This is an optimization exercise on Yosys and OpenROAD, whose aim is small area and a short achievable clock period, not a production implementation. Only simulation tests tie the RTL to the original design; equivalence was not proved. Some runs may be left out. An edit can pass the tests and still lose a function that they never use.

<file path="config.mk">
export PLATFORM = sky130hd
export DESIGN_NAME = IOTDF
export DESIGN_NICKNAME = IOTDF
export VERILOG_FILES = /design/flow/design.v
export SDC_FILE = /design/flow/constraint.sdc
export NUM_CORES = 4
export LEC_CHECK = 0
export CAP_MARGIN = 20
export CORE_MARGIN = 2
export CORE_UTILIZATION = 40
export PLACE_DENSITY = 0.6
export SLEW_MARGIN = 20
</file>
<file path="constraint.sdc">
create_clock -name core_clock -period 8.0 [get_ports {clk}]
set_input_delay 1.6000 -clock core_clock [delete_from_list [all_inputs] [get_ports {clk}]]
set_output_delay 1.6000 -clock core_clock [all_outputs]
set_load 0.01 [all_outputs]
</file>
<file path="design.v">
`timescale 1ns/10ps
module IOTDF( clk, rst, in_en, iot_in, fn_sel, busy, valid, iot_out);
input          clk;
input          rst;
input          in_en;
input  [7:0]   iot_in;
input  [2:0]   fn_sel;
output         busy;
output         valid;
output [127:0] iot_out;
parameter IDLE = 2'b00;
parameter FET = 2'b01;
parameter WB = 2'b10;
parameter iot_in_WIDTH = 8;
parameter LOW_EXT = 128'h6FFF_FFFF_FFFF_FFFF_FFFF_FFFF_FFFF_FFFF;
parameter HIGH_EXT = 128'hAFFF_FFFF_FFFF_FFFF_FFFF_FFFF_FFFF_FFFF;
parameter LOW_EXC = 128'h7FFF_FFFF_FFFF_FFFF_FFFF_FFFF_FFFF_FFFF;
parameter HIGH_EXC = 128'hBFFF_FFFF_FFFF_FFFF_FFFF_FFFF_FFFF_FFFF;
reg [ 1 : 0 ] state, state_n;
reg busy_r, valid_r;
reg [ 130 : 0 ] iot_out_r;
reg [ 3 : 0 ] cnt;
reg [ 2 : 0 ] p_cnt;
wire [ 6 : 0 ] digit_start;
reg [ 130 : 0 ] tmp;
wire [127:0] max_min_data;
wire [130:0] avg_data;
wire [127:0] ext_exc_data;
reg peak_standard_stored;
reg [127:0] peak_data;
assign busy = busy_r;
assign valid = valid_r;
assign iot_out = (cnt==0 && p_cnt==0) ? ((fn_sel==1 || fn_sel==2) ? iot_out_r : ((fn_sel==3) ? avg_data[127:0] : 
((fn_sel==6 || fn_sel==7) ? peak_data : ((fn_sel==4 || fn_sel==5) ? ext_exc_data : 0)))) : 0;
assign digit_start = 127 - (cnt<<3);
assign max_min_data = (cnt==0 && p_cnt==1 && state==FET) ? tmp[127:0] :
(((fn_sel==1 || fn_sel==6) ? ((cnt==0 && tmp[127:0]>iot_out_r[127:0]) ? tmp[127:0] : iot_out_r[127:0] ) : 
((cnt==0 && tmp[127:0]<iot_out_r[127:0]) ? tmp[127:0] : iot_out_r[127:0] )));
assign avg_data = (p_cnt==0 && cnt==0) ? iot_out_r>>3 : 0;
assign ext_exc_data = (cnt==0) ? ((fn_sel==3'd4) ? ((HIGH_EXT>tmp[127:0] && tmp[127:0]>LOW_EXT) ? tmp[127:0] : 0 ) : 
((tmp[127:0]>HIGH_EXC || LOW_EXC>tmp[127:0]) ? tmp[127:0] : 0 ) ) : 0;
always@(*)begin
    case(state)
        IDLE: state_n = FET;
        FET: state_n = ( cnt==4'd15 ) ? WB : FET;
        WB: state_n = FET;
        default: state_n = IDLE;
    endcase
end
always@(posedge clk)begin
    if(rst)begin
        busy_r <= 0;
        valid_r <= 0;
        iot_out_r <= 0;
        state <= IDLE;
        tmp <= 0;
        cnt <= 0;
        p_cnt <= 0;
        peak_standard_stored <= 0;
        peak_data <= 0;
    end
    else begin
        state <= state_n;
        case (state)
           FET:begin
               tmp[digit_start -: iot_in_WIDTH] <= iot_in;
               cnt <= (cnt==4'd15) ? 0 : cnt + 1'b1;
               busy_r <= (cnt==4'd14) ? 1'b1 : 1'b0;
               valid_r <= 0;
               if(fn_sel==3'b011)
               iot_out_r <= (cnt==0 && p_cnt==0)? 0 : iot_out_r;
               else
               iot_out_r <= (cnt==0) ? max_min_data : iot_out_r;
           end 
           WB:begin
               if(fn_sel==3'b001||fn_sel==3'b010)begin
                   iot_out_r[127:0] <= max_min_data;
                   p_cnt <= (p_cnt==3'd7) ? 0 : p_cnt + 1'b1;
                   valid_r <= p_cnt==3'd7 ? 1'b1 : 1'b0;
                   tmp <= (p_cnt==3'd7) ? 0 : tmp;
               end
               if(fn_sel==3'b011)begin
                   iot_out_r <= iot_out_r + tmp;
                   p_cnt <= (p_cnt==3'd7) ? 0 : p_cnt + 1'b1;
                   valid_r <= p_cnt==3'd7 ? 1'b1 : 1'b0;
                   tmp <= (p_cnt==3'd7) ? 0 : tmp;
               end
               if(fn_sel==3'b100||fn_sel==3'b101)begin
                   valid_r <= ext_exc_data>0 ? 1'b1 : 1'b0;
                   tmp <= p_cnt==3'd7 ? 0 : tmp;
               end
               if(fn_sel==3'b110)begin
                   iot_out_r[127:0] <= max_min_data;
                   p_cnt <= (p_cnt==3'd7) ? 0 : p_cnt + 1'b1;
                   if(peak_standard_stored==0 && p_cnt==3'd7)
                   valid_r <= 1'b1;
                   else
                   valid_r <= (p_cnt==7 && max_min_data>peak_data) ? 1'b1 : 1'b0;
                   peak_data <= (p_cnt==7 && max_min_data>peak_data) ? max_min_data : peak_data;
                   tmp <= (p_cnt==3'd7) ? 0 : tmp;
                   if(p_cnt==3'd7)
                   peak_standard_stored <= 1'b1;
               end
               if(fn_sel==3'b111)begin
                   iot_out_r[127:0] <= max_min_data;
                   p_cnt <= (p_cnt==3'd7) ? 0 : p_cnt + 1'b1;
                   if(peak_standard_stored==0 && p_cnt==3'd7)
                       valid_r <= 1'b1;
                   else
                   valid_r <= (p_cnt==7 && max_min_data<peak_data) ? 1'b1 : 1'b0;
                   peak_data <= (p_cnt==3'd7 && peak_standard_stored==0) ? max_min_data : 
                   ((p_cnt==7 && max_min_data<peak_data) ? max_min_data : peak_data);
                   tmp <= (p_cnt==3'd7) ? 0 : tmp;
                   if(p_cnt==3'd7)
                   peak_standard_stored <= 1'b1;
               end
           end
        endcase
    end
end
endmodule
</file>
<file path="run.sh">
#!/bin/bash
# synth_recipe.tcl (not shown) runs the flow's synth.tcl, then flattens the netlist and writes it again
# the make line also repeats each setting of config.mk as NAME=value (left out here)
make -C /OpenROAD-flow-scripts/flow DESIGN_CONFIG=/design/flow/config.mk WORK_HOME=/design/flow/orfs CLKGATE_MAP_FILE= SYNTH_SCRIPT=/design/flow/synth_recipe.tcl finish
</file>
==> impl_metrics.ini, run 1 <==
[outcome]
status = complete, no violations

[route]
antenna_left = 0
wirelength_mm = 159
route.met3.wl_mm = 14.2
met2_length_mm = 68.8
top_layer = met5
vias_per_cell = 6.05
met1Wirelength_mm = 69.8

[worst_setup_path]
cp_common_cell = a21o_1
crit_cells = 34
crit_buf_inv = 9
cp-endpoint = peak_data[119]$_SDFFE_PP0P_
r2r-end = peak_data[119]$_SDFFE_PP0P_
worst-r2r-setup-slack_ns = 0.30
critPathKind = register to register
slowest_stage = or4_4
max_stage_delay_ns = 0.59
critical_path_required_ns = 8.50
critical_path_arrival_ns = 8.19
path_max_fanout = 16
reg2reg_depth = 34
crit_path_start_kind = register

[layout]
final_cell_mix = 571 x nor2_1, 528 x a21oi_1, 491 x buf_4
flow.area_growth_from_synthesis_pct = 20.8
multi_input_gates = 3940
reg_top3 = iot_out_r: 131 flops, tmp: 131 flops, peak_data: 128 flops
n_antenna_cell = 0
area_share_nonclk_buffers_pct = 12.4
fillers = 9221
clkbuf_count = 69
drive_gt1_share_pct = 12.1
seq_cells = 402
fin_nets = 5958
multi_input_area_share_pct = 57.7
final_common_cell = nor2_1
multiInputGateArea_sq_um = 25600

[logic_synthesis]
synth_flop_cell = dfxtp_1
synth_xor_area_share_pct = 2.93
synthMuxAreaShare_pct = 3.60
synth_area_leader_cell = dfxtp_1
synth_area_sq_um = 36800
ys_ff_latch = 402
synth_edf_count = 0
synth_nets = 5595
yosys-top-cells-area = dfxtp_1 22%, ha_1 14%, a21oi_1 7.2%, o21ai_0 6.0%, nor2_1 5.8%
ys_warn_count = 1
post-synth-top-count-cell = nor2_1
ys_seq_area_share_pct = 21.9
synthAdderAreaFrac_pct = 13.6
synth_compound_area_share_pct = 30.4

[timing]
slew_viol_final = 0
worst_slew_pin_slew_ns = 1.29
setup_viol = 0
setup_slack_ns = 0.303
fmax_mhz = 130
period_share_pct = 96.2
holdWs_ns = 0.490
fin_crit_ns = 7.70

[floorplan]
rows = 111
taps = 1186
dieWidth_um = 307
num_io_pins = 144

[global_route]
use_met1_pct = 45.8
grt_max_degree = 142
grt-ovfl-total = 0
grt_pass1_vias = 38100
antenna_found_initial = 2
grt_util_met3_pct = 5.22

[place]
place_hpwl_mm = 120
io_buffer_count = 142
dp_slack_ns = 0.0820

[clocking]
cts_buffers = 53
cts.clk_slew.worst_paths_ns = 0.06
postCtsSetupRepairBufs = 0
cts_max_level = 2
cts_resized = 0
cts_hold_buf = 0
cts_buffer_depth = 3
clock_latency_ns = 0.65

[worst_hold_path]
hold_class = register to register

[job]
cap_viol_max_count = 0
run 1: per-stage QoR:
step / instance area [sq um] / instances
5_1_grt: 44400 / 6775
3_5_place_dp: 42400 / 6675
4_1_cts: 44300 / 6774
2_1_floorplan: 36800 / 5182
6_report: 44400 / 6775
3_3_place_gp: 42400 / 6675
run 1: how the worst min path moves through the flow:
| stage | startpoint | endpoint | depth (start not counted) |
|---|---|---|---|
| final | peak_data[74]$_SDFFE_PP0P_ | peak_data[74]$_SDFFE_PP0P_ | 2 |
| after global routing | peak_data[123]$_SDFFE_PP0P_ | peak_data[123]$_SDFFE_PP0P_ | 2 |
| after CTS | peak_data[74]$_SDFFE_PP0P_ | peak_data[74]$_SDFFE_PP0P_ | 2 |
| after detailed placement | peak_data[123]$_SDFFE_PP0P_ | peak_data[123]$_SDFFE_PP0P_ | 2 |
| after global placement | peak_standard_stored$_SDFFE_PP0P_ | peak_standard_stored$_SDFFE_PP0P_ | 2 |
| after floorplan | peak_standard_stored$_SDFFE_PP0P_ | peak_standard_stored$_SDFFE_PP0P_ | 2 |
**Run 1: floorplan with the power grid**

Pins as bars on the die edge. Tap cells in gray.
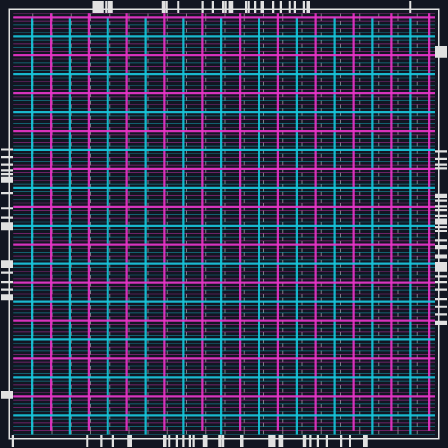
VSS: in cyan. VDD: in magenta.
22 straps on met4. 112 met1 rails follow the rows.
Core Area: 91400 sq um
die height: 307 um

**Run 1: cell classes on the final placement**

Scale bar: 100 um. Fill, decap, tap and diode cells in gray.
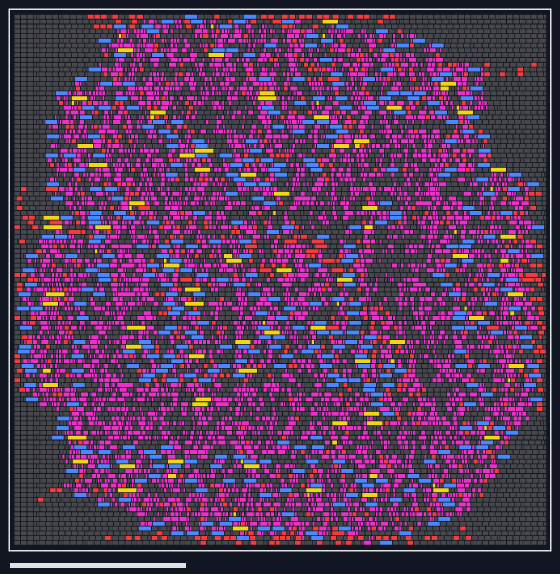
clock drivers and dummy loads: in yellow, cells 99, share of their area 4.5%. all other logic: in magenta, cells 4436, share of their area 64%. flip-flops: in blue, cells 402, share of their area 19%. other buffers and delay cells: in red, cells 652, share of their area 13%.
fraction of area in registers: 18.1%
utilization after layout: 48.6%

**Run 1: metal layers overlaid**

Only two layers are drawn.
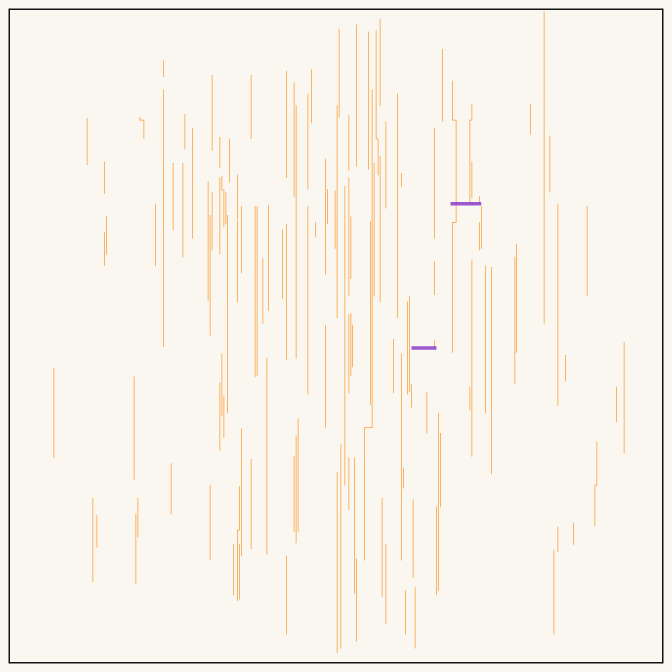
met4: in orange, wire length 5990 um. met5: in purple, wire length 23.0 um.
via count: 41000
DR WL/cell: 23.4 um

**Run 1: routing congestion**

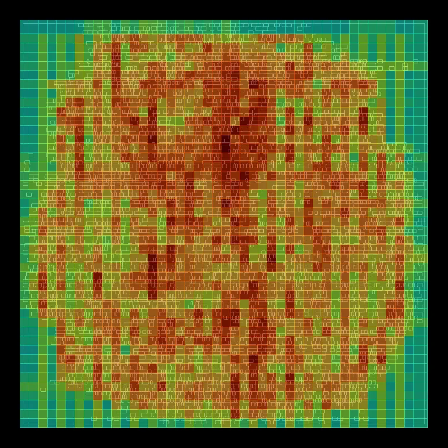
Global Route Usage Sum: 32.6%
grt peak-use layer: met2

==> run 2: changes to the inputs <==
==> design.v (replaced) <==
`timescale 1ns/10ps
module IOTDF( clk, rst, in_en, iot_in, fn_sel, busy, valid, iot_out);
input          clk;
input          rst;
input          in_en;
input  [7:0]   iot_in;
input  [2:0]   fn_sel;
output         busy;
output         valid;
output [127:0] iot_out;
reg  [135:0] ring;
reg  [4:0]   c;         
reg  [2:0]   p;         
reg          busy_r, valid_r;
reg          win, lose;  
reg          exc;       
reg          first;     
reg          g;         
reg          k1, k2, ones, nz;  
assign busy    = busy_r;
assign valid   = valid_r;
assign iot_out = ring[135:8];
wire byte_cyc = ~c[4];
wire gap      = c[4] & ~c[0];
wire last     = (p == 3'd7);
wire m_max  = (fn_sel == 3'd1) | (fn_sel == 3'd6);
wire m_rnd  = (fn_sel == 3'd1) | (fn_sel == 3'd2);
wire m_peak = (fn_sel == 3'd6) | (fn_sel == 3'd7);
wire m_mm   = m_rnd | m_peak;
wire m_avg  = (fn_sel == 3'd3);
wire m_flt  = (fn_sel == 3'd4) | (fn_sel == 3'd5);
wire [7:0] rb  = ring[135:128];
wire gt        = iot_in > rb;
wire lt        = iot_in < rb;
wire better    = m_max ? gt : lt;
wire worse     = m_max ? lt : gt;
wire eq_st     = ~win & ~lose;
wire load      = m_flt | ((m_rnd | (m_peak & first)) & (p == 3'd0));
wire dwr       = byte_cyc & (load | (m_mm & (win | (eq_st & ~worse))));
wire       fresh  = m_avg & (p == 3'd0);
wire       addon  = m_avg & byte_cyc;
wire [7:0] wold   = fresh ? 8'd0 : ring[132:125];
wire [8:0] asum   = addon ? {1'b0, wold} + {1'b0, iot_in} : {1'b0, wold};
wire [122:0] cv = ring[127:5];
wire [122:0] t;
assign t[0] = g;
genvar i;
generate
  for (i = 1; i < 123; i = i + 1) begin : inc
    assign t[i] = t[i-1] & cv[i-1];
  end
endgenerate
wire top_in  = fn_sel[0] ? ((iot_in >= 8'hC0) | (iot_in < 8'h7F))
                         : ((iot_in >= 8'h70) & (iot_in < 8'hAF));
wire top_bnd = fn_sel[0] ? (iot_in == 8'h7F) : (iot_in == 8'hAF);
wire v_next = m_flt ? (nz & (k1 | (k2 & ~ones)))
                    : (last & (m_avg | m_rnd | (m_peak & (first | exc))));
always @(posedge clk) begin
    ring[7:0]     <= dwr ? iot_in : {ring[135:133], asum[7:3]};
    ring[12:8]    <= ring[4:0];
    ring[132:13]  <= cv[119:0] ^ t[119:0];
    ring[135:133] <= asum[2:0] ^ t[122:120];
    g <= addon & asum[8];
    if (~byte_cyc) begin
        win  <= 1'b0;
        lose <= 1'b0;
    end else if (eq_st) begin
        win  <= better;
        lose <= worse;
    end
    if (c == 5'd0) begin
        k1   <= top_in;
        k2   <= top_bnd;
        nz   <= |iot_in;
        ones <= 1'b1;
    end else begin
        nz   <= nz | (|iot_in);
        ones <= ones & (&iot_in);
    end
    if (rst) begin
        c       <= 5'd17;
        p       <= 3'd0;
        busy_r  <= 1'b0;
        valid_r <= 1'b0;
        first   <= 1'b1;
    end else begin
        c       <= c[4] ? 5'd0 : c + 5'd1;
        busy_r  <= (c == 5'd14);
        valid_r <= gap & v_next;
        if (gap) begin
            p <= p + 3'd1;
            if (last) first <= 1'b0;
        end
    end
    if (gap & last)
        exc <= 1'b0;
    else if (byte_cyc & eq_st & better & ~load)
        exc <= 1'b1;
end
endmodule
**Run 2: floorplan with the power grid**

Pins as bars on the die edge. Tap cells in gray.
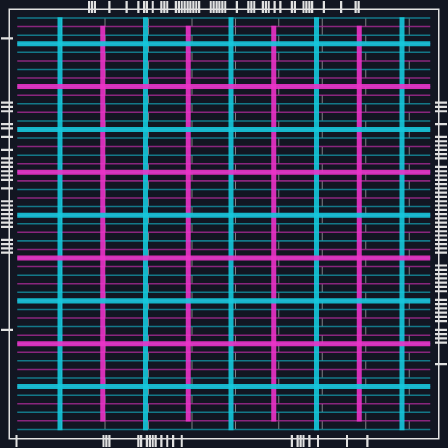
VDD: in magenta. VSS: in cyan.
144 signal pins sit on the boundary. 9 straps on met4. 49 met1 rails follow the rows. The core has 48 rows.
Core Area: 17100 sq um
die height: 136 um
Die Width: 136 um

==> impl_metrics.ini, run 2 <==
[outcome]
status = finished with violations
so.violations = negative setup slack

[layout]
final_cells = 908
final_cell_mix = 151 x dfxtp_1, 142 x clkdlybuf4s50_1, 120 x ha_4
multi_input_gates = 292
largest_reg_flops = 136
top_register = ring
multi_input_area_share_pct = 42.2
fin_nets = 828
final_common_cell = dfxtp_1
multiInputGateArea_sq_um = 4260
n_antenna_cell = 0
clkbuf_count = 19
drive_gt1_share_pct = 29.9
area_share_nonclk_buffers_pct = 16.9
flow.area_growth_from_synthesis_pct = 45.2
fin_util_pct = 59.0
reg_top3 = ring: 136 flops, c: 5 flops, p: 3 flops
seq_cells = 155
fillers = 1351

[timing]
rsz0062_at_grt = yes
fin_crit_ns = 19.17
worst_slew_pin_slew_ns = 0.637
setup_slack_ns = -11.17
period_share_pct = 240
finClkSkew_ns = 0.0151
holdWs_ns = 0.326
slew_viol_final = 0
setup_tns_ns = -432.26
fmax_mhz = 52.2
setup_viol = 75

[place]
place.gp.congestion = 0.805
dp_slack_ns = -11.22
io_buffer_count = 142
dp_cells = 877
place_hpwl_mm = 10.9
postPlaceCellArea_sq_um = 9440

[logic_synthesis]
synth_top_family_by_area = adder cells
synthAdderAreaFrac_pct = 25.8
synth_simple_gate_area_share_pct = 5.18
ys_warn_count = 1
synth_area_per_cell_sq_um = 11.5
synth_edf_count = 2
synth_area_leader_cell = dfxtp_1
synth_nets = 764
synth_compound_area_share_pct = 5.45
synth_area_sq_um = 6950
ys_ff_latch = 155
async_flop_share_pct = 0
yosys-top-cells-area = dfxtp_1 44%, ha_1 26%, buf_4 14%, o21ai_0 1.5%, inv_1 1.3%
synth_xor_area_share_pct = 1.39
synthMuxAreaShare_pct = 1.55
ys_seq_area_share_pct = 44.9
post-synth-top-count-cell = dfxtp_1
synth_flop_cell = dfxtp_1

[worst_setup_path]
path_max_fanout = 3
endpoint_kind = register
cp_common_cell = ha_4
reg2reg_depth = 122
crit_path_start_kind = register
max_stage_delay_ns = 0.33
critPathKind = register to register
slowest_stage = dfxtp_2
worst-r2r-setup-slack_ns = -11.17
critical_path_required_ns = 8.31
crit_path_start = g$_DFF_P_
critical_path_arrival_ns = 19.48
r2r-end = ring[135]$_DFF_P_

[clocking]
cts_resized = 3
cts_buffers = 17
cts.clk_slew.worst_paths_ns = 0.06
postCtsSetupRepairBufs = 0
clock_latency_ns = 0.42
cts_buffer_depth = 2
cts_tree = done
cts_max_level = 4
cts_hold_buf = 0

[job]
cap_viol_max_count = 0

[global_route]
track_usage_pct = 15.9
grt_pass1_vias = 4451
grt_max_degree = 17
use_met1_pct = 20.3
grt_util_met3_pct = 3.62
grt_pass1_wl_mm = 22.3
grt.busiest_layer = met2
antenna_found_initial = 0
grt-ovfl-total = 0

[floorplan]
num_io_pins = 144
rows = 48
taps = 225

[route]
wirelength_mm = 13.9
top_layer = met4
drtPass1Iterations = 4
vias = 4195
route.met3.wl_um = 606
antenna_left = 0
met2_length_mm = 6.45
met1Wirelength_mm = 6.50
routedWlPerCell_um = 15.3
vias_per_cell = 4.62

[worst_hold_path]
hold_class = register to register
hp-start = ring[3]$_DFF_P_
hold_end = ring[11]$_DFF_P_
hold_depth = 0

[power]
**Run 2: cell classes on the final placement**

Scale bar: 50 um. Fill, decap, tap and diode cells in gray.
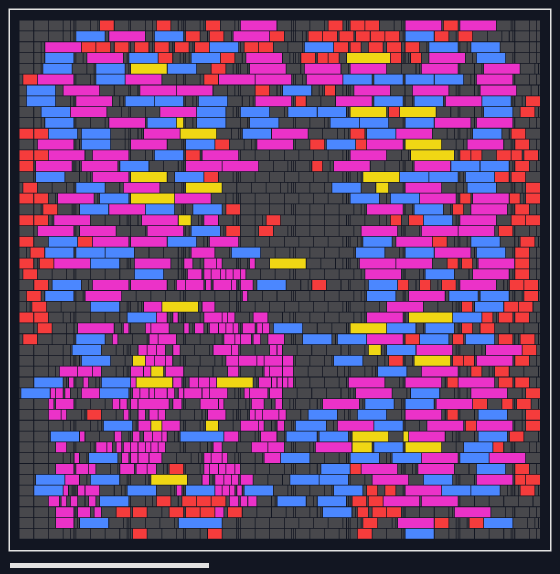
clock drivers and dummy loads: in yellow, cells 31, share of their area 6.4%. flip-flops: in blue, cells 155, share of their area 32%. all other logic: in magenta, cells 317, share of their area 44%. other buffers and delay cells: in red, cells 180, share of their area 17%.
fraction of area in registers: 31.0%
Final Cell Area: 10100 sq um

==> run 2: cell count changes after synthesis, moves of 249 or more <==
cell      before  now
clkbuf_1     283    6
o21ai_0      444   21
inv_1        489   25
ha_1         398  142
nor2_1       572   12
dfxtp_1      402  153
nand2_1      442   14
a21oi_1      530   13
==> run 2: worst max path at each step <==
stage / to / slack, ns / cells past startpoint
floorplan: ring[135]$_DFF_P_ / -10.66 / 122
global placement: ring[134]$_DFF_P_ / -11.06 / 122
detailed placement: ring[134]$_DFF_P_ / -11.22 / 122
CTS: ring[135]$_DFF_P_ / -11.28 / 122
global route: ring[135]$_DFF_P_ / -11.61 / 122
finish: ring[135]$_DFF_P_ / -11.17 / 122
==> run 2: critical path, delay by kind of cell (launching register included) <==
kind | cells | cell delay, ns
fa+ha+maj | 120 | 18.41
xor+xnor | 1 | 0.07
flops | 1 | 0.33
simple gates | 1 | 0.08
==> run 3: changes to the inputs <==
==> design.v (replaced) <==
`timescale 1ns/10ps
module IOTDF( clk, rst, in_en, iot_in, fn_sel, busy, valid, iot_out);
input          clk;
input          rst;
input          in_en;
input  [7:0]   iot_in;
input  [2:0]   fn_sel;
output         busy;
output         valid;
output [127:0] iot_out;
reg  [135:0] ring;
reg  [7:0]   ib;        
reg          g;         
reg          gt, lt;    
reg  [2:0]   fs;        
reg  [4:0]   c;         
reg  [2:0]   p;         
reg          busy_r, valid_r;
reg          win, lose;  
reg          exc;       
reg          first;     
reg          k1, k2, ones, nz;  
assign busy    = busy_r;
assign valid   = valid_r;
assign iot_out = ring[127:0];
wire proc  = (c != 5'd0) & (c != 5'd17);
wire gap   = (c == 5'd16);
wire lane0 = (c == 5'd1);
wire last  = (p == 3'd7);
wire m_max  = (fs == 3'd1) | (fs == 3'd6);
wire m_rnd  = (fs == 3'd1) | (fs == 3'd2);
wire m_peak = (fs == 3'd6) | (fs == 3'd7);
wire m_mm   = m_rnd | m_peak;
wire m_avg  = (fs == 3'd3);
wire m_flt  = (fs == 3'd4) | (fs == 3'd5);
wire better    = m_max ? gt : lt;
wire worse     = m_max ? lt : gt;
wire eq_st     = ~win & ~lose;
wire load      = m_flt | ((m_rnd | (m_peak & first)) & (p == 3'd0));
wire dwr       = proc & (load | (m_mm & (win | (eq_st & ~worse))));
wire beat      = proc & eq_st & better & ~load;
wire       fresh  = m_avg & (p == 3'd0);
wire       addon  = m_avg & proc;
wire [7:0] wold   = fresh ? 8'd0 : ring[132:125];
wire [7:0] asum   = addon ? ib : wold;
wire [7:0] nrb    = ring[127:120];
wire [7:0] nwold  = fresh ? 8'd0 : ring[124:117];
wire [8:0] nsum   = {1'b0, nwold} + {1'b0, iot_in};
wire [122:0] cv = {ring[119:0], ring[135:133]};
wire [122:0] t;
wire [122:0] wg;
wire [15:0]  pg;
wire [15:0]  q;
genvar i;
generate
  for (i = 0; i < 123; i = i + 1) begin : inc
    if (i % 8 == 0) begin : lo
      assign wg[i] = 1'b1;
    end else begin : hi
      assign wg[i] = &cv[i-1:8*(i/8)];
    end
    assign t[i] = g & q[i/8] & wg[i];
  end
  for (i = 0; i < 15; i = i + 1) begin : grp
    assign pg[i] = &cv[8*i+7:8*i];
  end
  assign pg[15] = 1'b0;
  assign q[0] = 1'b1;
  for (i = 1; i < 16; i = i + 1) begin : pre
    assign q[i] = &pg[i-1:0];
  end
endgenerate
wire [122:0] cn = cv ^ t;
wire top_in  = fs[0] ? ((ib >= 8'hC0) | (ib < 8'h7F))
                     : ((ib >= 8'h70) & (ib < 8'hAF));
wire top_bnd = fs[0] ? (ib == 8'h7F) : (ib == 8'hAF);
wire ones_f  = ones & (&ib);
wire nz_f    = nz | (|ib);
wire v_next = m_flt ? (nz_f & (k1 | (k2 & ~ones_f)))
                    : (last & (m_avg | m_rnd | (m_peak & (first | exc | beat))));
always @(posedge clk) begin
    ib <= m_avg ? nsum[7:0] : iot_in;
    g  <= m_avg & ~c[4] & nsum[8];
    gt <= iot_in > nrb;
    lt <= iot_in < nrb;
    fs <= fn_sel;
    ring[4:0]     <= dwr ? ib[4:0] : asum[7:3];
    ring[7:5]     <= dwr ? ib[7:5] : cn[2:0];
    ring[127:8]   <= cn[122:3];
    ring[132:128] <= ring[124:120];
    ring[135:133] <= asum[2:0];
    if (~proc) begin
        win  <= 1'b0;
        lose <= 1'b0;
    end else if (eq_st) begin
        win  <= better;
        lose <= worse;
    end
    if (lane0) begin
        k1   <= top_in;
        k2   <= top_bnd;
        nz   <= |ib;
        ones <= 1'b1;
    end else begin
        nz   <= nz_f;
        ones <= ones_f;
    end
    if (rst) begin
        c       <= 5'd17;
        p       <= 3'd0;
        busy_r  <= 1'b0;
        valid_r <= 1'b0;
        first   <= 1'b1;
    end else begin
        c       <= c[4] ? 5'd0 : c + 5'd1;
        busy_r  <= (c == 5'd14);
        valid_r <= gap & v_next;
        if (gap) begin
            p <= p + 3'd1;
            if (last) first <= 1'b0;
        end
    end
    if (gap & last)
        exc <= 1'b0;
    else if (beat)
        exc <= 1'b1;
end
endmodule
**Run 3: routing congestion**

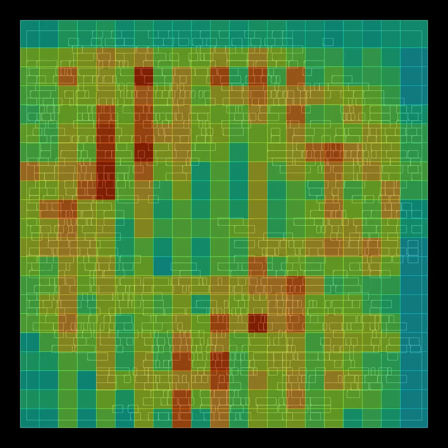
met3 GRT Util: 5.25%
met1 Usage GRT: 23.1%

==> impl_metrics.ini, run 3 <==
[worst_setup_path]
critical_path_required_ns = 8.36
critPathTopFamily = simple AND/OR/NAND/NOR gates
slowest_stage = nand4_1
path_max_fanout = 12
crit_path_start = ring[7]$_DFF_P_
crit_path_start_kind = register
crit_buf_inv = 0
endpoint_kind = register
cp-endpoint = ring[126]$_DFF_P_
worst-r2r-setup-slack_ns = 4.55
r2r_start = ring[7]$_DFF_P_
critical_path_arrival_ns = 3.81
reg2reg_depth = 8
r2r-end = ring[126]$_DFF_P_
max_stage_delay_ns = 0.63
crit_cells = 8
cp_common_cell = nand4_1
critPathKind = register to register
crit_chain = nand4_1, nor4_1, and4_1, nand4_1, nor3_1, and3_1, ha_1, xor2_1

[layout]
design_area_sq_um = 9560
drive_gt1_share_pct = 5.79
fillers = 1956
final_cells = 1186
final_common_cell = dfxtp_1
n_antenna_cell = 0
top_register = ring
largest_reg_flops = 136
fin_nets = 958
final_cell_mix = 166 x dfxtp_1, 142 x clkdlybuf4s50_1, 65 x nand2_1
reg_top3 = ring: 136 flops, ib: 8 flops, c: 5 flops
fin_util_pct = 47.1
flow.area_growth_from_synthesis_pct = 15.3

[place]
postPlaceCellArea_sq_um = 8970
io_buffer_count = 142
dp_cells = 1155
place_hpwl_mm = 13.3
dp_slack_ns = 4.26
place.gp.congestion = 0.823

[worst_hold_path]
hp-start = ring[123]$_DFF_P_
hold_end = ring[131]$_DFF_P_
hold_class = register to register
hold_depth = 0

[logic_synthesis]
synth_area_sq_um = 8290
synth_top_area_share_pct = 40.1
synth_area_leader_cell = dfxtp_1
post-synth-top-count-cell = dfxtp_1
synth_flop_cell = dfxtp_1
synth_area_per_cell_sq_um = 9.27
synth_nets = 948
synth_edf_count = 2
ys_seq_area_share_pct = 40.8
ys_ff_latch = 168
synthTopCellsByCount = 166 x dfxtp_1, 128 x buf_4, 65 x nand2_1
synth_cells = 894
yosys-top-cells-area = dfxtp_1 40%, buf_4 12%, xor2_1 6.6%, ha_1 5.9%, xnor2_1 5.7%
ys_warn_count = 1
async_flop_share_pct = 0
synth.distinct_cells = 51

[clocking]
cts_hold_buf = 0
postCtsSetupRepairBufs = 0
cts_resized = 0
cts_max_level = 4
cts_tree = done
clock_latency_ns = 0.42
clock_sinks = 168
cts_buffer_depth = 2
cts_buffers = 17
cts_root_buf = clkbuf_16
cts.clk_slew.worst_paths_ns = 0.07

[global_route]
grt_max_degree = 24
grt_pass1_wl_mm = 29.1
grt_pass1_vias = 5445
grt.busiest_layer = met2
use_met2_pct = 25.3
grt-ovfl-total = 0
track_usage_pct = 16.7
antenna_found_initial = 0

[timing]
fmax_mhz = 290
fin_crit_ns = 3.45
finClkSkew_ns = 0.0124
rsz0062_at_grt = no
holdWs_ns = 0.378
setup_viol = 0
setup_tns_ns = 0
slew_headroom_pct = 39.6
hold_violations = 0
setup_slack_ns = 4.55
period_share_pct = 43.1
worst_slew_pin_slew_ns = 0.897
slew_viol_final = 0

[outcome]
status = complete, no violations

[floorplan]
die-area_sq_um = 21900
dieWidth_um = 148
num_io_pins = 144
die_h_um = 148
coreArea_sq_um = 20300
initial_core_util_pct = 40.8
rows = 52

[route]
drt_iter0_drc = 215
drc = 0
vias_per_cell = 4.90
drtPass1Iterations = 5
antenna_left = 0

[job]
cap_viol_max_count = 0
**Run 3: metal layers overlaid**

Only two layers are drawn.
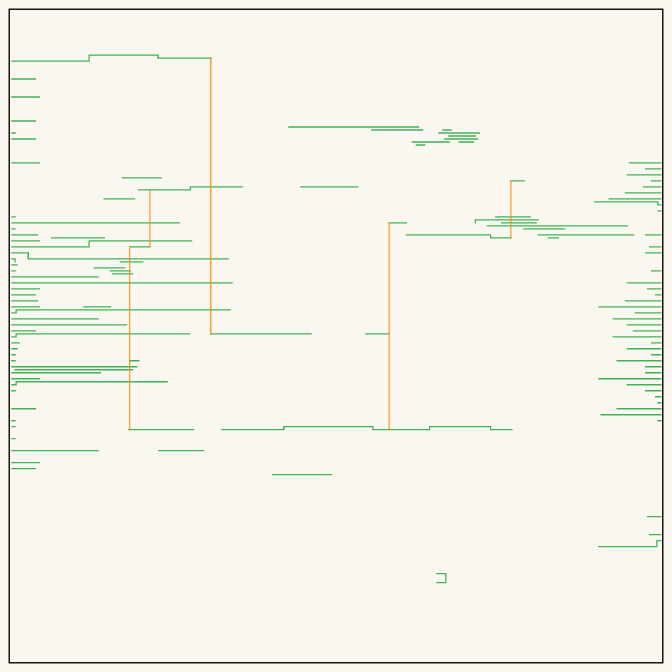
met3: in green, wire length 1310 um. met4: in orange, wire length 177 um.
DR WL/cell: 15.1 um
via count: 5814
Post-Route WL: 17.9 mm

-- run 3: cells by family (layout without fill, tap and decap cells) --
logic type	Yosys count	after routing	share of synthesized area [%]
AOI/OAI and AO/OA	68	68	5.24
adders and majority gates	40	40	6.13
buffers and inverters	192	214	14.9
DFF	168	168	40.8
and+or+nand+nor	301	301	19.5
xor gates and xnor gates	116	116	12.3
muxes	9	9	1.16
-- run 3: cell type report --
class | count | area [sq um] | share of cell area, %
repair buffers | 142 | 1420 | 14.9
clock inverters | 10 | 119 | 1.24
well taps | 270 | 338 | 3.53
inverters | 41 | 154 | 1.61
multi-input cells | 534 | 3670 | 38.4
clock buffers | 21 | 470 | 4.92
flip-flops and latches | 168 | 3380 | 35.4
-- run 3: worst register-to-register path: cells and delay by family, from the launching register on --
family | cells | cell delay, ns
AND/OR/NAND/NOR | 6 | 2.66
XOR/XNOR | 1 | 0.13
adder cells (fa/ha/maj) | 1 | 0.15
flip-flops | 1 | 0.45
-- run 3: per-layer routing --
metal	wire [um]	part of all wire (%)
met1	8620	48
met2	7800	44
met3	1310	7.3
met4	176	0.98
met5	0	0
==> run 4: changes to the inputs <==
--- a/config.mk
+++ b/config.mk
@@ -9,4 +9,5 @@
 export CORE_MARGIN = 2
 export CORE_UTILIZATION = 40
 export PLACE_DENSITY = 0.6
+export SETUP_SLACK_MARGIN = 5
 export SLEW_MARGIN = 20
**Run 4: floorplan with the power grid**

Pins as bars on the die edge. Tap cells in gray.
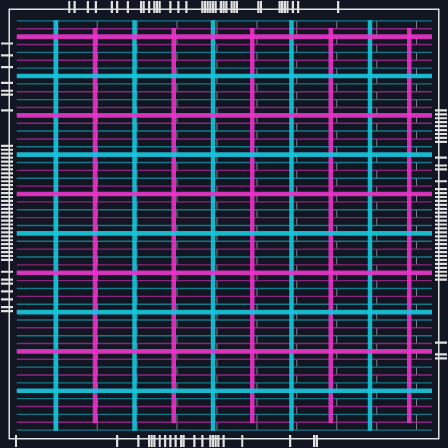
VDD: in magenta. VSS: in cyan.
53 met1 rails follow the rows. 270 tap cells. 10 straps on met5.
Die Width: 148 um
Core Area: 20300 sq um

==> impl_metrics.ini, run 4 <==
[timing]
worst_slew_pin_slew_ns = 0.875
slew_headroom_pct = 41.1
setup_viol = 0
slew_viol_final = 0
fin_crit_ns = 2.97
period_share_pct = 37.1
holdWs_ns = 0.376
hold_violations = 0
rsz0062_at_grt = no
setup_tns_ns = 0
fmax_mhz = 337

[worst_hold_path]
hold_depth = 0
hold_class = register to register
hp-start = ring[123]$_DFF_P_
hold_end = ring[131]$_DFF_P_

[logic_synthesis]
synth_top_area_share_pct = 40.1
synth_area_per_cell_sq_um = 9.27
synth_area_sq_um = 8290
ys_ff_latch = 168
synthTopCellsByCount = 166 x dfxtp_1, 128 x buf_4, 65 x nand2_1
synth_edf_count = 2
synth_cells = 894
yosys-top-cells-area = dfxtp_1 40%, buf_4 12%, xor2_1 6.6%, ha_1 5.9%, xnor2_1 5.7%
synth_flop_cell = dfxtp_1
ys_seq_area_share_pct = 40.8
synth_nets = 948
synth_area_leader_cell = dfxtp_1
async_flop_share_pct = 0
ys_warn_count = 1
post-synth-top-count-cell = dfxtp_1
synth.distinct_cells = 51

[global_route]
grt-ovfl-total = 0
antenna_found_initial = 0
grt.busiest_layer = met2
grt_pass1_vias = 5477
grt_util_met3_pct = 5.19
grt_pass1_wl_mm = 29.3
use_met1_pct = 23.1
use_met2_pct = 25.7
grt_max_degree = 24
track_usage_pct = 16.8

[worst_setup_path]
max_stage_delay_ns = 0.56
crit_chain = clkdlybuf4s50_1
r2r_start = g$_DFF_P_
critical_path_required_ns = 6.40
endpoint_kind = output port
slowest_stage = clkdlybuf4s50_1
crit_cells = 1
crit_path_start_kind = register
critical_path_arrival_ns = 1.37
crit_path_start = ring[18]$_DFF_P_
critPathTopFamily = buffers and inverters
critPathKind = register to output port
crit_buf_inv = 1
reg2reg_depth = 7
r2r-end = ring[127]$_DFF_P_
path_max_fanout = 4
worst-r2r-setup-slack_ns = 5.19
cp-endpoint = iot_out[18]

[place]
io_buffer_count = 142
dp_cells = 1155
place_hpwl_mm = 13.3
place.gp.congestion = 0.823

[route]
vias_per_cell = 4.89
met1Wirelength_mm = 8.69
top_layer = met4
met2_length_mm = 7.96
drt_iter0_drc = 220
drc = 0
antenna_left = 0
vias = 5820
route.met3.wl_mm = 1.23
drtPass1Iterations = 5
wirelength_mm = 18.1
routedWlPerCell_um = 15.2

[floorplan]
die-area_sq_um = 21900
rows = 52
initial_core_util_pct = 40.8
num_io_pins = 144

[layout]
top_register = ring
largest_reg_flops = 136
fillers = 1942
final_cells = 1191
drive_gt1_share_pct = 13.8
reg_top3 = ring: 136 flops, ib: 8 flops, c: 5 flops
flow.area_growth_from_synthesis_pct = 17.7
fin_nets = 963
final_cell_mix = 110 x dfxtp_1, 67 x clkdlybuf4s50_1, 65 x nand2_1
n_antenna_cell = 0
final_common_cell = dfxtp_1

[clocking]
cts_root_buf = clkbuf_16
clock_latency_ns = 0.42
clock_sinks = 168
cts_buffers = 17
cts_tree = done
cts_max_level = 4
cts_hold_buf = 0
cts.clk_slew.worst_paths_ns = 0.06
cts_buffer_depth = 2

[outcome]
status = complete, no violations

[job]
cap_viol_max_count = 0
**Run 4: clock network drawn from the DEF**

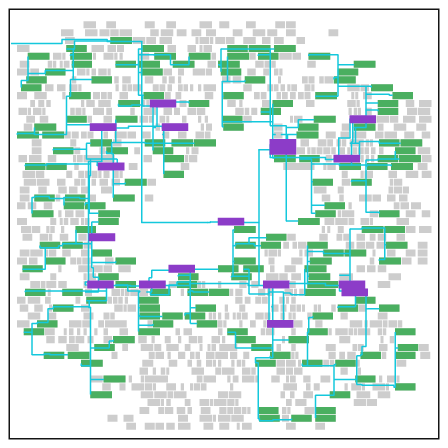
cells driving clock nets: in purple, count 17. clock wires: in cyan, length 2090 um. flip-flops: in green, count 168.
Position of the flops: widely spread.
Worst Skew: 0.0121 ns

==> run 4: cell counts after synthesis <==
No cell type changed its count.
==> run 4: kinds of logic after synthesis <==
group | synth area share, %
adders and majority gates | 6.13
AOI/OAI and AO/OA | 5.24
and+or+nand+nor | 19.5
muxes | 1.16
DFF | 40.8
xor gates and xnor gates | 12.3
buffers and inverters | 14.9
==> run 4: what timing repair did <==
item / CTS / global route
setup endpoints to repair: 123 / 55
setup buffers: 5 / 0
pin swaps: 3 / 1
hold endpoints to repair: 0 / 0
resized for setup: 103 / 45
==> run 4: layout make-up <==
class,count,area (sq um),area share (%)
clock buffer,21,470,4.82
sequential,168,3450,35.4
clock inverter,10,119,1.22
multi-input combinational,534,3740,38.4
inverter,41,154,1.58
tap,270,338,3.46
timing repair buffer,147,1480,15.1
==> run 4: metrics by stage <==
step / setup WS [ns] / util, % / cell area (sq um)
floorplan: 5.02 / - / 8290
global placement: 4.33 / 44.2 / 8970
detailed placement: 4.26 / 44.2 / 8970
CTS: 5.00 / 47.4 / 9620
global route: 5.00 / 48.1 / 9750
finish: 5.03 / 48.1 / 9750
==> run 5: changes to the inputs <==
==> flow/run.sh (new file) <==
#!/bin/bash
# Standard ORFS layout, with plain buffers (not delay cells) on the ports and
# a tighter setup target for the repair steps. Synthesis is the standard one.
set -euo pipefail
bash standard.sh synth > synth.log 2>&1
export BUFFER_PORTS_ARGS="-buffer_cell sky130_fd_sc_hd__buf_2"
export SETUP_SLACK_MARGIN=${MARGIN:-5}
export DONT_USE_CELLS="sky130_fd_sc_hd__clkdlybuf4s15_1 sky130_fd_sc_hd__clkdlybuf4s15_2 sky130_fd_sc_hd__clkdlybuf4s18_1 sky130_fd_sc_hd__clkdlybuf4s18_2 sky130_fd_sc_hd__clkdlybuf4s25_1 sky130_fd_sc_hd__clkdlybuf4s25_2 sky130_fd_sc_hd__clkdlybuf4s50_1 sky130_fd_sc_hd__clkdlybuf4s50_2 sky130_fd_sc_hd__dlygate4sd1_1 sky130_fd_sc_hd__dlygate4sd2_1 sky130_fd_sc_hd__dlygate4sd3_1 sky130_fd_sc_hd__dlymetal6s2s_1 sky130_fd_sc_hd__dlymetal6s4s_1 sky130_fd_sc_hd__dlymetal6s6s_1"
bash standard.sh > layout.log 2>&1
==> standard.sh (new file) <==
#!/bin/bash
# synth_recipe.tcl (not shown) runs the flow's synth.tcl, then flattens the netlist and writes it again
# the make line also repeats each setting of config.mk as NAME=value (left out here)
make -C /OpenROAD-flow-scripts/flow DESIGN_CONFIG=/design/flow/config.mk WORK_HOME=/design/flow/orfs CLKGATE_MAP_FILE= SYNTH_SCRIPT=/design/flow/synth_recipe.tcl "${@:-finish}"
--- a/config.mk
+++ b/config.mk
@@ -9,5 +9,4 @@
 export CORE_MARGIN = 2
 export CORE_UTILIZATION = 40
 export PLACE_DENSITY = 0.6
-export SETUP_SLACK_MARGIN = 5
 export SLEW_MARGIN = 20
removed: run.sh
**Run 5: cell classes on the final placement**

Scale bar: 50 um. Fill, decap, tap and diode cells in gray.
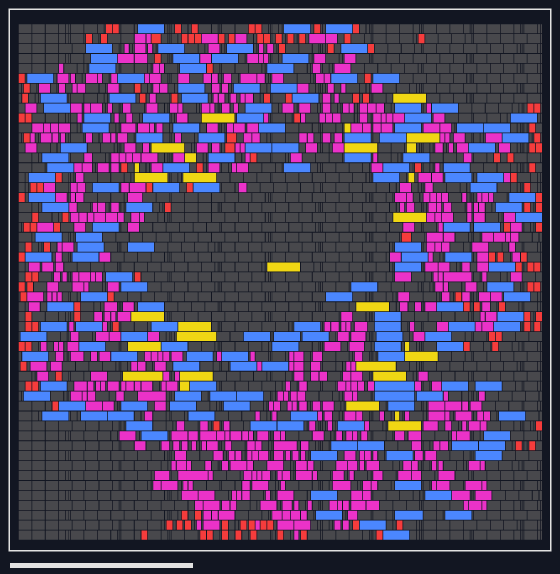
clock drivers and dummy loads: in yellow, cells 29, share of their area 6.8%. flip-flops: in blue, cells 168, share of their area 39%. all other logic: in magenta, cells 575, share of their area 45%. other buffers and delay cells: in red, cells 146, share of their area 8.6%.
Std-Cell Rows: 52
fraction of area in registers: 37.9%
Final Cell Area: 8930 sq um

==> impl_metrics.ini, run 5 <==
[place]
dp_cells = 1155
postPlaceCellArea_sq_um = 8260
place.gp.congestion = 0.828
dp_slack_ns = 4.56
place_hpwl_mm = 13.1
io_buffer_count = 142

[route]
top_layer = met4
drc = 0
drtPass1Iterations = 5
antenna_left = 0
vias = 5792
vias_per_cell = 4.88
wirelength_mm = 17.5
met2_length_mm = 7.60
drt_iter0_drc = 280
routedWlPerCell_um = 14.7
met1Wirelength_mm = 8.53
route.met3.wl_mm = 1.10

[timing]
period_share_pct = 35.7
hold_violations = 0
worst_slew_pin_slew_ns = 0.945
slew_headroom_pct = 36.4
fin_crit_ns = 2.85
setup_slack_ns = 5.15
setup_viol = 0
holdWs_ns = 0.395
slew_viol_final = 0
fmax_mhz = 350
rsz0062_at_grt = no
setup_tns_ns = 0

[layout]
seq_cells = 168
fillers = 2016
multi_input_gates = 534
clkbuf_count = 21
final_common_cell = dfxtp_1
n_antenna_cell = 0
multiInputGateArea_sq_um = 3730
top_register = ring
fin_nets = 962
multi_input_area_share_pct = 41.7
clk_share_pct = 6.56
final_cells = 1188
fin_util_pct = 44.0
inv_count = 41
flow.area_growth_from_synthesis_pct = 7.79
reg_top3 = ring: 136 flops, ib: 8 flops, c: 5 flops
largest_reg_flops = 136
area_share_nonclk_buffers_pct = 8.29
n_all_buffers = 146
register_area_sq_um = 3380
drive_gt1_share_pct = 22.2
biggestCellCategory = multi-input combinational cells
final_cell_mix = 165 x dfxtp_1, 142 x buf_2, 65 x nand2_1

[logic_synthesis]
synth_top_area_share_pct = 40.1
synth_edf_count = 2
post-synth-top-count-cell = dfxtp_1
ys_ff_latch = 168
synth_nets = 948
synth_flop_cell = dfxtp_1
synth_cells = 894
synth_area_sq_um = 8290
ys_warn_count = 1
async_flop_share_pct = 0
synthTopCellsByCount = 166 x dfxtp_1, 128 x buf_4, 65 x nand2_1
synth.distinct_cells = 51
synth_area_per_cell_sq_um = 9.27
yosys-top-cells-area = dfxtp_1 40%, buf_4 12%, xor2_1 6.6%, ha_1 5.9%, xnor2_1 5.7%
ys_seq_area_share_pct = 40.8
synth_area_leader_cell = dfxtp_1

[global_route]
antenna_found_initial = 0
grt-ovfl-total = 0
grt_util_met3_pct = 4.60
grt_max_degree = 24
grt_pass1_vias = 5483
grt.busiest_layer = met2
use_met2_pct = 24.0
grt_pass1_wl_mm = 28.3
use_met1_pct = 22.5
track_usage_pct = 16.3

[clocking]
cts_buffer_depth = 2
cts_buffers = 17
cts_hold_buf = 0
cts_root_buf = clkbuf_16
cts.clk_slew.worst_paths_ns = 0.06
clock_sinks = 168
cts_max_level = 4
cts_tree = done

[outcome]
status = complete, no violations

[floorplan]
initial_core_util_pct = 40.8
die-area_sq_um = 21900
coreArea_sq_um = 20300
dieWidth_um = 148
taps = 270
die_h_um = 148
num_io_pins = 144

[job]
cap_viol_max_count = 0

[worst_setup_path]
critPathKind = primary input to register
crit_path_start = iot_in[0]
max_stage_delay_ns = 0.35
slowest_stage = fa_2
path_max_fanout = 3
critical_path_arrival_ns = 3.14
critical_path_required_ns = 8.29
endpoint_kind = register
r2r_start = ring[135]$_DFF_P_
crit_path_start_kind = primary input
crit_chain = buf_2, ha_1, inv_1, fa_2, nor2b_1, o21a_1, o21ai_1, a21oi_1, nor3_1, nor4_1

[worst_hold_path]
hold_class = register to register
hp-start = ring[121]$_DFF_P_
**Run 5: clock network drawn from the DEF**

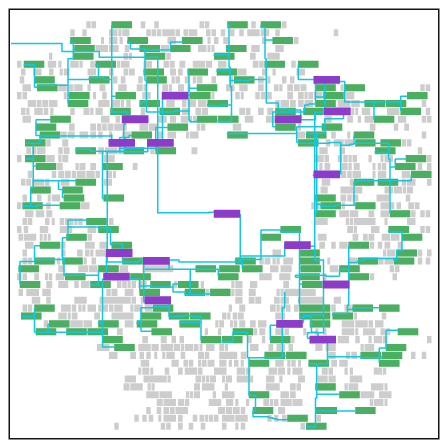
cells driving clock nets: in purple, count 17. flip-flops: in green, count 168. clock wires: in cyan, length 2030 um.
There are 18 routed clock nets.
Worst Skew: 0.0111 ns
clock latency (worst-skew pair): 0.42 ns

==> run 5: cell counts after synthesis <==
No cell type changed its count.
==> run 5: final timing paths <==
kind,slack [ns],depth (start not counted),end
worst max-delay path,5.15,10,g$_DFF_P_
worst min-delay path,0.40,0,ring[129]$_DFF_P_
worst max register to register,5.21,6,ring[71]$_DFF_P_
worst min register to register,0.40,0,ring[129]$_DFF_P_
==> run 5: critical path, delay by kind of cell <==
kind / cells / cell delay (ns)
AOI/OAI and AO/OA: 3 / 0.43
adders and majority gates: 2 / 0.51
and+or+nand+nor: 3 / 0.44
buffers and inverters: 2 / 0.16
==> run 5: cells by family after synthesis <==
group	share of synthesized area [%]
and+or+nand+nor	19.5
buffers and inverters	14.9
DFF	40.8
xor gates and xnor gates	12.3
AOI/OAI and AO/OA	5.24
adders and majority gates	6.13
muxes	1.16
==> run 5: what timing repair did <==
| action | CTS | global route |
|---|---|---|
| gates resized for setup | 3 | 11 |
| buffers inserted | 2 | 2 |
| pin swaps | 2 | 3 |
| setup endpoints to repair | 23 | 44 |
==> run 6: changes to the inputs <==
--- a/flow/run.sh
+++ b/flow/run.sh
@@ -4,6 +4,6 @@
 set -euo pipefail
 bash standard.sh synth > synth.log 2>&1
 export BUFFER_PORTS_ARGS="-buffer_cell sky130_fd_sc_hd__buf_2"
-export SETUP_SLACK_MARGIN=${MARGIN:-5}
+export SETUP_SLACK_MARGIN=${MARGIN:-5.5}
 export DONT_USE_CELLS="sky130_fd_sc_hd__clkdlybuf4s15_1 sky130_fd_sc_hd__clkdlybuf4s15_2 sky130_fd_sc_hd__clkdlybuf4s18_1 sky130_fd_sc_hd__clkdlybuf4s18_2 sky130_fd_sc_hd__clkdlybuf4s25_1 sky130_fd_sc_hd__clkdlybuf4s25_2 sky130_fd_sc_hd__clkdlybuf4s50_1 sky130_fd_sc_hd__clkdlybuf4s50_2 sky130_fd_sc_hd__dlygate4sd1_1 sky130_fd_sc_hd__dlygate4sd2_1 sky130_fd_sc_hd__dlygate4sd3_1 sky130_fd_sc_hd__dlymetal6s2s_1 sky130_fd_sc_hd__dlymetal6s4s_1 sky130_fd_sc_hd__dlymetal6s6s_1"
 bash standard.sh > layout.log 2>&1
**Run 6: cell classes on the final placement**

Scale bar: 50 um. Fill, decap, tap and diode cells in gray.
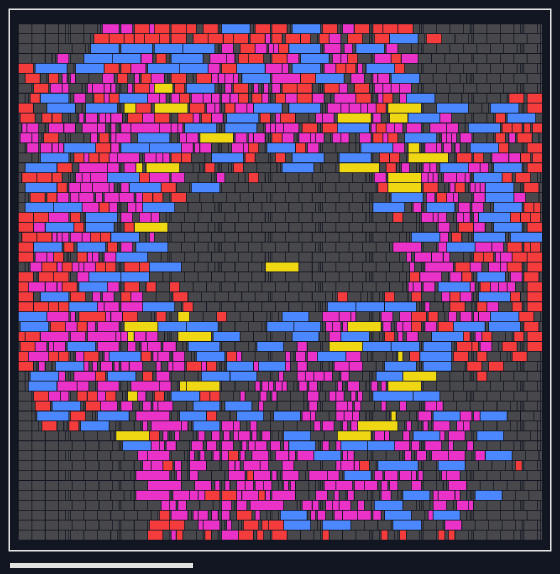
all other logic: in magenta, cells 576, share of their area 38%. flip-flops: in blue, cells 168, share of their area 33%. clock drivers and dummy loads: in yellow, cells 32, share of their area 5.5%. other buffers and delay cells: in red, cells 301, share of their area 24%.
utilization after layout: 57.3%
fraction of area in registers: 31.6%

==> impl_metrics.ini, run 6 <==
[floorplan]
die-area_sq_um = 21900
coreArea_sq_um = 20300
dieWidth_um = 148
taps = 270
die_h_um = 148
rows = 52
num_io_pins = 144
initial_core_util_pct = 40.8

[route]
route.met3.wl_mm = 1.01
met1Wirelength_mm = 9.86
drtPass1Iterations = 4
drt_iter0_drc = 252
top_layer = met4
met2_length_mm = 10.4

[worst_setup_path]
crit_path_start = iot_in[0]
worst-r2r-setup-slack_ns = 5.46
r2r_start = ring[76]$_DFF_P_
r2r-end = ring[106]$_DFF_P_
critical_path_arrival_ns = 2.94
endpoint_kind = register
critPathKind = primary input to register
path_max_fanout = 2

[clocking]
cts_hold_buf = 0
clock_latency_ns = 0.43
cts_buffer_depth = 2
cts_resized = 310
cts_tree = done
cts_root_buf = clkbuf_16

[timing]
rsz0062_at_grt = yes
slew_viol_final = 0
fmax_mhz = 381
slew_headroom_pct = 35.2
fin_crit_ns = 2.63
setup_tns_ns = 0
finClkSkew_ns = 0.0142
setup_viol = 0

[layout]
fillers = 1656
flow.area_growth_from_synthesis_pct = 40.5
multiInputGateArea_sq_um = 4110
reg_top3 = ring: 136 flops, ib: 8 flops, c: 5 flops
clk_share_pct = 5.36
inv_count = 41
multi_input_area_share_pct = 35.3
fin_nets = 1118
top_register = ring
n_all_buffers = 301
drive_gt1_share_pct = 50.1
area_share_nonclk_buffers_pct = 23.5
final_cell_mix = 147 x buf_4, 134 x buf_6, 78 x dfxtp_2

[logic_synthesis]
ys_warn_count = 1
synth_area_sq_um = 8290
ys_seq_area_share_pct = 40.8
ys_ff_latch = 168
synth.distinct_cells = 51
async_flop_share_pct = 0
synth_cells = 894
synth_area_leader_cell = dfxtp_1

[global_route]
use_met2_pct = 30.7
grt_pass1_vias = 6497
grt_max_degree = 24
grt-ovfl-total = 0
grt_util_met3_pct = 4.75
grt.busiest_layer = met2
grt_pass1_wl_mm = 33.2

[place]
dp_slack_ns = 4.61
postPlaceCellArea_sq_um = 8350
place.gp.congestion = 0.782
place_hpwl_mm = 12.9
io_buffer_count = 142

[outcome]
status = complete, no violations

[worst_hold_path]
hold_end = ring[132]$_DFF_P_
**Run 6: metal layers overlaid**

Only two layers are drawn.
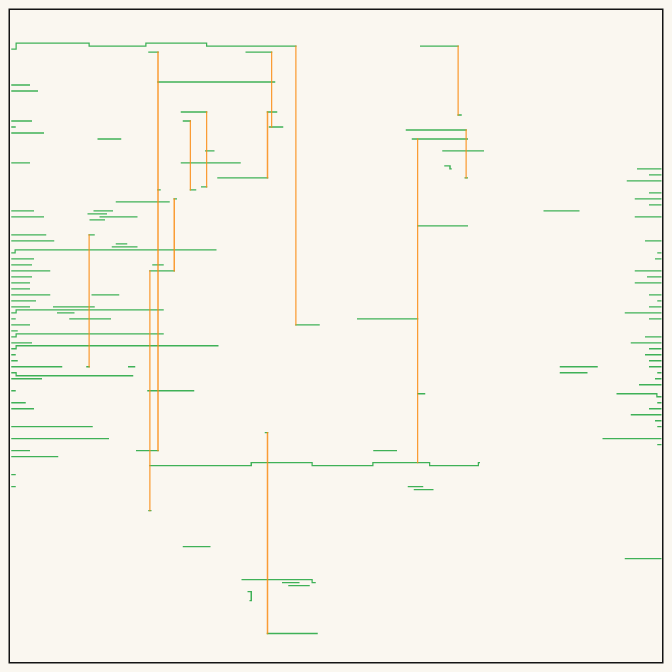
met4: in orange, wire length 464 um. met3: in green, wire length 1010 um.
DR WL/cell: 16.1 um
Global Route Usage Sum: 19.1%
via count: 6658
Post-Route WL: 21.7 mm

run 6: cell types whose count changed in the layout (fill, tap and decap cells not counted), moves of 8 or more:
cell | before | now
buf_6 | 0 | 134
dfxtp_4 | 0 | 53
dfxtp_1 | 165 | 35
dfxtp_2 | 1 | 78
buf_4 | 4 | 147
buf_2 | 142 | 18
ha_1 | 39 | 30
nor3_1 | 31 | 20
nor3_4 | 0 | 9
nor4_1 | 18 | 10
run 6: worst max-delay path: stages:
cell and delay [ns]:
buf_8 0.08, ha_4 0.13, inv_2 0.03, fa_2 0.33, nor2b_1 0.12, o21a_1 0.16
o21ai_2 0.08, a21oi_2 0.16, nor3_2 0.06, nor4_2 0.19
run 6: cells by family (layout without fill, tap and decap cells):
| group | count (synthesis) | after routing | share of synthesized area, % |
|---|---|---|---|
| mux | 9 | 9 | 1.16 |
| flops | 168 | 168 | 40.8 |
| simple gates | 301 | 302 | 19.5 |
| compound gates | 68 | 68 | 5.24 |
| buf+inv | 192 | 374 | 14.9 |
| xor+xnor | 116 | 116 | 12.3 |
| fa+ha+maj | 40 | 40 | 6.13 |
## Run 7: files that changed since run 6, shown whole
==> design.v <==
`timescale 1ns/10ps
module IOTDF( clk, rst, in_en, iot_in, fn_sel, busy, valid, iot_out);
input          clk;
input          rst;
input          in_en;
input  [7:0]   iot_in;
input  [2:0]   fn_sel;
output         busy;
output         valid;
output [127:0] iot_out;
reg  [135:0] ring;
reg  [7:0]   ib;        
reg          g;         
reg          nadd;      
reg          gt, lt;    
reg  [2:0]   fs;        
reg  [4:0]   c;         
reg  [2:0]   p;         
reg          busy_r, valid_r;
reg          win, lose;  
reg          exc;       
reg          first;     
reg          k1, k2, ones, nz;  
assign busy    = busy_r;
assign valid   = valid_r;
assign iot_out = ring[127:0];
wire proc  = (c != 5'd0) & (c != 5'd17);
wire gap   = (c == 5'd16);
wire lane0 = (c == 5'd1);
wire last  = (p == 3'd7);
wire m_max  = (fs == 3'd1) | (fs == 3'd6);
wire m_rnd  = (fs == 3'd1) | (fs == 3'd2);
wire m_peak = (fs == 3'd6) | (fs == 3'd7);
wire m_mm   = m_rnd | m_peak;
wire m_avg  = (fs == 3'd3);
wire m_flt  = (fs == 3'd4) | (fs == 3'd5);
wire better    = m_max ? gt : lt;
wire worse     = m_max ? lt : gt;
wire eq_st     = ~win & ~lose;
wire load      = m_flt | ((m_rnd | (m_peak & first)) & (p == 3'd0));
wire dwr       = proc & (load | (m_mm & (win | (eq_st & ~worse))));
wire beat      = proc & eq_st & better & ~load;
wire       fresh  = m_avg & (p == 3'd0);
wire       addon  = m_avg & proc;
wire [7:0] wold   = fresh ? 8'd0 : ring[132:125];
wire [7:0] asum   = addon ? ib : wold;
wire [7:0] nrb    = ring[127:120];
wire [7:0] nwold  = nadd ? ring[124:117] : 8'd0;
wire [7:0] ag = iot_in & nwold;
wire [7:0] ap = iot_in | nwold;
wire [8:0] ac;
assign ac[0] = 1'b0;
genvar j, k;
generate
  for (j = 1; j < 9; j = j + 1) begin : cla
    wire [j-1:0] terms;
    for (k = 0; k < j; k = k + 1) begin : tm
      if (k == j - 1) begin : last
        assign terms[k] = ag[k];
      end else begin : mid
        assign terms[k] = ag[k] & (&ap[j-1:k+1]);
      end
    end
    assign ac[j] = |terms;
  end
endgenerate
wire [8:0] nsum = {ac[8], iot_in ^ nwold ^ ac[7:0]};
wire [7:0] cg = iot_in & ~nrb;      
wire [7:0] cl = ~iot_in & nrb;
wire [7:0] ce = ~(cg | cl);
wire [7:0] gtt, ltt;
generate
  for (j = 0; j < 8; j = j + 1) begin : cmp
    if (j == 7) begin : msb
      assign gtt[j] = cg[j];
      assign ltt[j] = cl[j];
    end else begin : oth
      assign gtt[j] = cg[j] & (&ce[7:j+1]);
      assign ltt[j] = cl[j] & (&ce[7:j+1]);
    end
  end
endgenerate
wire ngt = |gtt;
wire nlt = |ltt;
wire [122:0] cv = {ring[119:0], ring[135:133]};
wire [122:0] cn;
wire [30:0]  pg;
wire [30:0]  q;
genvar i;
generate
  for (i = 0; i < 31; i = i + 1) begin : grp
    if (i < 30) begin : full
      assign pg[i] = &cv[4*i+3:4*i];
      assign cn[4*i+3:4*i] = cv[4*i+3:4*i] + {3'd0, g & q[i]};
    end else begin : top
      assign pg[i] = 1'b0;
      assign cn[122:120] = cv[122:120] + {2'd0, g & q[i]};
    end
    if (i == 0) begin : q0
      assign q[i] = 1'b1;
    end else begin : qi
      assign q[i] = &pg[i-1:0];
    end
  end
endgenerate
wire top_in  = fs[0] ? ((ib >= 8'hC0) | (ib < 8'h7F))
                     : ((ib >= 8'h70) & (ib < 8'hAF));
wire top_bnd = fs[0] ? (ib == 8'h7F) : (ib == 8'hAF);
wire ones_f  = ones & (&ib);
wire nz_f    = nz | (|ib);
wire v_next = m_flt ? (nz_f & (k1 | (k2 & ~ones_f)))
                    : (last & (m_avg | m_rnd | (m_peak & (first | exc | beat))));
always @(posedge clk) begin
    ib <= nsum[7:0];
    g  <= nsum[8];
    nadd <= ~rst & m_avg & (c != 5'd15) & ~(gap ? last : (p == 3'd0));
    gt <= ngt;
    lt <= nlt;
    fs <= fn_sel;
    ring[4:0]     <= dwr ? ib[4:0] : asum[7:3];
    ring[7:5]     <= dwr ? ib[7:5] : cn[2:0];
    ring[127:8]   <= cn[122:3];
    ring[132:128] <= ring[124:120];
    ring[135:133] <= asum[2:0];
    if (~proc) begin
        win  <= 1'b0;
        lose <= 1'b0;
    end else if (eq_st) begin
        win  <= better;
        lose <= worse;
    end
    if (lane0) begin
        k1   <= top_in;
        k2   <= top_bnd;
        nz   <= |ib;
        ones <= 1'b1;
    end else begin
        nz   <= nz_f;
        ones <= ones_f;
    end
    if (rst) begin
        c       <= 5'd17;
        p       <= 3'd0;
        busy_r  <= 1'b0;
        valid_r <= 1'b0;
        first   <= 1'b1;
    end else begin
        c       <= c[4] ? 5'd0 : c + 5'd1;
        busy_r  <= (c == 5'd14);
        valid_r <= gap & v_next;
        if (gap) begin
            p <= p + 3'd1;
            if (last) first <= 1'b0;
        end
    end
    if (gap & last)
        exc <= 1'b0;
    else if (beat)
        exc <= 1'b1;
end
endmodule
==> flow/run.sh <==
#!/bin/bash
# Standard ORFS layout, with plain buffers (not delay cells) on the ports and
# a tighter setup target for the repair steps. Synthesis is the standard one.
set -euo pipefail
bash standard.sh synth > synth.log 2>&1
export BUFFER_PORTS_ARGS="-buffer_cell sky130_fd_sc_hd__buf_2"
export SETUP_SLACK_MARGIN=${MARGIN:-5}
export DONT_USE_CELLS="sky130_fd_sc_hd__clkdlybuf4s15_1 sky130_fd_sc_hd__clkdlybuf4s15_2 sky130_fd_sc_hd__clkdlybuf4s18_1 sky130_fd_sc_hd__clkdlybuf4s18_2 sky130_fd_sc_hd__clkdlybuf4s25_1 sky130_fd_sc_hd__clkdlybuf4s25_2 sky130_fd_sc_hd__clkdlybuf4s50_1 sky130_fd_sc_hd__clkdlybuf4s50_2 sky130_fd_sc_hd__dlygate4sd1_1 sky130_fd_sc_hd__dlygate4sd2_1 sky130_fd_sc_hd__dlygate4sd3_1 sky130_fd_sc_hd__dlymetal6s2s_1 sky130_fd_sc_hd__dlymetal6s4s_1 sky130_fd_sc_hd__dlymetal6s6s_1"
bash standard.sh > layout.log 2>&1
**Run 7: cell classes on the final placement**

Scale bar: 50 um. Fill, decap, tap and diode cells in gray.
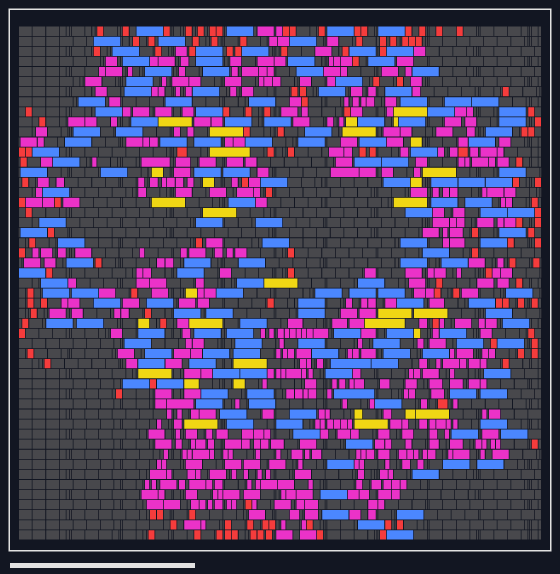
other buffers and delay cells: in red, cells 145, share of their area 8.7%. clock drivers and dummy loads: in yellow, cells 32, share of their area 7.0%. all other logic: in magenta, cells 487, share of their area 44%. flip-flops: in blue, cells 169, share of their area 41%.
utilization after layout: 44.5%
Core Area: 19600 sq um
Final Cell Area: 8720 sq um
fraction of area in registers: 39.0%
Std-Cell Rows: 51

==> impl_metrics.ini, run 7 <==
[worst_setup_path]
endpoint_kind = register
crit_chain = nand3_1, or4_4, or3_4, or3_4, nor4_4, ha_1, ha_1, xor2_1
crit_buf_inv = 0
crit_cells = 8
max_stage_delay_ns = 0.58
slowest_stage = or4_4
critical_path_arrival_ns = 3.24
critPathKind = register to register
crit_path_start = ring[0]$_DFF_P_
critPathTopFamily = simple AND/OR/NAND/NOR gates
r2r_start = ring[0]$_DFF_P_
r2r-end = ring[91]$_DFF_P_

[route]
wirelength_mm = 16.1
route.met3.wl_um = 774
routedWlPerCell_um = 14.7
vias = 5116
top_layer = met4
met2_length_mm = 7.01
drt_iter0_drc = 216
met1Wirelength_mm = 8.05
drtPass1Iterations = 4

[timing]
slew_viol_final = 0
fin_crit_ns = 2.89
setup_viol = 0
setup_tns_ns = 0
fmax_mhz = 346

[floorplan]
die-area_sq_um = 21300
initial_core_util_pct = 41.1
dieWidth_um = 146
num_io_pins = 144

[clocking]
cts_tree = done
cts_buffers = 17
cts_root_buf = clkbuf_16
cts_hold_buf = 0
clock_latency_ns = 0.42
cts_resized = 3

[worst_hold_path]
hold_end = ring[129]$_DFF_P_

[logic_synthesis]
synth_simple_gate_area_share_pct = 14.4
async_flop_share_pct = 0
synth_area_leader_cell = dfxtp_1
synth_compound_area_share_pct = 4.17
synth_top_family_by_area = adder cells
synthMuxAreaShare_pct = 1.37
synth_cells = 797
ys_seq_area_share_pct = 42.3
ys_ff_latch = 169
ys_warn_count = 1
synth_xor_area_share_pct = 7.62
synth.distinct_cells = 50
synth_area_sq_um = 8050
synth_flop_cell = dfxtp_1
synthAdderAreaFrac_pct = 15.5

[place]
dp_slack_ns = 4.79
io_buffer_count = 142
place.gp.congestion = 0.815

[layout]
reg_top3 = ring: 136 flops, ib: 8 flops, c: 5 flops
final_cell_mix = 167 x dfxtp_1, 142 x buf_2, 98 x ha_1
drive_gt1_share_pct = 24.0
top_register = ring
fillers = 1915
fin_nets = 933

[global_route]
grt_pass1_wl_mm = 25.9
grt_pass1_vias = 4968
grt.busiest_layer = met2
grt_util_met3_pct = 3.98
track_usage_pct = 15.3
grt_max_degree = 17

[outcome]
status = complete, no violations
**Run 7: clock network drawn from the DEF**

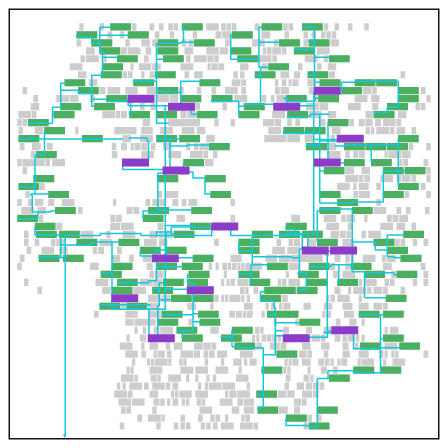
cells driving clock nets: in purple, count 17. flip-flops: in green, count 169. clock wires: in cyan, length 1970 um.
There are 18 routed clock nets.
Worst Skew: 0.0112 ns

## run 7: logic make-up (layout without fill, tap and decap cells)
| group | count (synthesis) | count (layout) |
|---|---|---|
| AO/OA/AOI/OAI | 54 | 54 |
| XOR/XNOR | 70 | 70 |
| adder cells (fa/ha/maj) | 99 | 99 |
| buffers and inverters | 183 | 219 |
| flip-flops | 169 | 169 |
| multiplexers | 10 | 10 |
| AND/OR/NAND/NOR | 212 | 212 |
## run 7: through the flow
| step | hold slack (ns) | area, sq um | instances |
|---|---|---|---|
| after floorplan | 0.376 | 8050 | 797 |
| after global placement | 0.440 | 8070 | 1064 |
| after detailed placement | 0.451 | 8070 | 1064 |
| after CTS | 0.462 | 8680 | 1096 |
| after global routing | 0.462 | 8720 | 1098 |
| final | 0.454 | 8720 | 1098 |
## run 7: cell type report
type,instances,area (sq um),share of cell area [%]
tap,265,332,3.80
clock inverter,14,160,1.84
clock buffer,18,429,4.92
multi-input combinational,445,3510,40.2
sequential,169,3400,39.0
timing repair buffer,145,733,8.41
inverter,42,158,1.81
==> run 8: changes to the inputs <==
==> flow/run.sh (replaced) <==
#!/bin/bash
# Standard ORFS layout, with plain buffers (not delay cells) on the ports and
# a tighter setup target for the repair steps. Synthesis is the standard one.
set -euo pipefail
bash standard.sh synth > synth.log 2>&1
export BUFFER_PORTS_ARGS="-buffer_cell sky130_fd_sc_hd__buf_1"
export SETUP_SLACK_MARGIN=${MARGIN:-5}
export DONT_USE_CELLS="sky130_fd_sc_hd__clkdlybuf4s15_1 sky130_fd_sc_hd__clkdlybuf4s15_2 sky130_fd_sc_hd__clkdlybuf4s18_1 sky130_fd_sc_hd__clkdlybuf4s18_2 sky130_fd_sc_hd__clkdlybuf4s25_1 sky130_fd_sc_hd__clkdlybuf4s25_2 sky130_fd_sc_hd__clkdlybuf4s50_1 sky130_fd_sc_hd__clkdlybuf4s50_2 sky130_fd_sc_hd__dlygate4sd1_1 sky130_fd_sc_hd__dlygate4sd2_1 sky130_fd_sc_hd__dlygate4sd3_1 sky130_fd_sc_hd__dlymetal6s2s_1 sky130_fd_sc_hd__dlymetal6s4s_1 sky130_fd_sc_hd__dlymetal6s6s_1"
bash standard.sh > layout.log 2>&1
**Run 8: routing congestion**

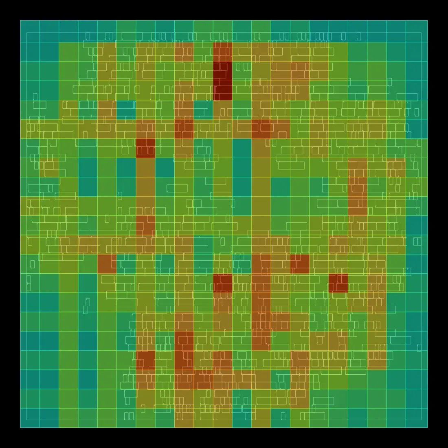
met1 Usage GRT: 20.7%
grt met2 use: 23.2%
utilization after layout: 43.8%

==> impl_metrics.ini, run 8 <==
[place]
place_hpwl_mm = 12.4
place.gp.congestion = 0.815
postPlaceCellArea_sq_um = 7890
dp_cells = 1064
dp_slack_ns = 4.79
io_buffer_count = 142

[logic_synthesis]
synth_cells = 797
ys_warn_count = 1
post-synth-top-count-cell = dfxtp_1
synth_top_area_share_pct = 41.6
yosys-top-cells-area = dfxtp_1 42%, ha_1 15%, buf_4 12%, xnor2_1 3.8%, xor2_1 3.8%
synth.distinct_cells = 50
synthTopCellsByCount = 167 x dfxtp_1, 128 x buf_4, 98 x ha_1
ys_seq_area_share_pct = 42.3
synth_area_leader_cell = dfxtp_1
synth_nets = 910
synth_flop_cell = dfxtp_1
ys_ff_latch = 169
async_flop_share_pct = 0
synth_area_sq_um = 8050
synth_area_per_cell_sq_um = 10.1

[global_route]
grt-ovfl-total = 0
grt_pass1_wl_mm = 25.9
track_usage_pct = 15.2
grt_max_degree = 17
grt_pass1_vias = 4928
antenna_found_initial = 0

[clocking]
cts_max_level = 4
clock_sinks = 169
cts_buffers = 17
cts.clk_slew.worst_paths_ns = 0.06
cts_tree = done
clock_latency_ns = 0.41
cts_root_buf = clkbuf_16
cts_hold_buf = 0
cts_resized = 4
cts_buffer_depth = 2
postCtsSetupRepairBufs = 0

[layout]
top_register = ring
final_cells = 1098
flow.area_growth_from_synthesis_pct = 6.72
fin_nets = 933
drive_gt1_share_pct = 6.60
largest_reg_flops = 136
final_common_cell = dfxtp_1
reg_top3 = ring: 136 flops, ib: 8 flops, c: 5 flops
register_area_sq_um = 3400
multiInputGateArea_sq_um = 3490
final_cell_mix = 167 x dfxtp_1, 142 x buf_1, 98 x ha_1
fillers = 1924
n_antenna_cell = 0

[worst_setup_path]
crit_buf_inv = 0
cp-endpoint = ring[127]$_DFF_P_
crit_chain = nand4_1, or4_1, or4_1, nor4_2, and2_1, ha_1, ha_1, xor2_1
crit_path_start_kind = register
crit_path_start = ring[32]$_DFF_P_
max_stage_delay_ns = 0.70
path_max_fanout = 4
critPathTopFamily = simple AND/OR/NAND/NOR gates
endpoint_kind = register
slowest_stage = or4_1
r2r_start = ring[32]$_DFF_P_
reg2reg_depth = 8
crit_cells = 8
critPathKind = register to register
critical_path_required_ns = 8.34
r2r-end = ring[127]$_DFF_P_
worst-r2r-setup-slack_ns = 5.10
critical_path_arrival_ns = 3.24

[route]
antenna_left = 0
drtPass1Iterations = 4
met2_length_mm = 7.05
top_layer = met4
vias = 5091
route.met3.wl_um = 794
drc = 0
met1Wirelength_mm = 7.94
drt_iter0_drc = 160
vias_per_cell = 4.64
wirelength_mm = 16.0
routedWlPerCell_um = 14.5

[timing]
setup_tns_ns = 0
setup_slack_ns = 5.10
fin_crit_ns = 2.90
slew_viol_final = 0
finClkSkew_ns = 0.0117
fmax_mhz = 345
holdWs_ns = 0.436
worst_slew_pin_slew_ns = 0.593
period_share_pct = 36.3
slew_headroom_pct = 60.1
setup_viol = 0
rsz0062_at_grt = yes
hold_violations = 0

[outcome]
status = complete, no violations

[floorplan]
coreArea_sq_um = 19600
rows = 51
num_io_pins = 144
die_h_um = 146
die-area_sq_um = 21300
initial_core_util_pct = 41.1
dieWidth_um = 146

[worst_hold_path]
hold_class = register to register
hold_depth = 0
hp-start = ring[120]$_DFF_P_
hold_end = ring[128]$_DFF_P_

[job]
cap_viol_max_count = 0
**Run 8: cell classes on the final placement**

Scale bar: 50 um. Fill, decap, tap and diode cells in gray.
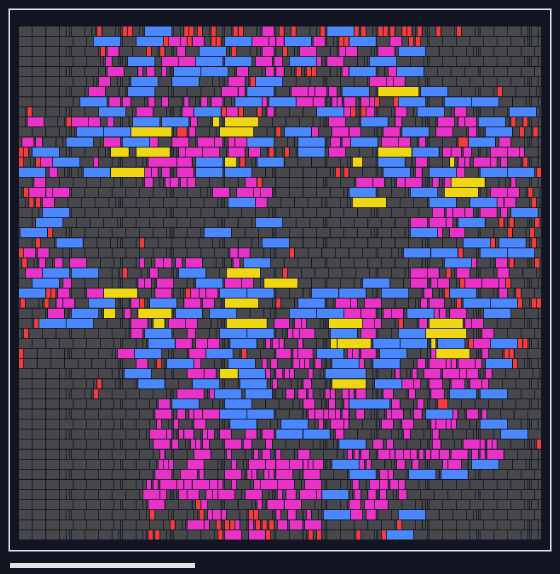
clock drivers and dummy loads: in yellow, cells 32, share of their area 7.9%. flip-flops: in blue, cells 169, share of their area 41%. all other logic: in magenta, cells 487, share of their area 44%. other buffers and delay cells: in red, cells 145, share of their area 6.7%.
fraction of area in registers: 39.6%
Final Cell Area: 8590 sq um

[run 8: cell types whose count changed in the layout (fill, tap and decap cells not counted), sizes merged]
cell / delta
bufinv: +2
clkbuf: +4
inv: -6
[run 8: cell families (layout without fill, tap and decap cells)]
kind of cell / Yosys count / after routing / synth area share [%]
mux: 10 / 10 / 1.37
simple gates: 212 / 212 / 14.4
flops: 169 / 169 / 42.3
xor+xnor: 70 / 70 / 7.62
fa+ha+maj: 99 / 99 / 15.5
buf+inv: 183 / 219 / 14.7
compound gates: 54 / 54 / 4.17
[run 8: routing by layer]
| layer | vias up | global-route usage, % |
|---|---|---|
| met5 | - | 0 |
| met4 | 0 | 4.07 |
| met3 | 12 | 4.98 |
| met2 | 94 | 23.2 |
| met1 | 2355 | 20.7 |
| li1 | 2630 | - |
[run 8: cell type report]
class	count	share of cell area, %
inverter	42	1.84
clock buffer	22	5.65
sequential	169	39.6
timing repair buffer	145	6.47
multi-input combinational	445	40.6
tap	265	3.86
clock inverter	10	1.91
==> run 9: changes to the inputs <==
--- a/design.v
+++ b/design.v
@@ -12,7 +12,6 @@
 reg  [7:0]   ib;        
 reg          g;         
 reg          nadd;      
-reg          gt, lt;    
 reg  [2:0]   fs;        
 reg  [4:0]   c;         
 reg  [2:0]   p;         
@@ -20,7 +19,7 @@
 reg          win, lose;  
 reg          exc;       
 reg          first;     
-reg          k1, k2, ones, nz;  
+reg          kz;        
 assign busy    = busy_r;
 assign valid   = valid_r;
 assign iot_out = ring[127:0];
@@ -44,7 +43,6 @@
 wire       addon  = m_avg & proc;
 wire [7:0] wold   = fresh ? 8'd0 : ring[132:125];
 wire [7:0] asum   = addon ? ib : wold;
-wire [7:0] nrb    = ring[127:120];
 wire [7:0] nwold  = nadd ? ring[124:117] : 8'd0;
 wire [7:0] ag = iot_in & nwold;
 wire [7:0] ap = iot_in | nwold;
@@ -65,8 +63,9 @@
   end
 endgenerate
 wire [8:0] nsum = {ac[8], iot_in ^ nwold ^ ac[7:0]};
-wire [7:0] cg = iot_in & ~nrb;      
-wire [7:0] cl = ~iot_in & nrb;
+wire [7:0] rb = ring[135:128];
+wire [7:0] cg = ib & ~rb;      
+wire [7:0] cl = ~ib & rb;
 wire [7:0] ce = ~(cg | cl);
 wire [7:0] gtt, ltt;
 generate
@@ -80,8 +79,8 @@
     end
   end
 endgenerate
-wire ngt = |gtt;
-wire nlt = |ltt;
+wire gt = |gtt;
+wire lt = |ltt;
 wire [122:0] cv = {ring[119:0], ring[135:133]};
 wire [122:0] cn;
 wire [30:0]  pg;
@@ -103,19 +102,16 @@
     end
   end
 endgenerate
-wire top_in  = fs[0] ? ((ib >= 8'hC0) | (ib < 8'h7F))
+wire top_in  = fs[0] ? ((ib >= 8'hC0) | ((ib < 8'h7F) & (ib != 8'h00)))
                      : ((ib >= 8'h70) & (ib < 8'hAF));
-wire top_bnd = fs[0] ? (ib == 8'h7F) : (ib == 8'hAF);
-wire ones_f  = ones & (&ib);
-wire nz_f    = nz | (|ib);
-wire v_next = m_flt ? (nz_f & (k1 | (k2 & ~ones_f)))
+wire top_pnd = fs[0] ? ((ib == 8'h7F) | (ib == 8'h00)) : (ib == 8'hAF);
+wire nek     = kz ? (|ib) : ~(&ib);
+wire v_next = m_flt ? (win | (lose & nek))
                     : (last & (m_avg | m_rnd | (m_peak & (first | exc | beat))));
 always @(posedge clk) begin
     ib <= nsum[7:0];
     g  <= nsum[8];
     nadd <= ~rst & m_avg & (c != 5'd15) & ~(gap ? last : (p == 3'd0));
-    gt <= ngt;
-    lt <= nlt;
     fs <= fn_sel;
     ring[4:0]     <= dwr ? ib[4:0] : asum[7:3];
     ring[7:5]     <= dwr ? ib[7:5] : cn[2:0];
@@ -125,18 +121,18 @@
     if (~proc) begin
         win  <= 1'b0;
         lose <= 1'b0;
+    end else if (m_flt) begin
+        if (lane0) begin
+            win  <= top_in;
+            lose <= top_pnd;
+            kz   <= ~(|ib);
+        end else if (lose & nek) begin
+            win  <= 1'b1;
+            lose <= 1'b0;
+        end
     end else if (eq_st) begin
         win  <= better;
         lose <= worse;
-    end
-    if (lane0) begin
-        k1   <= top_in;
-        k2   <= top_bnd;
-        nz   <= |ib;
-        ones <= 1'b1;
-    end else begin
-        nz   <= nz_f;
-        ones <= ones_f;
     end
     if (rst) begin
         c       <= 5'd17;
--- a/flow/run.sh
+++ b/flow/run.sh
@@ -4,6 +4,7 @@
 set -euo pipefail
 bash standard.sh synth > synth.log 2>&1
 export BUFFER_PORTS_ARGS="-buffer_cell sky130_fd_sc_hd__buf_1"
-export SETUP_SLACK_MARGIN=${MARGIN:-5}
+export SETUP_SLACK_MARGIN=${MARGIN:-5.45}
 export DONT_USE_CELLS="sky130_fd_sc_hd__clkdlybuf4s15_1 sky130_fd_sc_hd__clkdlybuf4s15_2 sky130_fd_sc_hd__clkdlybuf4s18_1 sky130_fd_sc_hd__clkdlybuf4s18_2 sky130_fd_sc_hd__clkdlybuf4s25_1 sky130_fd_sc_hd__clkdlybuf4s25_2 sky130_fd_sc_hd__clkdlybuf4s50_1 sky130_fd_sc_hd__clkdlybuf4s50_2 sky130_fd_sc_hd__dlygate4sd1_1 sky130_fd_sc_hd__dlygate4sd2_1 sky130_fd_sc_hd__dlygate4sd3_1 sky130_fd_sc_hd__dlymetal6s2s_1 sky130_fd_sc_hd__dlymetal6s4s_1 sky130_fd_sc_hd__dlymetal6s6s_1"
+export CTS_ARGS="-sink_clustering_enable -repair_clock_nets -dont_use_dummy_load"
 bash standard.sh > layout.log 2>&1
**Run 9: metal layers overlaid**

Only two layers are drawn.
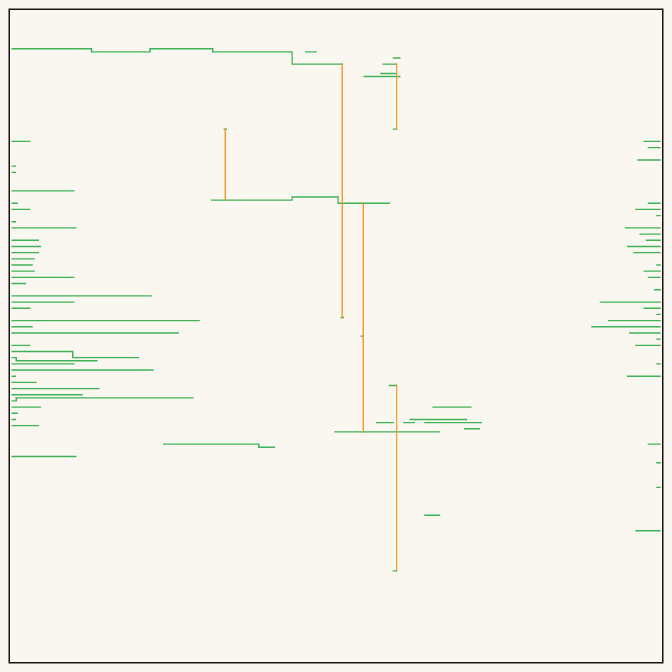
met3: in green, wire length 785 um. met4: in orange, wire length 177 um.
via count: 5106
Global Route Usage Sum: 15.3%
DR WL/cell: 14.6 um

==> impl_metrics.ini, run 9 <==
[route]
vias_per_cell = 4.70
met1Wirelength_mm = 7.15
top_layer = met4
route.met3.wl_um = 784
antenna_left = 0
wirelength_mm = 15.8
drc = 0
drt_iter0_drc = 182
met2_length_mm = 7.73
drtPass1Iterations = 4

[logic_synthesis]
synth_nets = 875
synth_simple_gate_area_share_pct = 13.1
synth_area_leader_cell = dfxtp_1
post-synth-top-count-cell = dfxtp_1
async_flop_share_pct = 0
synth_compound_area_share_pct = 4.85
synth_area_sq_um = 7780
synth_cells = 762
synth_area_per_cell_sq_um = 10.2
ys_seq_area_share_pct = 42.3
synthTopCellsByCount = 163 x dfxtp_1, 120 x buf_4, 98 x ha_1
ys_warn_count = 1
synth_top_area_share_pct = 41.9
synth_flop_cell = dfxtp_1
yosys-top-cells-area = dfxtp_1 42%, ha_1 16%, buf_4 12%, xnor2_1 4.2%, xor2_1 3.8%
synth_top_family_by_area = adder cells
synthAdderAreaFrac_pct = 16.0
synthMuxAreaShare_pct = 1.35
ys_ff_latch = 164
synth.distinct_cells = 56

[layout]
drive_gt1_share_pct = 41.8
final_cells = 1086
top_register = ring
final_common_cell = buf_2
fin_util_pct = 46.9
final_cell_mix = 99 x buf_2, 95 x dfxtp_2, 90 x ha_1
design_area_sq_um = 9030
n_antenna_cell = 0
reg_top3 = ring: 136 flops, ib: 8 flops, c: 5 flops
fin_nets = 936
flow.area_growth_from_synthesis_pct = 16.0
largest_reg_flops = 136

[global_route]
grt_max_degree = 17
grt_util_met3_pct = 4.97
use_met1_pct = 19.4
grt-ovfl-total = 0
use_met2_pct = 24.8
grt_pass1_vias = 4834
grt.busiest_layer = met2
grt_pass1_wl_mm = 24.6
antenna_found_initial = 0

[place]
postPlaceCellArea_sq_um = 7750
dp_cells = 1041
dp_slack_ns = 4.78
io_buffer_count = 142
place.gp.congestion = 0.824
place_hpwl_mm = 11.8

[clocking]
postCtsSetupRepairBufs = 6
cts_root_buf = clkbuf_16
clock_sinks = 164
cts_tree = done
cts_buffer_depth = 2
cts_resized = 235
cts_hold_buf = 0
cts_buffers = 17
cts_max_level = 4
cts.clk_slew.worst_paths_ns = 0.06

[timing]
finClkSkew_ns = 0.0222
holdWs_ns = 0.363
fmax_mhz = 388
setup_slack_ns = 5.42
slew_headroom_pct = 55.3
slew_viol_final = 0
worst_slew_pin_slew_ns = 0.670
fin_crit_ns = 2.58
rsz0062_at_grt = yes
setup_viol = 0
period_share_pct = 32.2
hold_violations = 0
setup_tns_ns = 0

[worst_setup_path]
endpoint_kind = output port
max_stage_delay_ns = 0.35
crit_chain = buf_6, buf_6
crit_path_start_kind = register
critPathKind = register to output port
reg2reg_depth = 10
critical_path_required_ns = 6.40
slowest_stage = dfxtp_4
critical_path_arrival_ns = 0.98
crit_buf_inv = 2
path_max_fanout = 3
crit_cells = 2
critPathTopFamily = flip-flops

[worst_hold_path]
hold_class = register to register
hold_depth = 0

[outcome]
status = complete, no violations

[floorplan]
num_io_pins = 144
die-area_sq_um = 20600
die_h_um = 144
dieWidth_um = 144
coreArea_sq_um = 19300
rows = 51
initial_core_util_pct = 40.4

[job]
cap_viol_max_count = 0
**Run 9: clock network drawn from the DEF**

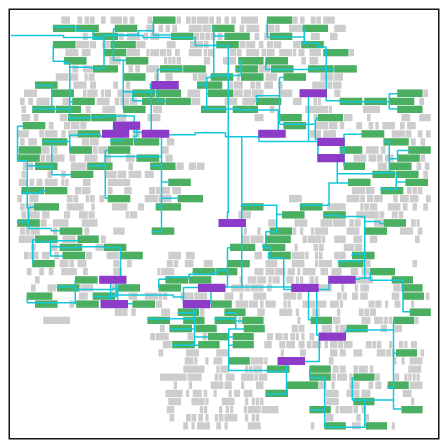
cells driving clock nets: in purple, count 17. flip-flops: in green, count 164. clock wires: in cyan, length 1900 um.
Position of the flops: widely spread. There are 18 routed clock nets.
clock latency (worst-skew pair): 0.41 ns

==> run 9: cell types whose count changed after synthesis, sizes merged, moves of 5 or more <==
cell	delta
nand2	-13
nor4	-5
inv	+6
clkbuf	-5
a21oi	+5
nand3	-5
a31oi	-8
nand4	+7
o21ai	-14
nor2	+8
buf	-8
==> run 9: worst reg2reg max path, delay by kind of cell, from the launching register on <==
kind          cells  cell delay, ns
fa+ha+maj         2            0.36
buf+inv           1            0.18
simple gates      6            1.44
flops             1            0.36
xor+xnor          1            0.12
==> run 9: worst paths after layout <==
path,startpoint,slack (ns),endpoint
min reg2reg,ring[124]$_DFF_P_,0.36,ring[132]$_DFF_P_
min,ring[124]$_DFF_P_,0.36,ring[132]$_DFF_P_
max,ring[31]$_DFF_P_,5.42,iot_out[31]
max reg2reg,ring[38]$_DFF_P_,5.45,ring[99]$_DFF_P_
==> run 9: area by class of cell <==
cell class / instances / area [sq um]
multi-input combinational: 422 / 3530
sequential: 164 / 3540
fill: 1871 / 10200
timing repair buffer: 170 / 1000
inverter: 48 / 193
tap: 265 / 332
clock buffer: 17 / 425
==> run 10: changes to the inputs <==
--- a/flow/run.sh
+++ b/flow/run.sh
@@ -4,7 +4,7 @@
 set -euo pipefail
 bash standard.sh synth > synth.log 2>&1
 export BUFFER_PORTS_ARGS="-buffer_cell sky130_fd_sc_hd__buf_1"
-export SETUP_SLACK_MARGIN=${MARGIN:-5.45}
+export SETUP_SLACK_MARGIN=${MARGIN:-5.25}
 export DONT_USE_CELLS="sky130_fd_sc_hd__clkdlybuf4s15_1 sky130_fd_sc_hd__clkdlybuf4s15_2 sky130_fd_sc_hd__clkdlybuf4s18_1 sky130_fd_sc_hd__clkdlybuf4s18_2 sky130_fd_sc_hd__clkdlybuf4s25_1 sky130_fd_sc_hd__clkdlybuf4s25_2 sky130_fd_sc_hd__clkdlybuf4s50_1 sky130_fd_sc_hd__clkdlybuf4s50_2 sky130_fd_sc_hd__dlygate4sd1_1 sky130_fd_sc_hd__dlygate4sd2_1 sky130_fd_sc_hd__dlygate4sd3_1 sky130_fd_sc_hd__dlymetal6s2s_1 sky130_fd_sc_hd__dlymetal6s4s_1 sky130_fd_sc_hd__dlymetal6s6s_1"
 export CTS_ARGS="-sink_clustering_enable -repair_clock_nets -dont_use_dummy_load"
 bash standard.sh > layout.log 2>&1
**Run 10: floorplan with the power grid**

Pins as bars on the die edge. Tap cells in gray.
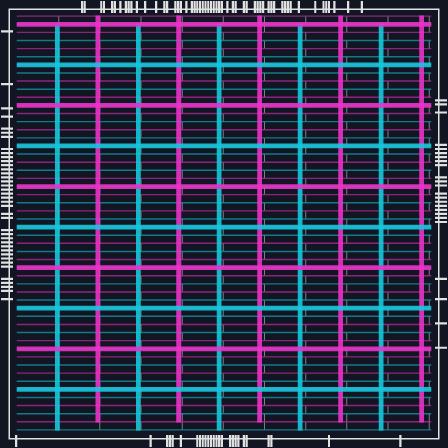
VDD: in magenta. VSS: in cyan.
52 met1 rails follow the rows. 10 straps on met4. The core has 51 rows.
die height: 144 um
Die Width: 144 um

==> impl_metrics.ini, run 10 <==
[outcome]
status = complete, no violations

[logic_synthesis]
post-synth-top-count-cell = dfxtp_1
synthTopCellsByCount = 163 x dfxtp_1, 120 x buf_4, 98 x ha_1
ys_seq_area_share_pct = 42.3
synth_flop_cell = dfxtp_1
synthAdderAreaFrac_pct = 16.0
synth_nets = 875
synth.distinct_cells = 56
async_flop_share_pct = 0
synth_area_per_cell_sq_um = 10.2
synthMuxAreaShare_pct = 1.35
synth_area_leader_cell = dfxtp_1
synth_top_area_share_pct = 41.9
synth_edf_count = 1
synth_area_sq_um = 7780
synth_cells = 762
synth_compound_area_share_pct = 4.85
synth_top_family_by_area = adder cells
ys_warn_count = 1
synth_simple_gate_area_share_pct = 13.1
synth_xor_area_share_pct = 7.99
yosys-top-cells-area = dfxtp_1 42%, ha_1 16%, buf_4 12%, xnor2_1 4.2%, xor2_1 3.8%
ys_ff_latch = 164

[route]
top_layer = met4
drc = 0
antenna_left = 0
route.met3.wl_um = 790
met1Wirelength_mm = 6.99
drtPass1Iterations = 4
vias_per_cell = 4.68
drt_iter0_drc = 173
met2_length_mm = 7.40

[layout]
flow.area_growth_from_synthesis_pct = 6.62
fillers = 1986
design_area_sq_um = 8300
register_area_sq_um = 3310
fin_util_pct = 43.1
largest_reg_flops = 136
final_cell_mix = 152 x dfxtp_1, 142 x buf_1, 96 x ha_1
top_register = ring
n_antenna_cell = 0
multiInputGateArea_sq_um = 3430
reg_top3 = ring: 136 flops, ib: 8 flops, c: 5 flops
fin_nets = 920
final_common_cell = dfxtp_1
final_cells = 1070
drive_gt1_share_pct = 7.70

[place]
place_hpwl_mm = 11.8
io_buffer_count = 142
dp_cells = 1041
postPlaceCellArea_sq_um = 7720
place.gp.congestion = 0.844
dp_slack_ns = 4.97

[global_route]
use_met2_pct = 24.7
grt_max_degree = 17
antenna_found_initial = 0
grt_pass1_wl_mm = 24.0
grt_util_met3_pct = 4.77
grt.busiest_layer = met2
grt_pass1_vias = 4768
grt-ovfl-total = 0
use_met1_pct = 19.0

[clocking]
cts_buffers = 17
cts_hold_buf = 0
postCtsSetupRepairBufs = 1
cts_tree = done
cts_max_level = 4
cts_resized = 1
clock_latency_ns = 0.42
clock_sinks = 164
cts_root_buf = clkbuf_16
cts.clk_slew.worst_paths_ns = 0.06
cts_buffer_depth = 2

[worst_setup_path]
critical_path_arrival_ns = 1.04
crit_path_start_kind = register
slowest_stage = dfxtp_1
crit_chain = buf_1
crit_buf_inv = 1
worst-r2r-setup-slack_ns = 5.37
max_stage_delay_ns = 0.41
critical_path_required_ns = 6.40
critPathKind = register to output port
path_max_fanout = 4
critPathTopFamily = flip-flops
endpoint_kind = output port

[floorplan]
die-area_sq_um = 20600
initial_core_util_pct = 40.4
coreArea_sq_um = 19300
rows = 51
num_io_pins = 144

[timing]
worst_slew_pin_slew_ns = 0.795
finClkSkew_ns = 0.0229
slew_viol_final = 0
holdWs_ns = 0.402
slew_headroom_pct = 46.5
period_share_pct = 33.0
fin_crit_ns = 2.64
hold_violations = 0
setup_tns_ns = 0
setup_slack_ns = 5.36
setup_viol = 0
rsz0062_at_grt = yes
fmax_mhz = 379

[worst_hold_path]
hold_class = register to register

[job]
cap_viol_max_count = 0
**Run 10: metal layers overlaid**

Only two layers are drawn.
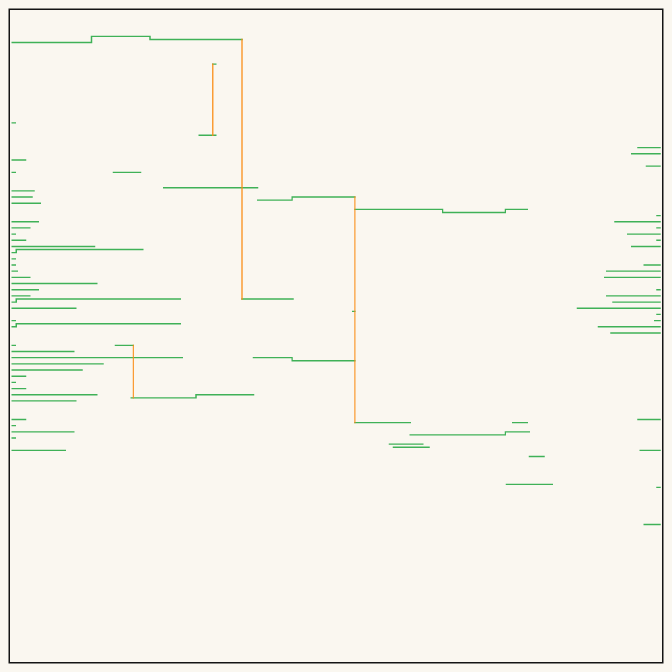
met3: in green, wire length 791 um. met4: in orange, wire length 134 um.
via count: 5004
DR WL/cell: 14.3 um
Global Route Usage Sum: 15.0%
Post-Route WL: 15.3 mm

-- run 10: worst paths after layout --
path	from	cells after the start	endpoint
setup reg to reg	ring[5]$_DFF_P_	9	ring[99]$_DFF_P_
hold reg to reg	ring[120]$_DFF_P_	0	ring[128]$_DFF_P_
hold / removal	ring[120]$_DFF_P_	0	ring[128]$_DFF_P_
setup / recovery	ring[19]$_DFF_P_	1	iot_out[19]
-- run 10: final cells by class --
cell class / count / area share (%)
tap: 265 / 3.99
clock buffer: 17 / 5.13
sequential: 164 / 39.9
timing repair buffer: 154 / 7.51
inverter: 48 / 2.17
multi-input combinational: 422 / 41.3
-- run 10: logic make-up after synthesis --
kind of cell	Yosys count
xor+xnor	71
fa+ha+maj	99
simple gates	187
buf+inv	176
compound gates	55
mux	10
flops	164
==> run 11: changes to the inputs <==
--- a/flow/run.sh
+++ b/flow/run.sh
@@ -4,7 +4,7 @@
 set -euo pipefail
 bash standard.sh synth > synth.log 2>&1
 export BUFFER_PORTS_ARGS="-buffer_cell sky130_fd_sc_hd__buf_1"
-export SETUP_SLACK_MARGIN=${MARGIN:-5.25}
+export SETUP_SLACK_MARGIN=${MARGIN:-5.35}
 export DONT_USE_CELLS="sky130_fd_sc_hd__clkdlybuf4s15_1 sky130_fd_sc_hd__clkdlybuf4s15_2 sky130_fd_sc_hd__clkdlybuf4s18_1 sky130_fd_sc_hd__clkdlybuf4s18_2 sky130_fd_sc_hd__clkdlybuf4s25_1 sky130_fd_sc_hd__clkdlybuf4s25_2 sky130_fd_sc_hd__clkdlybuf4s50_1 sky130_fd_sc_hd__clkdlybuf4s50_2 sky130_fd_sc_hd__dlygate4sd1_1 sky130_fd_sc_hd__dlygate4sd2_1 sky130_fd_sc_hd__dlygate4sd3_1 sky130_fd_sc_hd__dlymetal6s2s_1 sky130_fd_sc_hd__dlymetal6s4s_1 sky130_fd_sc_hd__dlymetal6s6s_1"
 export CTS_ARGS="-sink_clustering_enable -repair_clock_nets -dont_use_dummy_load"
 bash standard.sh > layout.log 2>&1
**Run 11: metal layers overlaid**

Only two layers are drawn.
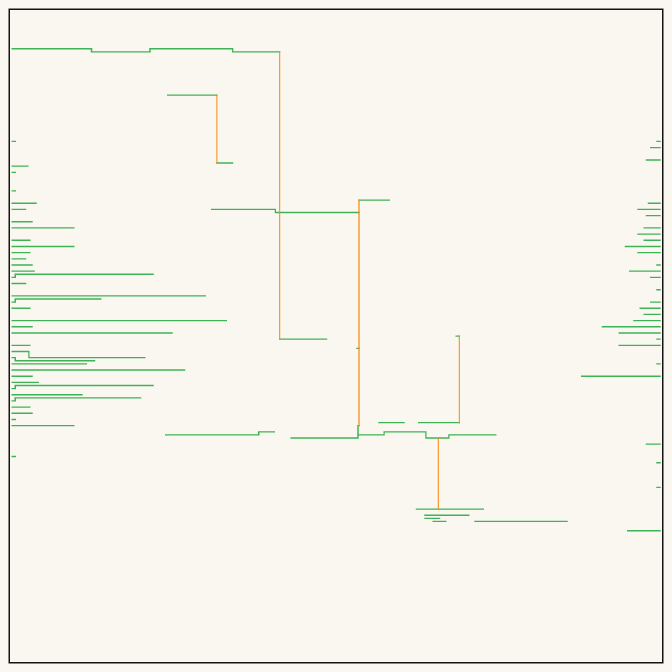
met3: in green, wire length 864 um. met4: in orange, wire length 163 um.
via count: 4993
DR WL/cell: 14.2 um
Post-Route WL: 15.1 mm
Global Route Usage Sum: 14.9%

==> impl_metrics.ini, run 11 <==
[timing]
slew_headroom_pct = 58.5
hold_violations = 0
slew_viol_final = 0
setup_tns_ns = 0
rsz0062_at_grt = yes

[logic_synthesis]
synth_simple_gate_area_share_pct = 13.1
synth_nets = 875
synth_cells = 762
synth_area_per_cell_sq_um = 10.2
post-synth-top-count-cell = dfxtp_1
synth_xor_area_share_pct = 7.99
ys_seq_area_share_pct = 42.3
synth_area_leader_cell = dfxtp_1
synth_compound_area_share_pct = 4.85
synthTopCellsByCount = 163 x dfxtp_1, 120 x buf_4, 98 x ha_1
synthMuxAreaShare_pct = 1.35
ys_ff_latch = 164
synthAdderAreaFrac_pct = 16.0
ys_warn_count = 1
synth_flop_cell = dfxtp_1
synth_edf_count = 1
synth_area_sq_um = 7780
synth.distinct_cells = 56
async_flop_share_pct = 0

[layout]
fin_nets = 916
multi_input_area_share_pct = 41.7
n_antenna_cell = 0
multiInputGateArea_sq_um = 3500
final_cell_mix = 135 x dfxtp_1, 126 x buf_1, 93 x ha_1
seq_area_share_pct = 39.7
biggestCellCategory = multi-input combinational cells
top_register = ring
register_area_sq_um = 3330
reg_top3 = ring: 136 flops, ib: 8 flops, c: 5 flops
clk_share_pct = 5.07
clkbuf_count = 17
final_common_cell = dfxtp_1
multi_input_gates = 422
fillers = 1939
n_all_buffers = 150

[worst_setup_path]
critical_path_required_ns = 6.40
critPathTopFamily = flip-flops
critical_path_arrival_ns = 1.00
slowest_stage = dfxtp_1
crit_path_start_kind = register
max_stage_delay_ns = 0.43
crit_buf_inv = 1
critPathKind = register to output port

[clocking]
cts.clk_slew.worst_paths_ns = 0.05
cts_max_level = 4
clock_latency_ns = 0.42
cts_buffer_depth = 2
cts_hold_buf = 0
cts_resized = 9
cts_buffers = 17
cts_root_buf = clkbuf_16

[floorplan]
num_io_pins = 144
coreArea_sq_um = 19300
die-area_sq_um = 20600
taps = 265
die_h_um = 144
initial_core_util_pct = 40.4

[job]
cap_viol_max_count = 0

[outcome]
status = complete, no violations

[global_route]
antenna_found_initial = 0
grt_pass1_vias = 4698

[place]
place.gp.congestion = 0.824
io_buffer_count = 142
dp_slack_ns = 4.78

[route]
drtPass1Iterations = 4
antenna_left = 0

[worst_hold_path]
hold_class = register to register
**Run 11: routing congestion**

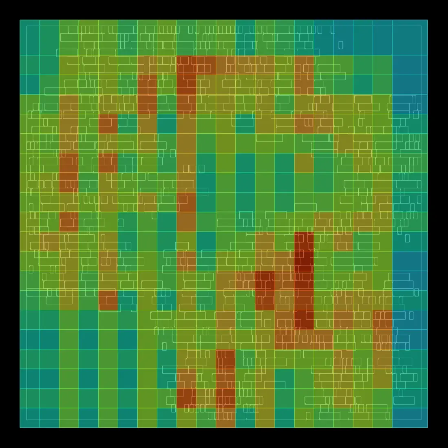
grt met2 use: 23.7%
met1 Usage GRT: 19.0%
met3 GRT Util: 5.30%

[run 11: cell counts after synthesis]
Identical to the previous run, type by type.
[run 11: worst paths after layout]
kind                                         from                end  slack [ns]  cells after the start
worst min register to register  ring[124]$_DFF_P_  ring[132]$_DFF_P_        0.37                      0
worst max register to register   ring[32]$_DFF_P_   ring[99]$_DFF_P_        5.42                      9
worst max-delay path             ring[90]$_DFF_P_        iot_out[90]        5.40                      1
worst min-delay path            ring[124]$_DFF_P_  ring[132]$_DFF_P_        0.37                      0
[run 11: routing by layer]
| metal | GRT usage (%) | vias to the layer above | wire, um |
|---|---|---|---|
| met3 | 5.30 | 12 | 863 |
| met2 | 23.7 | 94 | 7020 |
| li1 | - | 2542 | - |
| met1 | 19.0 | 2345 | 7060 |
| met5 | 0 | - | 0 |
| met4 | 4.44 | 0 | 162 |
[run 11: metrics by stage]
step                      area, sq um  utilization, %  hold slack [ns]  cells
after floorplan                  7820               -            0.393    762
after global placement           7750            40.2            0.371   1041
after detailed placement         7750            40.2            0.369   1041
after CTS                        8220            42.6            0.372   1061
after global routing             8400            43.6            0.381   1066
final                            8400            43.6            0.372   1066
==> run 12: changes to the inputs <==
--- a/flow/run.sh
+++ b/flow/run.sh
@@ -6,5 +6,4 @@
 export BUFFER_PORTS_ARGS="-buffer_cell sky130_fd_sc_hd__buf_1"
 export SETUP_SLACK_MARGIN=${MARGIN:-5.35}
 export DONT_USE_CELLS="sky130_fd_sc_hd__clkdlybuf4s15_1 sky130_fd_sc_hd__clkdlybuf4s15_2 sky130_fd_sc_hd__clkdlybuf4s18_1 sky130_fd_sc_hd__clkdlybuf4s18_2 sky130_fd_sc_hd__clkdlybuf4s25_1 sky130_fd_sc_hd__clkdlybuf4s25_2 sky130_fd_sc_hd__clkdlybuf4s50_1 sky130_fd_sc_hd__clkdlybuf4s50_2 sky130_fd_sc_hd__dlygate4sd1_1 sky130_fd_sc_hd__dlygate4sd2_1 sky130_fd_sc_hd__dlygate4sd3_1 sky130_fd_sc_hd__dlymetal6s2s_1 sky130_fd_sc_hd__dlymetal6s4s_1 sky130_fd_sc_hd__dlymetal6s6s_1"
-export CTS_ARGS="-sink_clustering_enable -repair_clock_nets -dont_use_dummy_load"
 bash standard.sh > layout.log 2>&1
**Run 12: metal layers overlaid**

Only two layers are drawn.
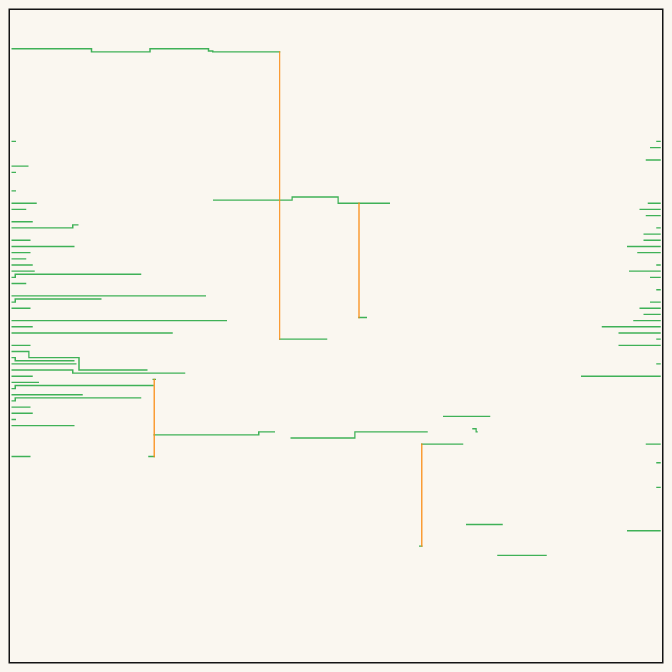
met3: in green, wire length 804 um. met4: in orange, wire length 128 um.
Global Route Usage Sum: 15.0%
DR WL/cell: 14.0 um
Post-Route WL: 15.3 mm
via count: 5044

==> impl_metrics.ini, run 12 <==
[worst_setup_path]
worst-r2r-setup-slack_ns = 5.42
r2r_start = ring[133]$_DFF_P_
crit_path_start = ring[43]$_DFF_P_
reg2reg_depth = 9
crit_path_start_kind = register
crit_cells = 1
cp-endpoint = iot_out[43]
critical_path_required_ns = 6.40
path_max_fanout = 4
r2r-end = ring[98]$_DFF_P_
max_stage_delay_ns = 0.41
slowest_stage = dfxtp_1
critPathTopFamily = flip-flops
critical_path_arrival_ns = 1.00
crit_buf_inv = 1
endpoint_kind = output port
critPathKind = register to output port
crit_chain = buf_1

[layout]
multiInputGateArea_sq_um = 3490
design_area_sq_um = 8650
fin_nets = 924
largest_reg_flops = 136
register_area_sq_um = 3370
final_cells = 1089
fin_util_pct = 44.9
flow.area_growth_from_synthesis_pct = 11.1
drive_gt1_share_pct = 18.0
reg_top3 = ring: 136 flops, ib: 8 flops, c: 5 flops
fillers = 1918
n_antenna_cell = 0
final_cell_mix = 117 x dfxtp_1, 117 x buf_1, 94 x ha_1
top_register = ring

[clocking]
cts_buffers = 17
cts_buffer_depth = 2
cts_tree = done
cts_root_buf = clkbuf_16
cts_max_level = 4
clock_sinks = 164
cts.clk_slew.worst_paths_ns = 0.07

[floorplan]
dieWidth_um = 144
die-area_sq_um = 20600
num_io_pins = 144
rows = 51
initial_core_util_pct = 40.4
coreArea_sq_um = 19300
die_h_um = 144

[logic_synthesis]
synth_area_per_cell_sq_um = 10.2
synth_nets = 875
synth_area_leader_cell = dfxtp_1
synth_area_sq_um = 7780
synth_top_area_share_pct = 41.9
synth_flop_cell = dfxtp_1
ys_seq_area_share_pct = 42.3
yosys-top-cells-area = dfxtp_1 42%, ha_1 16%, buf_4 12%, xnor2_1 4.2%, xor2_1 3.8%
synth.distinct_cells = 56
synthTopCellsByCount = 163 x dfxtp_1, 120 x buf_4, 98 x ha_1
ys_warn_count = 1
synth_cells = 762
post-synth-top-count-cell = dfxtp_1
synth_edf_count = 1
ys_ff_latch = 164
async_flop_share_pct = 0

[global_route]
grt-ovfl-total = 0
antenna_found_initial = 0
grt_util_met3_pct = 5.10
use_met1_pct = 19.1
grt.busiest_layer = met2
grt_max_degree = 17
grt_pass1_vias = 4729
grt_pass1_wl_mm = 23.9
use_met2_pct = 23.8

[route]
met2_length_mm = 7.27
antenna_left = 0
route.met3.wl_um = 803
met1Wirelength_mm = 7.08
vias_per_cell = 4.63
top_layer = met4
drtPass1Iterations = 4
drt_iter0_drc = 224
drc = 0

[timing]
slew_viol_final = 0
setup_tns_ns = 0
holdWs_ns = 0.371
setup_viol = 0
fmax_mhz = 385
setup_slack_ns = 5.40
rsz0062_at_grt = yes
worst_slew_pin_slew_ns = 0.640
hold_violations = 0
period_share_pct = 32.5
fin_crit_ns = 2.60
slew_headroom_pct = 57.3

[place]
postPlaceCellArea_sq_um = 7750
dp_slack_ns = 4.78
io_buffer_count = 142
place_hpwl_mm = 11.7
place.gp.congestion = 0.824
dp_cells = 1041

[worst_hold_path]
hp-start = ring[124]$_DFF_P_
hold_end = ring[132]$_DFF_P_
hold_depth = 0
hold_class = register to register

[outcome]
status = complete, no violations

[job]
cap_viol_max_count = 0
**Run 12: clock network drawn from the DEF**

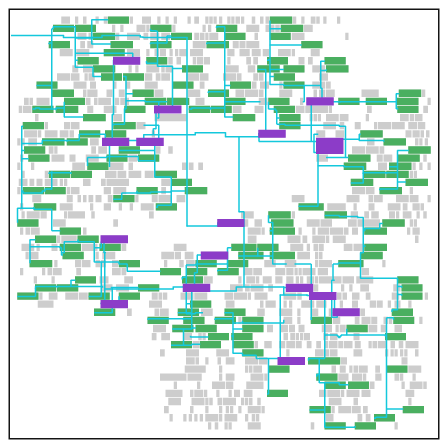
cells driving clock nets: in purple, count 17. clock wires: in cyan, length 2030 um. flip-flops: in green, count 164.
Position of the flops: widely spread.
Worst Skew: 0.0114 ns
clock latency (worst-skew pair): 0.42 ns

run 12: cell types whose count changed in the layout (fill, tap and decap cells not counted), sizes merged:
cell	change
bufinv	+1
inv	+7
clkinv	+5
buf	+4
clkbuf	+6
run 12: cell families (layout without fill, tap and decap cells):
kind of cell	after synthesis	after routing	share of synthesized area, %
simple gates	187	187	13.1
buf+inv	176	238	14.4
flops	164	164	42.3
fa+ha+maj	99	99	16.0
xor+xnor	71	71	7.99
compound gates	55	55	4.85
mux	10	10	1.35
run 12: layout make-up:
cell class / instances / area share (%)
Clock buffer: 19 / 5.12
Clock inverter: 13 / 1.63
Inverter: 48 / 2.23
Multi-Input combinational cell: 422 / 40.4
Sequential cell: 164 / 38.9
Tap cell: 265 / 3.83
Timing Repair Buffer: 158 / 7.91
run 12: timing repair:
item,in CTS,in global routing
gates cloned,0,0
setup endpoints to repair,39,63
pin swaps,4,20
gates resized for setup,16,79
setup buffers,3,13
hold buffers,0,0
==> run 13: changes to the inputs <==
--- a/flow/run.sh
+++ b/flow/run.sh
@@ -4,6 +4,6 @@
 set -euo pipefail
 bash standard.sh synth > synth.log 2>&1
 export BUFFER_PORTS_ARGS="-buffer_cell sky130_fd_sc_hd__buf_1"
-export SETUP_SLACK_MARGIN=${MARGIN:-5.35}
+export SETUP_SLACK_MARGIN=${MARGIN:-5}
 export DONT_USE_CELLS="sky130_fd_sc_hd__clkdlybuf4s15_1 sky130_fd_sc_hd__clkdlybuf4s15_2 sky130_fd_sc_hd__clkdlybuf4s18_1 sky130_fd_sc_hd__clkdlybuf4s18_2 sky130_fd_sc_hd__clkdlybuf4s25_1 sky130_fd_sc_hd__clkdlybuf4s25_2 sky130_fd_sc_hd__clkdlybuf4s50_1 sky130_fd_sc_hd__clkdlybuf4s50_2 sky130_fd_sc_hd__dlygate4sd1_1 sky130_fd_sc_hd__dlygate4sd2_1 sky130_fd_sc_hd__dlygate4sd3_1 sky130_fd_sc_hd__dlymetal6s2s_1 sky130_fd_sc_hd__dlymetal6s4s_1 sky130_fd_sc_hd__dlymetal6s6s_1"
 bash standard.sh > layout.log 2>&1
**Run 13: metal layers overlaid**

Only two layers are drawn.
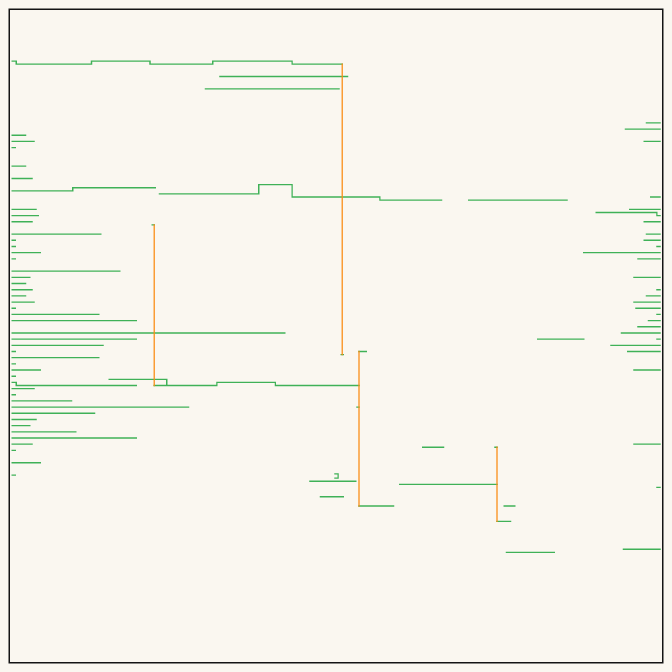
met3: in green, wire length 991 um. met4: in orange, wire length 150 um.
DR WL/cell: 14.2 um
via count: 4959
Post-Route WL: 15.3 mm
Global Route Usage Sum: 15.0%

==> impl_metrics.ini, run 13 <==
[clocking]
cts_buffer_depth = 2
clock_sinks = 164
cts_tree = done
cts_buffers = 17
cts_max_level = 4
cts_root_buf = clkbuf_16
cts_resized = 0
cts_hold_buf = 0
clock_latency_ns = 0.42
cts.clk_slew.worst_paths_ns = 0.06

[worst_setup_path]
crit_path_start_kind = register
crit_path_start = ring[135]$_DFF_P_
critical_path_required_ns = 8.35
max_stage_delay_ns = 0.46
crit_buf_inv = 0
crit_cells = 9
slowest_stage = dfxtp_1
critical_path_arrival_ns = 3.15
endpoint_kind = register
crit_chain = nand2_2, nor4_4, nand4_4, or3_4, or2_1, nor3_4, ha_1, ha_1, xor2_1
critPathTopFamily = simple AND/OR/NAND/NOR gates
reg2reg_depth = 9
worst-r2r-setup-slack_ns = 5.20
path_max_fanout = 9

[floorplan]
num_io_pins = 144
initial_core_util_pct = 40.4
die_h_um = 144
coreArea_sq_um = 19300
rows = 51
dieWidth_um = 144
die-area_sq_um = 20600

[logic_synthesis]
synthAdderAreaFrac_pct = 16.0
synth_flop_cell = dfxtp_1
synthTopCellsByCount = 163 x dfxtp_1, 120 x buf_4, 98 x ha_1
ys_ff_latch = 164
synth_xor_area_share_pct = 7.99
synth_edf_count = 1
synth_nets = 875
synth_top_area_share_pct = 41.9
post-synth-top-count-cell = dfxtp_1
async_flop_share_pct = 0
synth_cells = 762
synthMuxAreaShare_pct = 1.35
ys_seq_area_share_pct = 42.3
yosys-top-cells-area = dfxtp_1 42%, ha_1 16%, buf_4 12%, xnor2_1 4.2%, xor2_1 3.8%
synth.distinct_cells = 56

[route]
drc = 0
drtPass1Iterations = 5
met2_length_mm = 6.99
vias_per_cell = 4.62
top_layer = met4
met1Wirelength_mm = 7.13
antenna_left = 0

[timing]
slew_headroom_pct = 53.7
period_share_pct = 35.0
fmax_mhz = 357
hold_violations = 0
setup_viol = 0
rsz0062_at_grt = no

[layout]
top_register = ring
drive_gt1_share_pct = 5.20
final_cell_mix = 163 x dfxtp_1, 142 x buf_1, 98 x ha_1
largest_reg_flops = 136

[global_route]
grt_max_degree = 17
use_met1_pct = 18.9
grt_pass1_wl_mm = 24.0
grt_util_met3_pct = 5.36
grt_pass1_vias = 4818
use_met2_pct = 24.4
grt-ovfl-total = 0
grt.busiest_layer = met2
antenna_found_initial = 1

[place]
place_hpwl_mm = 11.8
io_buffer_count = 142
dp_cells = 1041

[worst_hold_path]
hp-start = ring[121]$_DFF_P_
hold_class = register to register

[outcome]
status = complete, no violations

[job]
cap_viol_max_count = 0
**Run 13: clock network drawn from the DEF**

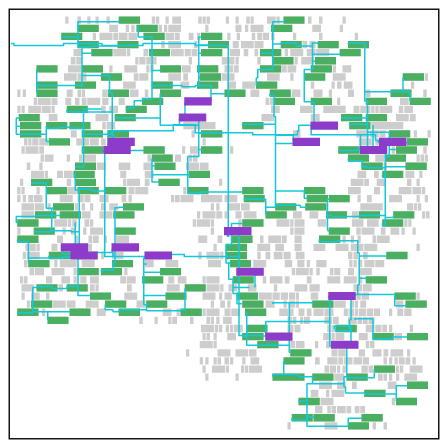
flip-flops: in green, count 164. clock wires: in cyan, length 2020 um. cells driving clock nets: in purple, count 17.
Position of the flops: widely spread. There are 18 routed clock nets.
Worst Skew: 0.0137 ns

run 13: cell types whose count changed in the layout (fill, tap and decap cells not counted), moves of 4 or more:
cell      change
dfxtp_4       -6
buf_2         -8
dfxtp_2      -40
dfxtp_1      +46
nor4_1        +4
buf_1        +25
ha_1          +4
clkbuf_2     -17
buf_4        -16
run 13: cell type report:
type / instances / area [sq um]
timing repair buffer: 142 / 533
tap: 265 / 332
sequential: 164 / 3290
inverter: 48 / 180
multi-input combinational: 422 / 3380
clock buffer: 20 / 437
antenna: 1 / 2.50
fill: 1916 / 11000
clock inverter: 11 / 129
run 13: through the flow:
step / setup WS, ns / cell area (sq um)
5_1_grt: 5.00 / 8290
3_3_place_gp: 4.86 / 7710
4_1_cts: 5.13 / 8280
2_1_floorplan: 5.17 / 7780
6_report: 5.20 / 8290
3_5_place_dp: 4.84 / 7710
run 13: kinds of logic (layout without fill, tap and decap cells):
kind of cell | after synthesis | in the layout
xor gates and xnor gates | 71 | 71
muxes | 10 | 10
other | 0 | 1
adders and majority gates | 99 | 99
and+or+nand+nor | 187 | 187
AOI/OAI and AO/OA | 55 | 55
buffers and inverters | 176 | 221
DFF | 164 | 164
==> run 14: changes to the inputs <==
--- a/flow/run.sh
+++ b/flow/run.sh
@@ -4,6 +4,7 @@
 set -euo pipefail
 bash standard.sh synth > synth.log 2>&1
 export BUFFER_PORTS_ARGS="-buffer_cell sky130_fd_sc_hd__buf_1"
-export SETUP_SLACK_MARGIN=${MARGIN:-5}
+export SETUP_SLACK_MARGIN=${MARGIN:-5.35}
 export DONT_USE_CELLS="sky130_fd_sc_hd__clkdlybuf4s15_1 sky130_fd_sc_hd__clkdlybuf4s15_2 sky130_fd_sc_hd__clkdlybuf4s18_1 sky130_fd_sc_hd__clkdlybuf4s18_2 sky130_fd_sc_hd__clkdlybuf4s25_1 sky130_fd_sc_hd__clkdlybuf4s25_2 sky130_fd_sc_hd__clkdlybuf4s50_1 sky130_fd_sc_hd__clkdlybuf4s50_2 sky130_fd_sc_hd__dlygate4sd1_1 sky130_fd_sc_hd__dlygate4sd2_1 sky130_fd_sc_hd__dlygate4sd3_1 sky130_fd_sc_hd__dlymetal6s2s_1 sky130_fd_sc_hd__dlymetal6s4s_1 sky130_fd_sc_hd__dlymetal6s6s_1"
+export CTS_ARGS="-sink_clustering_enable -repair_clock_nets -dont_use_dummy_load -buf_list sky130_fd_sc_hd__clkbuf_8 -sink_clustering_size 24"
 bash standard.sh > layout.log 2>&1
**Run 14: metal layers overlaid**

Only two layers are drawn.
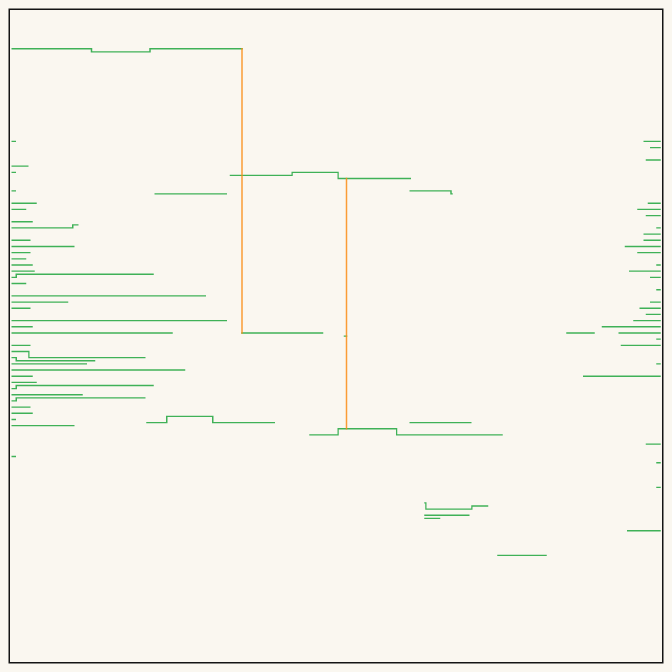
met4: in orange, wire length 118 um. met3: in green, wire length 860 um.
DR WL/cell: 14.2 um
Global Route Usage Sum: 14.9%
Post-Route WL: 15.2 mm

==> impl_metrics.ini, run 14 <==
[layout]
clkbuf_count = 17
n_all_buffers = 150
area_share_nonclk_buffers_pct = 8.10
final_cells = 1066
flow.area_growth_from_synthesis_pct = 7.20
n_antenna_cell = 0
multi_input_area_share_pct = 42.0
inv_count = 48
register_area_sq_um = 3410
fillers = 1959
design_area_sq_um = 8350
seq_cells = 164
multiInputGateArea_sq_um = 3510
biggestCellCategory = multi-input combinational cells
fin_util_pct = 43.3
largest_reg_flops = 136
top_register = ring
seq_area_share_pct = 40.8
fin_nets = 916
final_cell_mix = 91 x ha_1, 87 x dfxtp_2, 76 x buf_1
multi_input_gates = 422
reg_top3 = ring: 136 flops, ib: 8 flops, c: 5 flops
drive_gt1_share_pct = 26.6
clk_share_pct = 2.80
final_common_cell = ha_1

[global_route]
grt_max_degree = 17
grt_pass1_vias = 4688
grt-ovfl-total = 0
antenna_found_initial = 0
grt_pass1_wl_mm = 23.8

[worst_setup_path]
critPathTopFamily = flip-flops
crit_path_start_kind = register
crit_buf_inv = 1
max_stage_delay_ns = 0.39
critical_path_required_ns = 6.40
critPathKind = register to output port
path_max_fanout = 3
slowest_stage = dfxtp_1
endpoint_kind = output port
crit_chain = buf_1
critical_path_arrival_ns = 1.01

[worst_hold_path]
hold_class = register to register

[logic_synthesis]
async_flop_share_pct = 0
synth_top_family_by_area = adder cells
synth_nets = 875
synth_compound_area_share_pct = 4.85
yosys-top-cells-area = dfxtp_1 42%, ha_1 16%, buf_4 12%, xnor2_1 4.2%, xor2_1 3.8%
synth_xor_area_share_pct = 7.99
synth_area_per_cell_sq_um = 10.2
post-synth-top-count-cell = dfxtp_1
synth_area_sq_um = 7780
synth_simple_gate_area_share_pct = 13.1
synthTopCellsByCount = 163 x dfxtp_1, 120 x buf_4, 98 x ha_1
ys_ff_latch = 164
synthMuxAreaShare_pct = 1.35
ys_warn_count = 1
synth_cells = 762
synth_top_area_share_pct = 41.9
synth_edf_count = 1
synth_area_leader_cell = dfxtp_1
synthAdderAreaFrac_pct = 16.0
synth.distinct_cells = 56
synth_flop_cell = dfxtp_1
ys_seq_area_share_pct = 42.3

[clocking]
clock_sinks = 164
cts_root_buf = clkbuf_8
cts.clk_slew.worst_paths_ns = 0.08
cts_max_level = 4
cts_buffer_depth = 2
cts_tree = done
cts_buffers = 17

[place]
postPlaceCellArea_sq_um = 7750
dp_cells = 1041
io_buffer_count = 142
place_hpwl_mm = 11.7
dp_slack_ns = 4.78
place.gp.congestion = 0.824

[route]
vias = 4976
vias_per_cell = 4.67
drc = 0
antenna_left = 0
drtPass1Iterations = 4
drt_iter0_drc = 197

[floorplan]
initial_core_util_pct = 40.4
die_h_um = 144
taps = 265
die-area_sq_um = 20600
rows = 51
dieWidth_um = 144
coreArea_sq_um = 19300
num_io_pins = 144

[timing]
setup_tns_ns = 0
fin_crit_ns = 2.61
period_share_pct = 32.6
setup_viol = 0
rsz0062_at_grt = yes
setup_slack_ns = 5.39
fmax_mhz = 383
worst_slew_pin_slew_ns = 0.649
slew_headroom_pct = 56.6
hold_violations = 0
slew_viol_final = 0
holdWs_ns = 0.370

[job]
cap_viol_max_count = 0

[outcome]
status = complete, no violations
**Run 14: clock network drawn from the DEF**

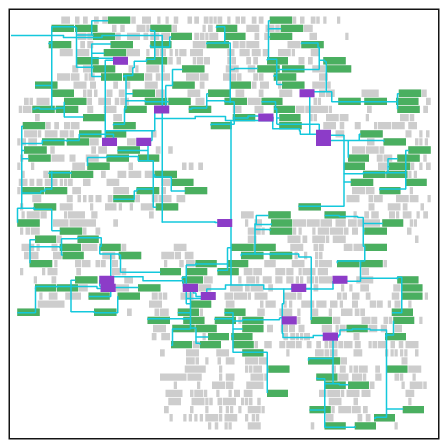
clock wires: in cyan, length 1950 um. flip-flops: in green, count 164. cells driving clock nets: in purple, count 17.
Position of the flops: widely spread. There are 18 routed clock nets.
clock latency (worst-skew pair): 0.45 ns
Worst Skew: 0.0395 ns

[run 14: cell counts after synthesis]
Identical to the previous run, type by type.
[run 14: timing repair]
item | in CTS | in global routing
cloned | 0 | 0
endpoints found under the setup margin | 74 | 119
resized for setup | 45 | 132
hold buffers | 0 | 0
setup buffers | 3 | 5
pin swaps | 5 | 11
[run 14: path summary, 6_finish.rpt]
check | start | to | slack [ns] | depth (start not counted)
setup / recovery | ring[60]$_DFF_P_ | iot_out[60] | 5.39 | 1
hold / removal | ring[124]$_DFF_P_ | ring[132]$_DFF_P_ | 0.37 | 0
setup reg to reg | ring[31]$_DFF_P_ | ring[99]$_DFF_P_ | 5.39 | 9
hold reg to reg | ring[124]$_DFF_P_ | ring[132]$_DFF_P_ | 0.37 | 0
[run 14: routing by layer]
layer | vias to the layer above | GRT usage [%] | wire (um)
met5 | - | 0 | 0
met3 | 5 | 5.30 | 859
met2 | 94 | 23.7 | 7160
met1 | 2333 | 19.0 | 7030
met4 | 0 | 4.44 | 117
li1 | 2544 | - | -

-- separate check: timing with driven ports --
In the flow no input, the clock included, has a driving cell. The finished layouts below were timed again as built, in two steps. Step 1: set_driving_cell puts a clkbuf_16 on clk and a buf_2 on each other input, an assumption about the parent block. Step 2 times the ports against the registers' clock, not the clock port: input delays grow and output delays shrink by t, the midpoint of the rising clock arrivals with the driver on. a / b / c = ideal ports / drivers / drivers and shift; a / b = the first two.
run | t, ns | setup slack, ns | worst setup path at the end | latest minus earliest clock arrival (ns) | worst register clock-pin slew, ns
run 1 | 0.706 | 0.303 / 0.303 / 0.303 | register to register | 0.034 / 0.034 | 0.07 / 0.07
run 2 | 0.460 | -11.169 / -11.169 / -11.169 | register to register | 0.015 / 0.015 | 0.06 / 0.06
run 3 | 0.461 | 4.549 / 4.549 / 4.243 | input to register | 0.013 / 0.012 | 0.07 / 0.07
run 4 | 0.461 | 5.033 / 4.988 / 4.690 | input to register | 0.012 / 0.012 | 0.07 / 0.07
run 5 | 0.454 | 5.146 / 5.159 / 4.705 | input to register | 0.011 / 0.011 | 0.06 / 0.06
run 6 | 0.466 | 5.375 / 5.368 / 4.902 | input to register | 0.014 / 0.014 | 0.07 / 0.07
run 7 | 0.459 | 5.108 / 5.108 / 4.860 | input to register | 0.011 / 0.011 | 0.07 / 0.07
run 8 | 0.449 | 5.099 / 5.099 / 4.814 | input to register | 0.012 / 0.012 | 0.07 / 0.07
run 9 | 0.449 | 5.421 / 5.375 / 5.053 | input to register | 0.022 / 0.023 | 0.07 / 0.07
run 10 | 0.452 | 5.361 / 5.318 / 5.005 | input to register | 0.023 / 0.023 | 0.07 / 0.07
run 11 | 0.451 | 5.395 / 5.351 / 5.022 | input to register | 0.028 / 0.028 | 0.07 / 0.07
run 12 | 0.458 | 5.402 / 5.358 / 5.030 | input to register | 0.011 / 0.012 | 0.07 / 0.07
run 13 | 0.459 | 5.201 / 5.201 / 4.755 | input to register | 0.014 / 0.014 | 0.07 / 0.07
run 14 | 0.469 | 5.391 / 5.352 / 4.990 | input to register | 0.040 / 0.040 | 0.10 / 0.10
The setup slack of run 6, which loses most, moves by -0.007 ns with the drivers and by -0.473 ns with both steps.
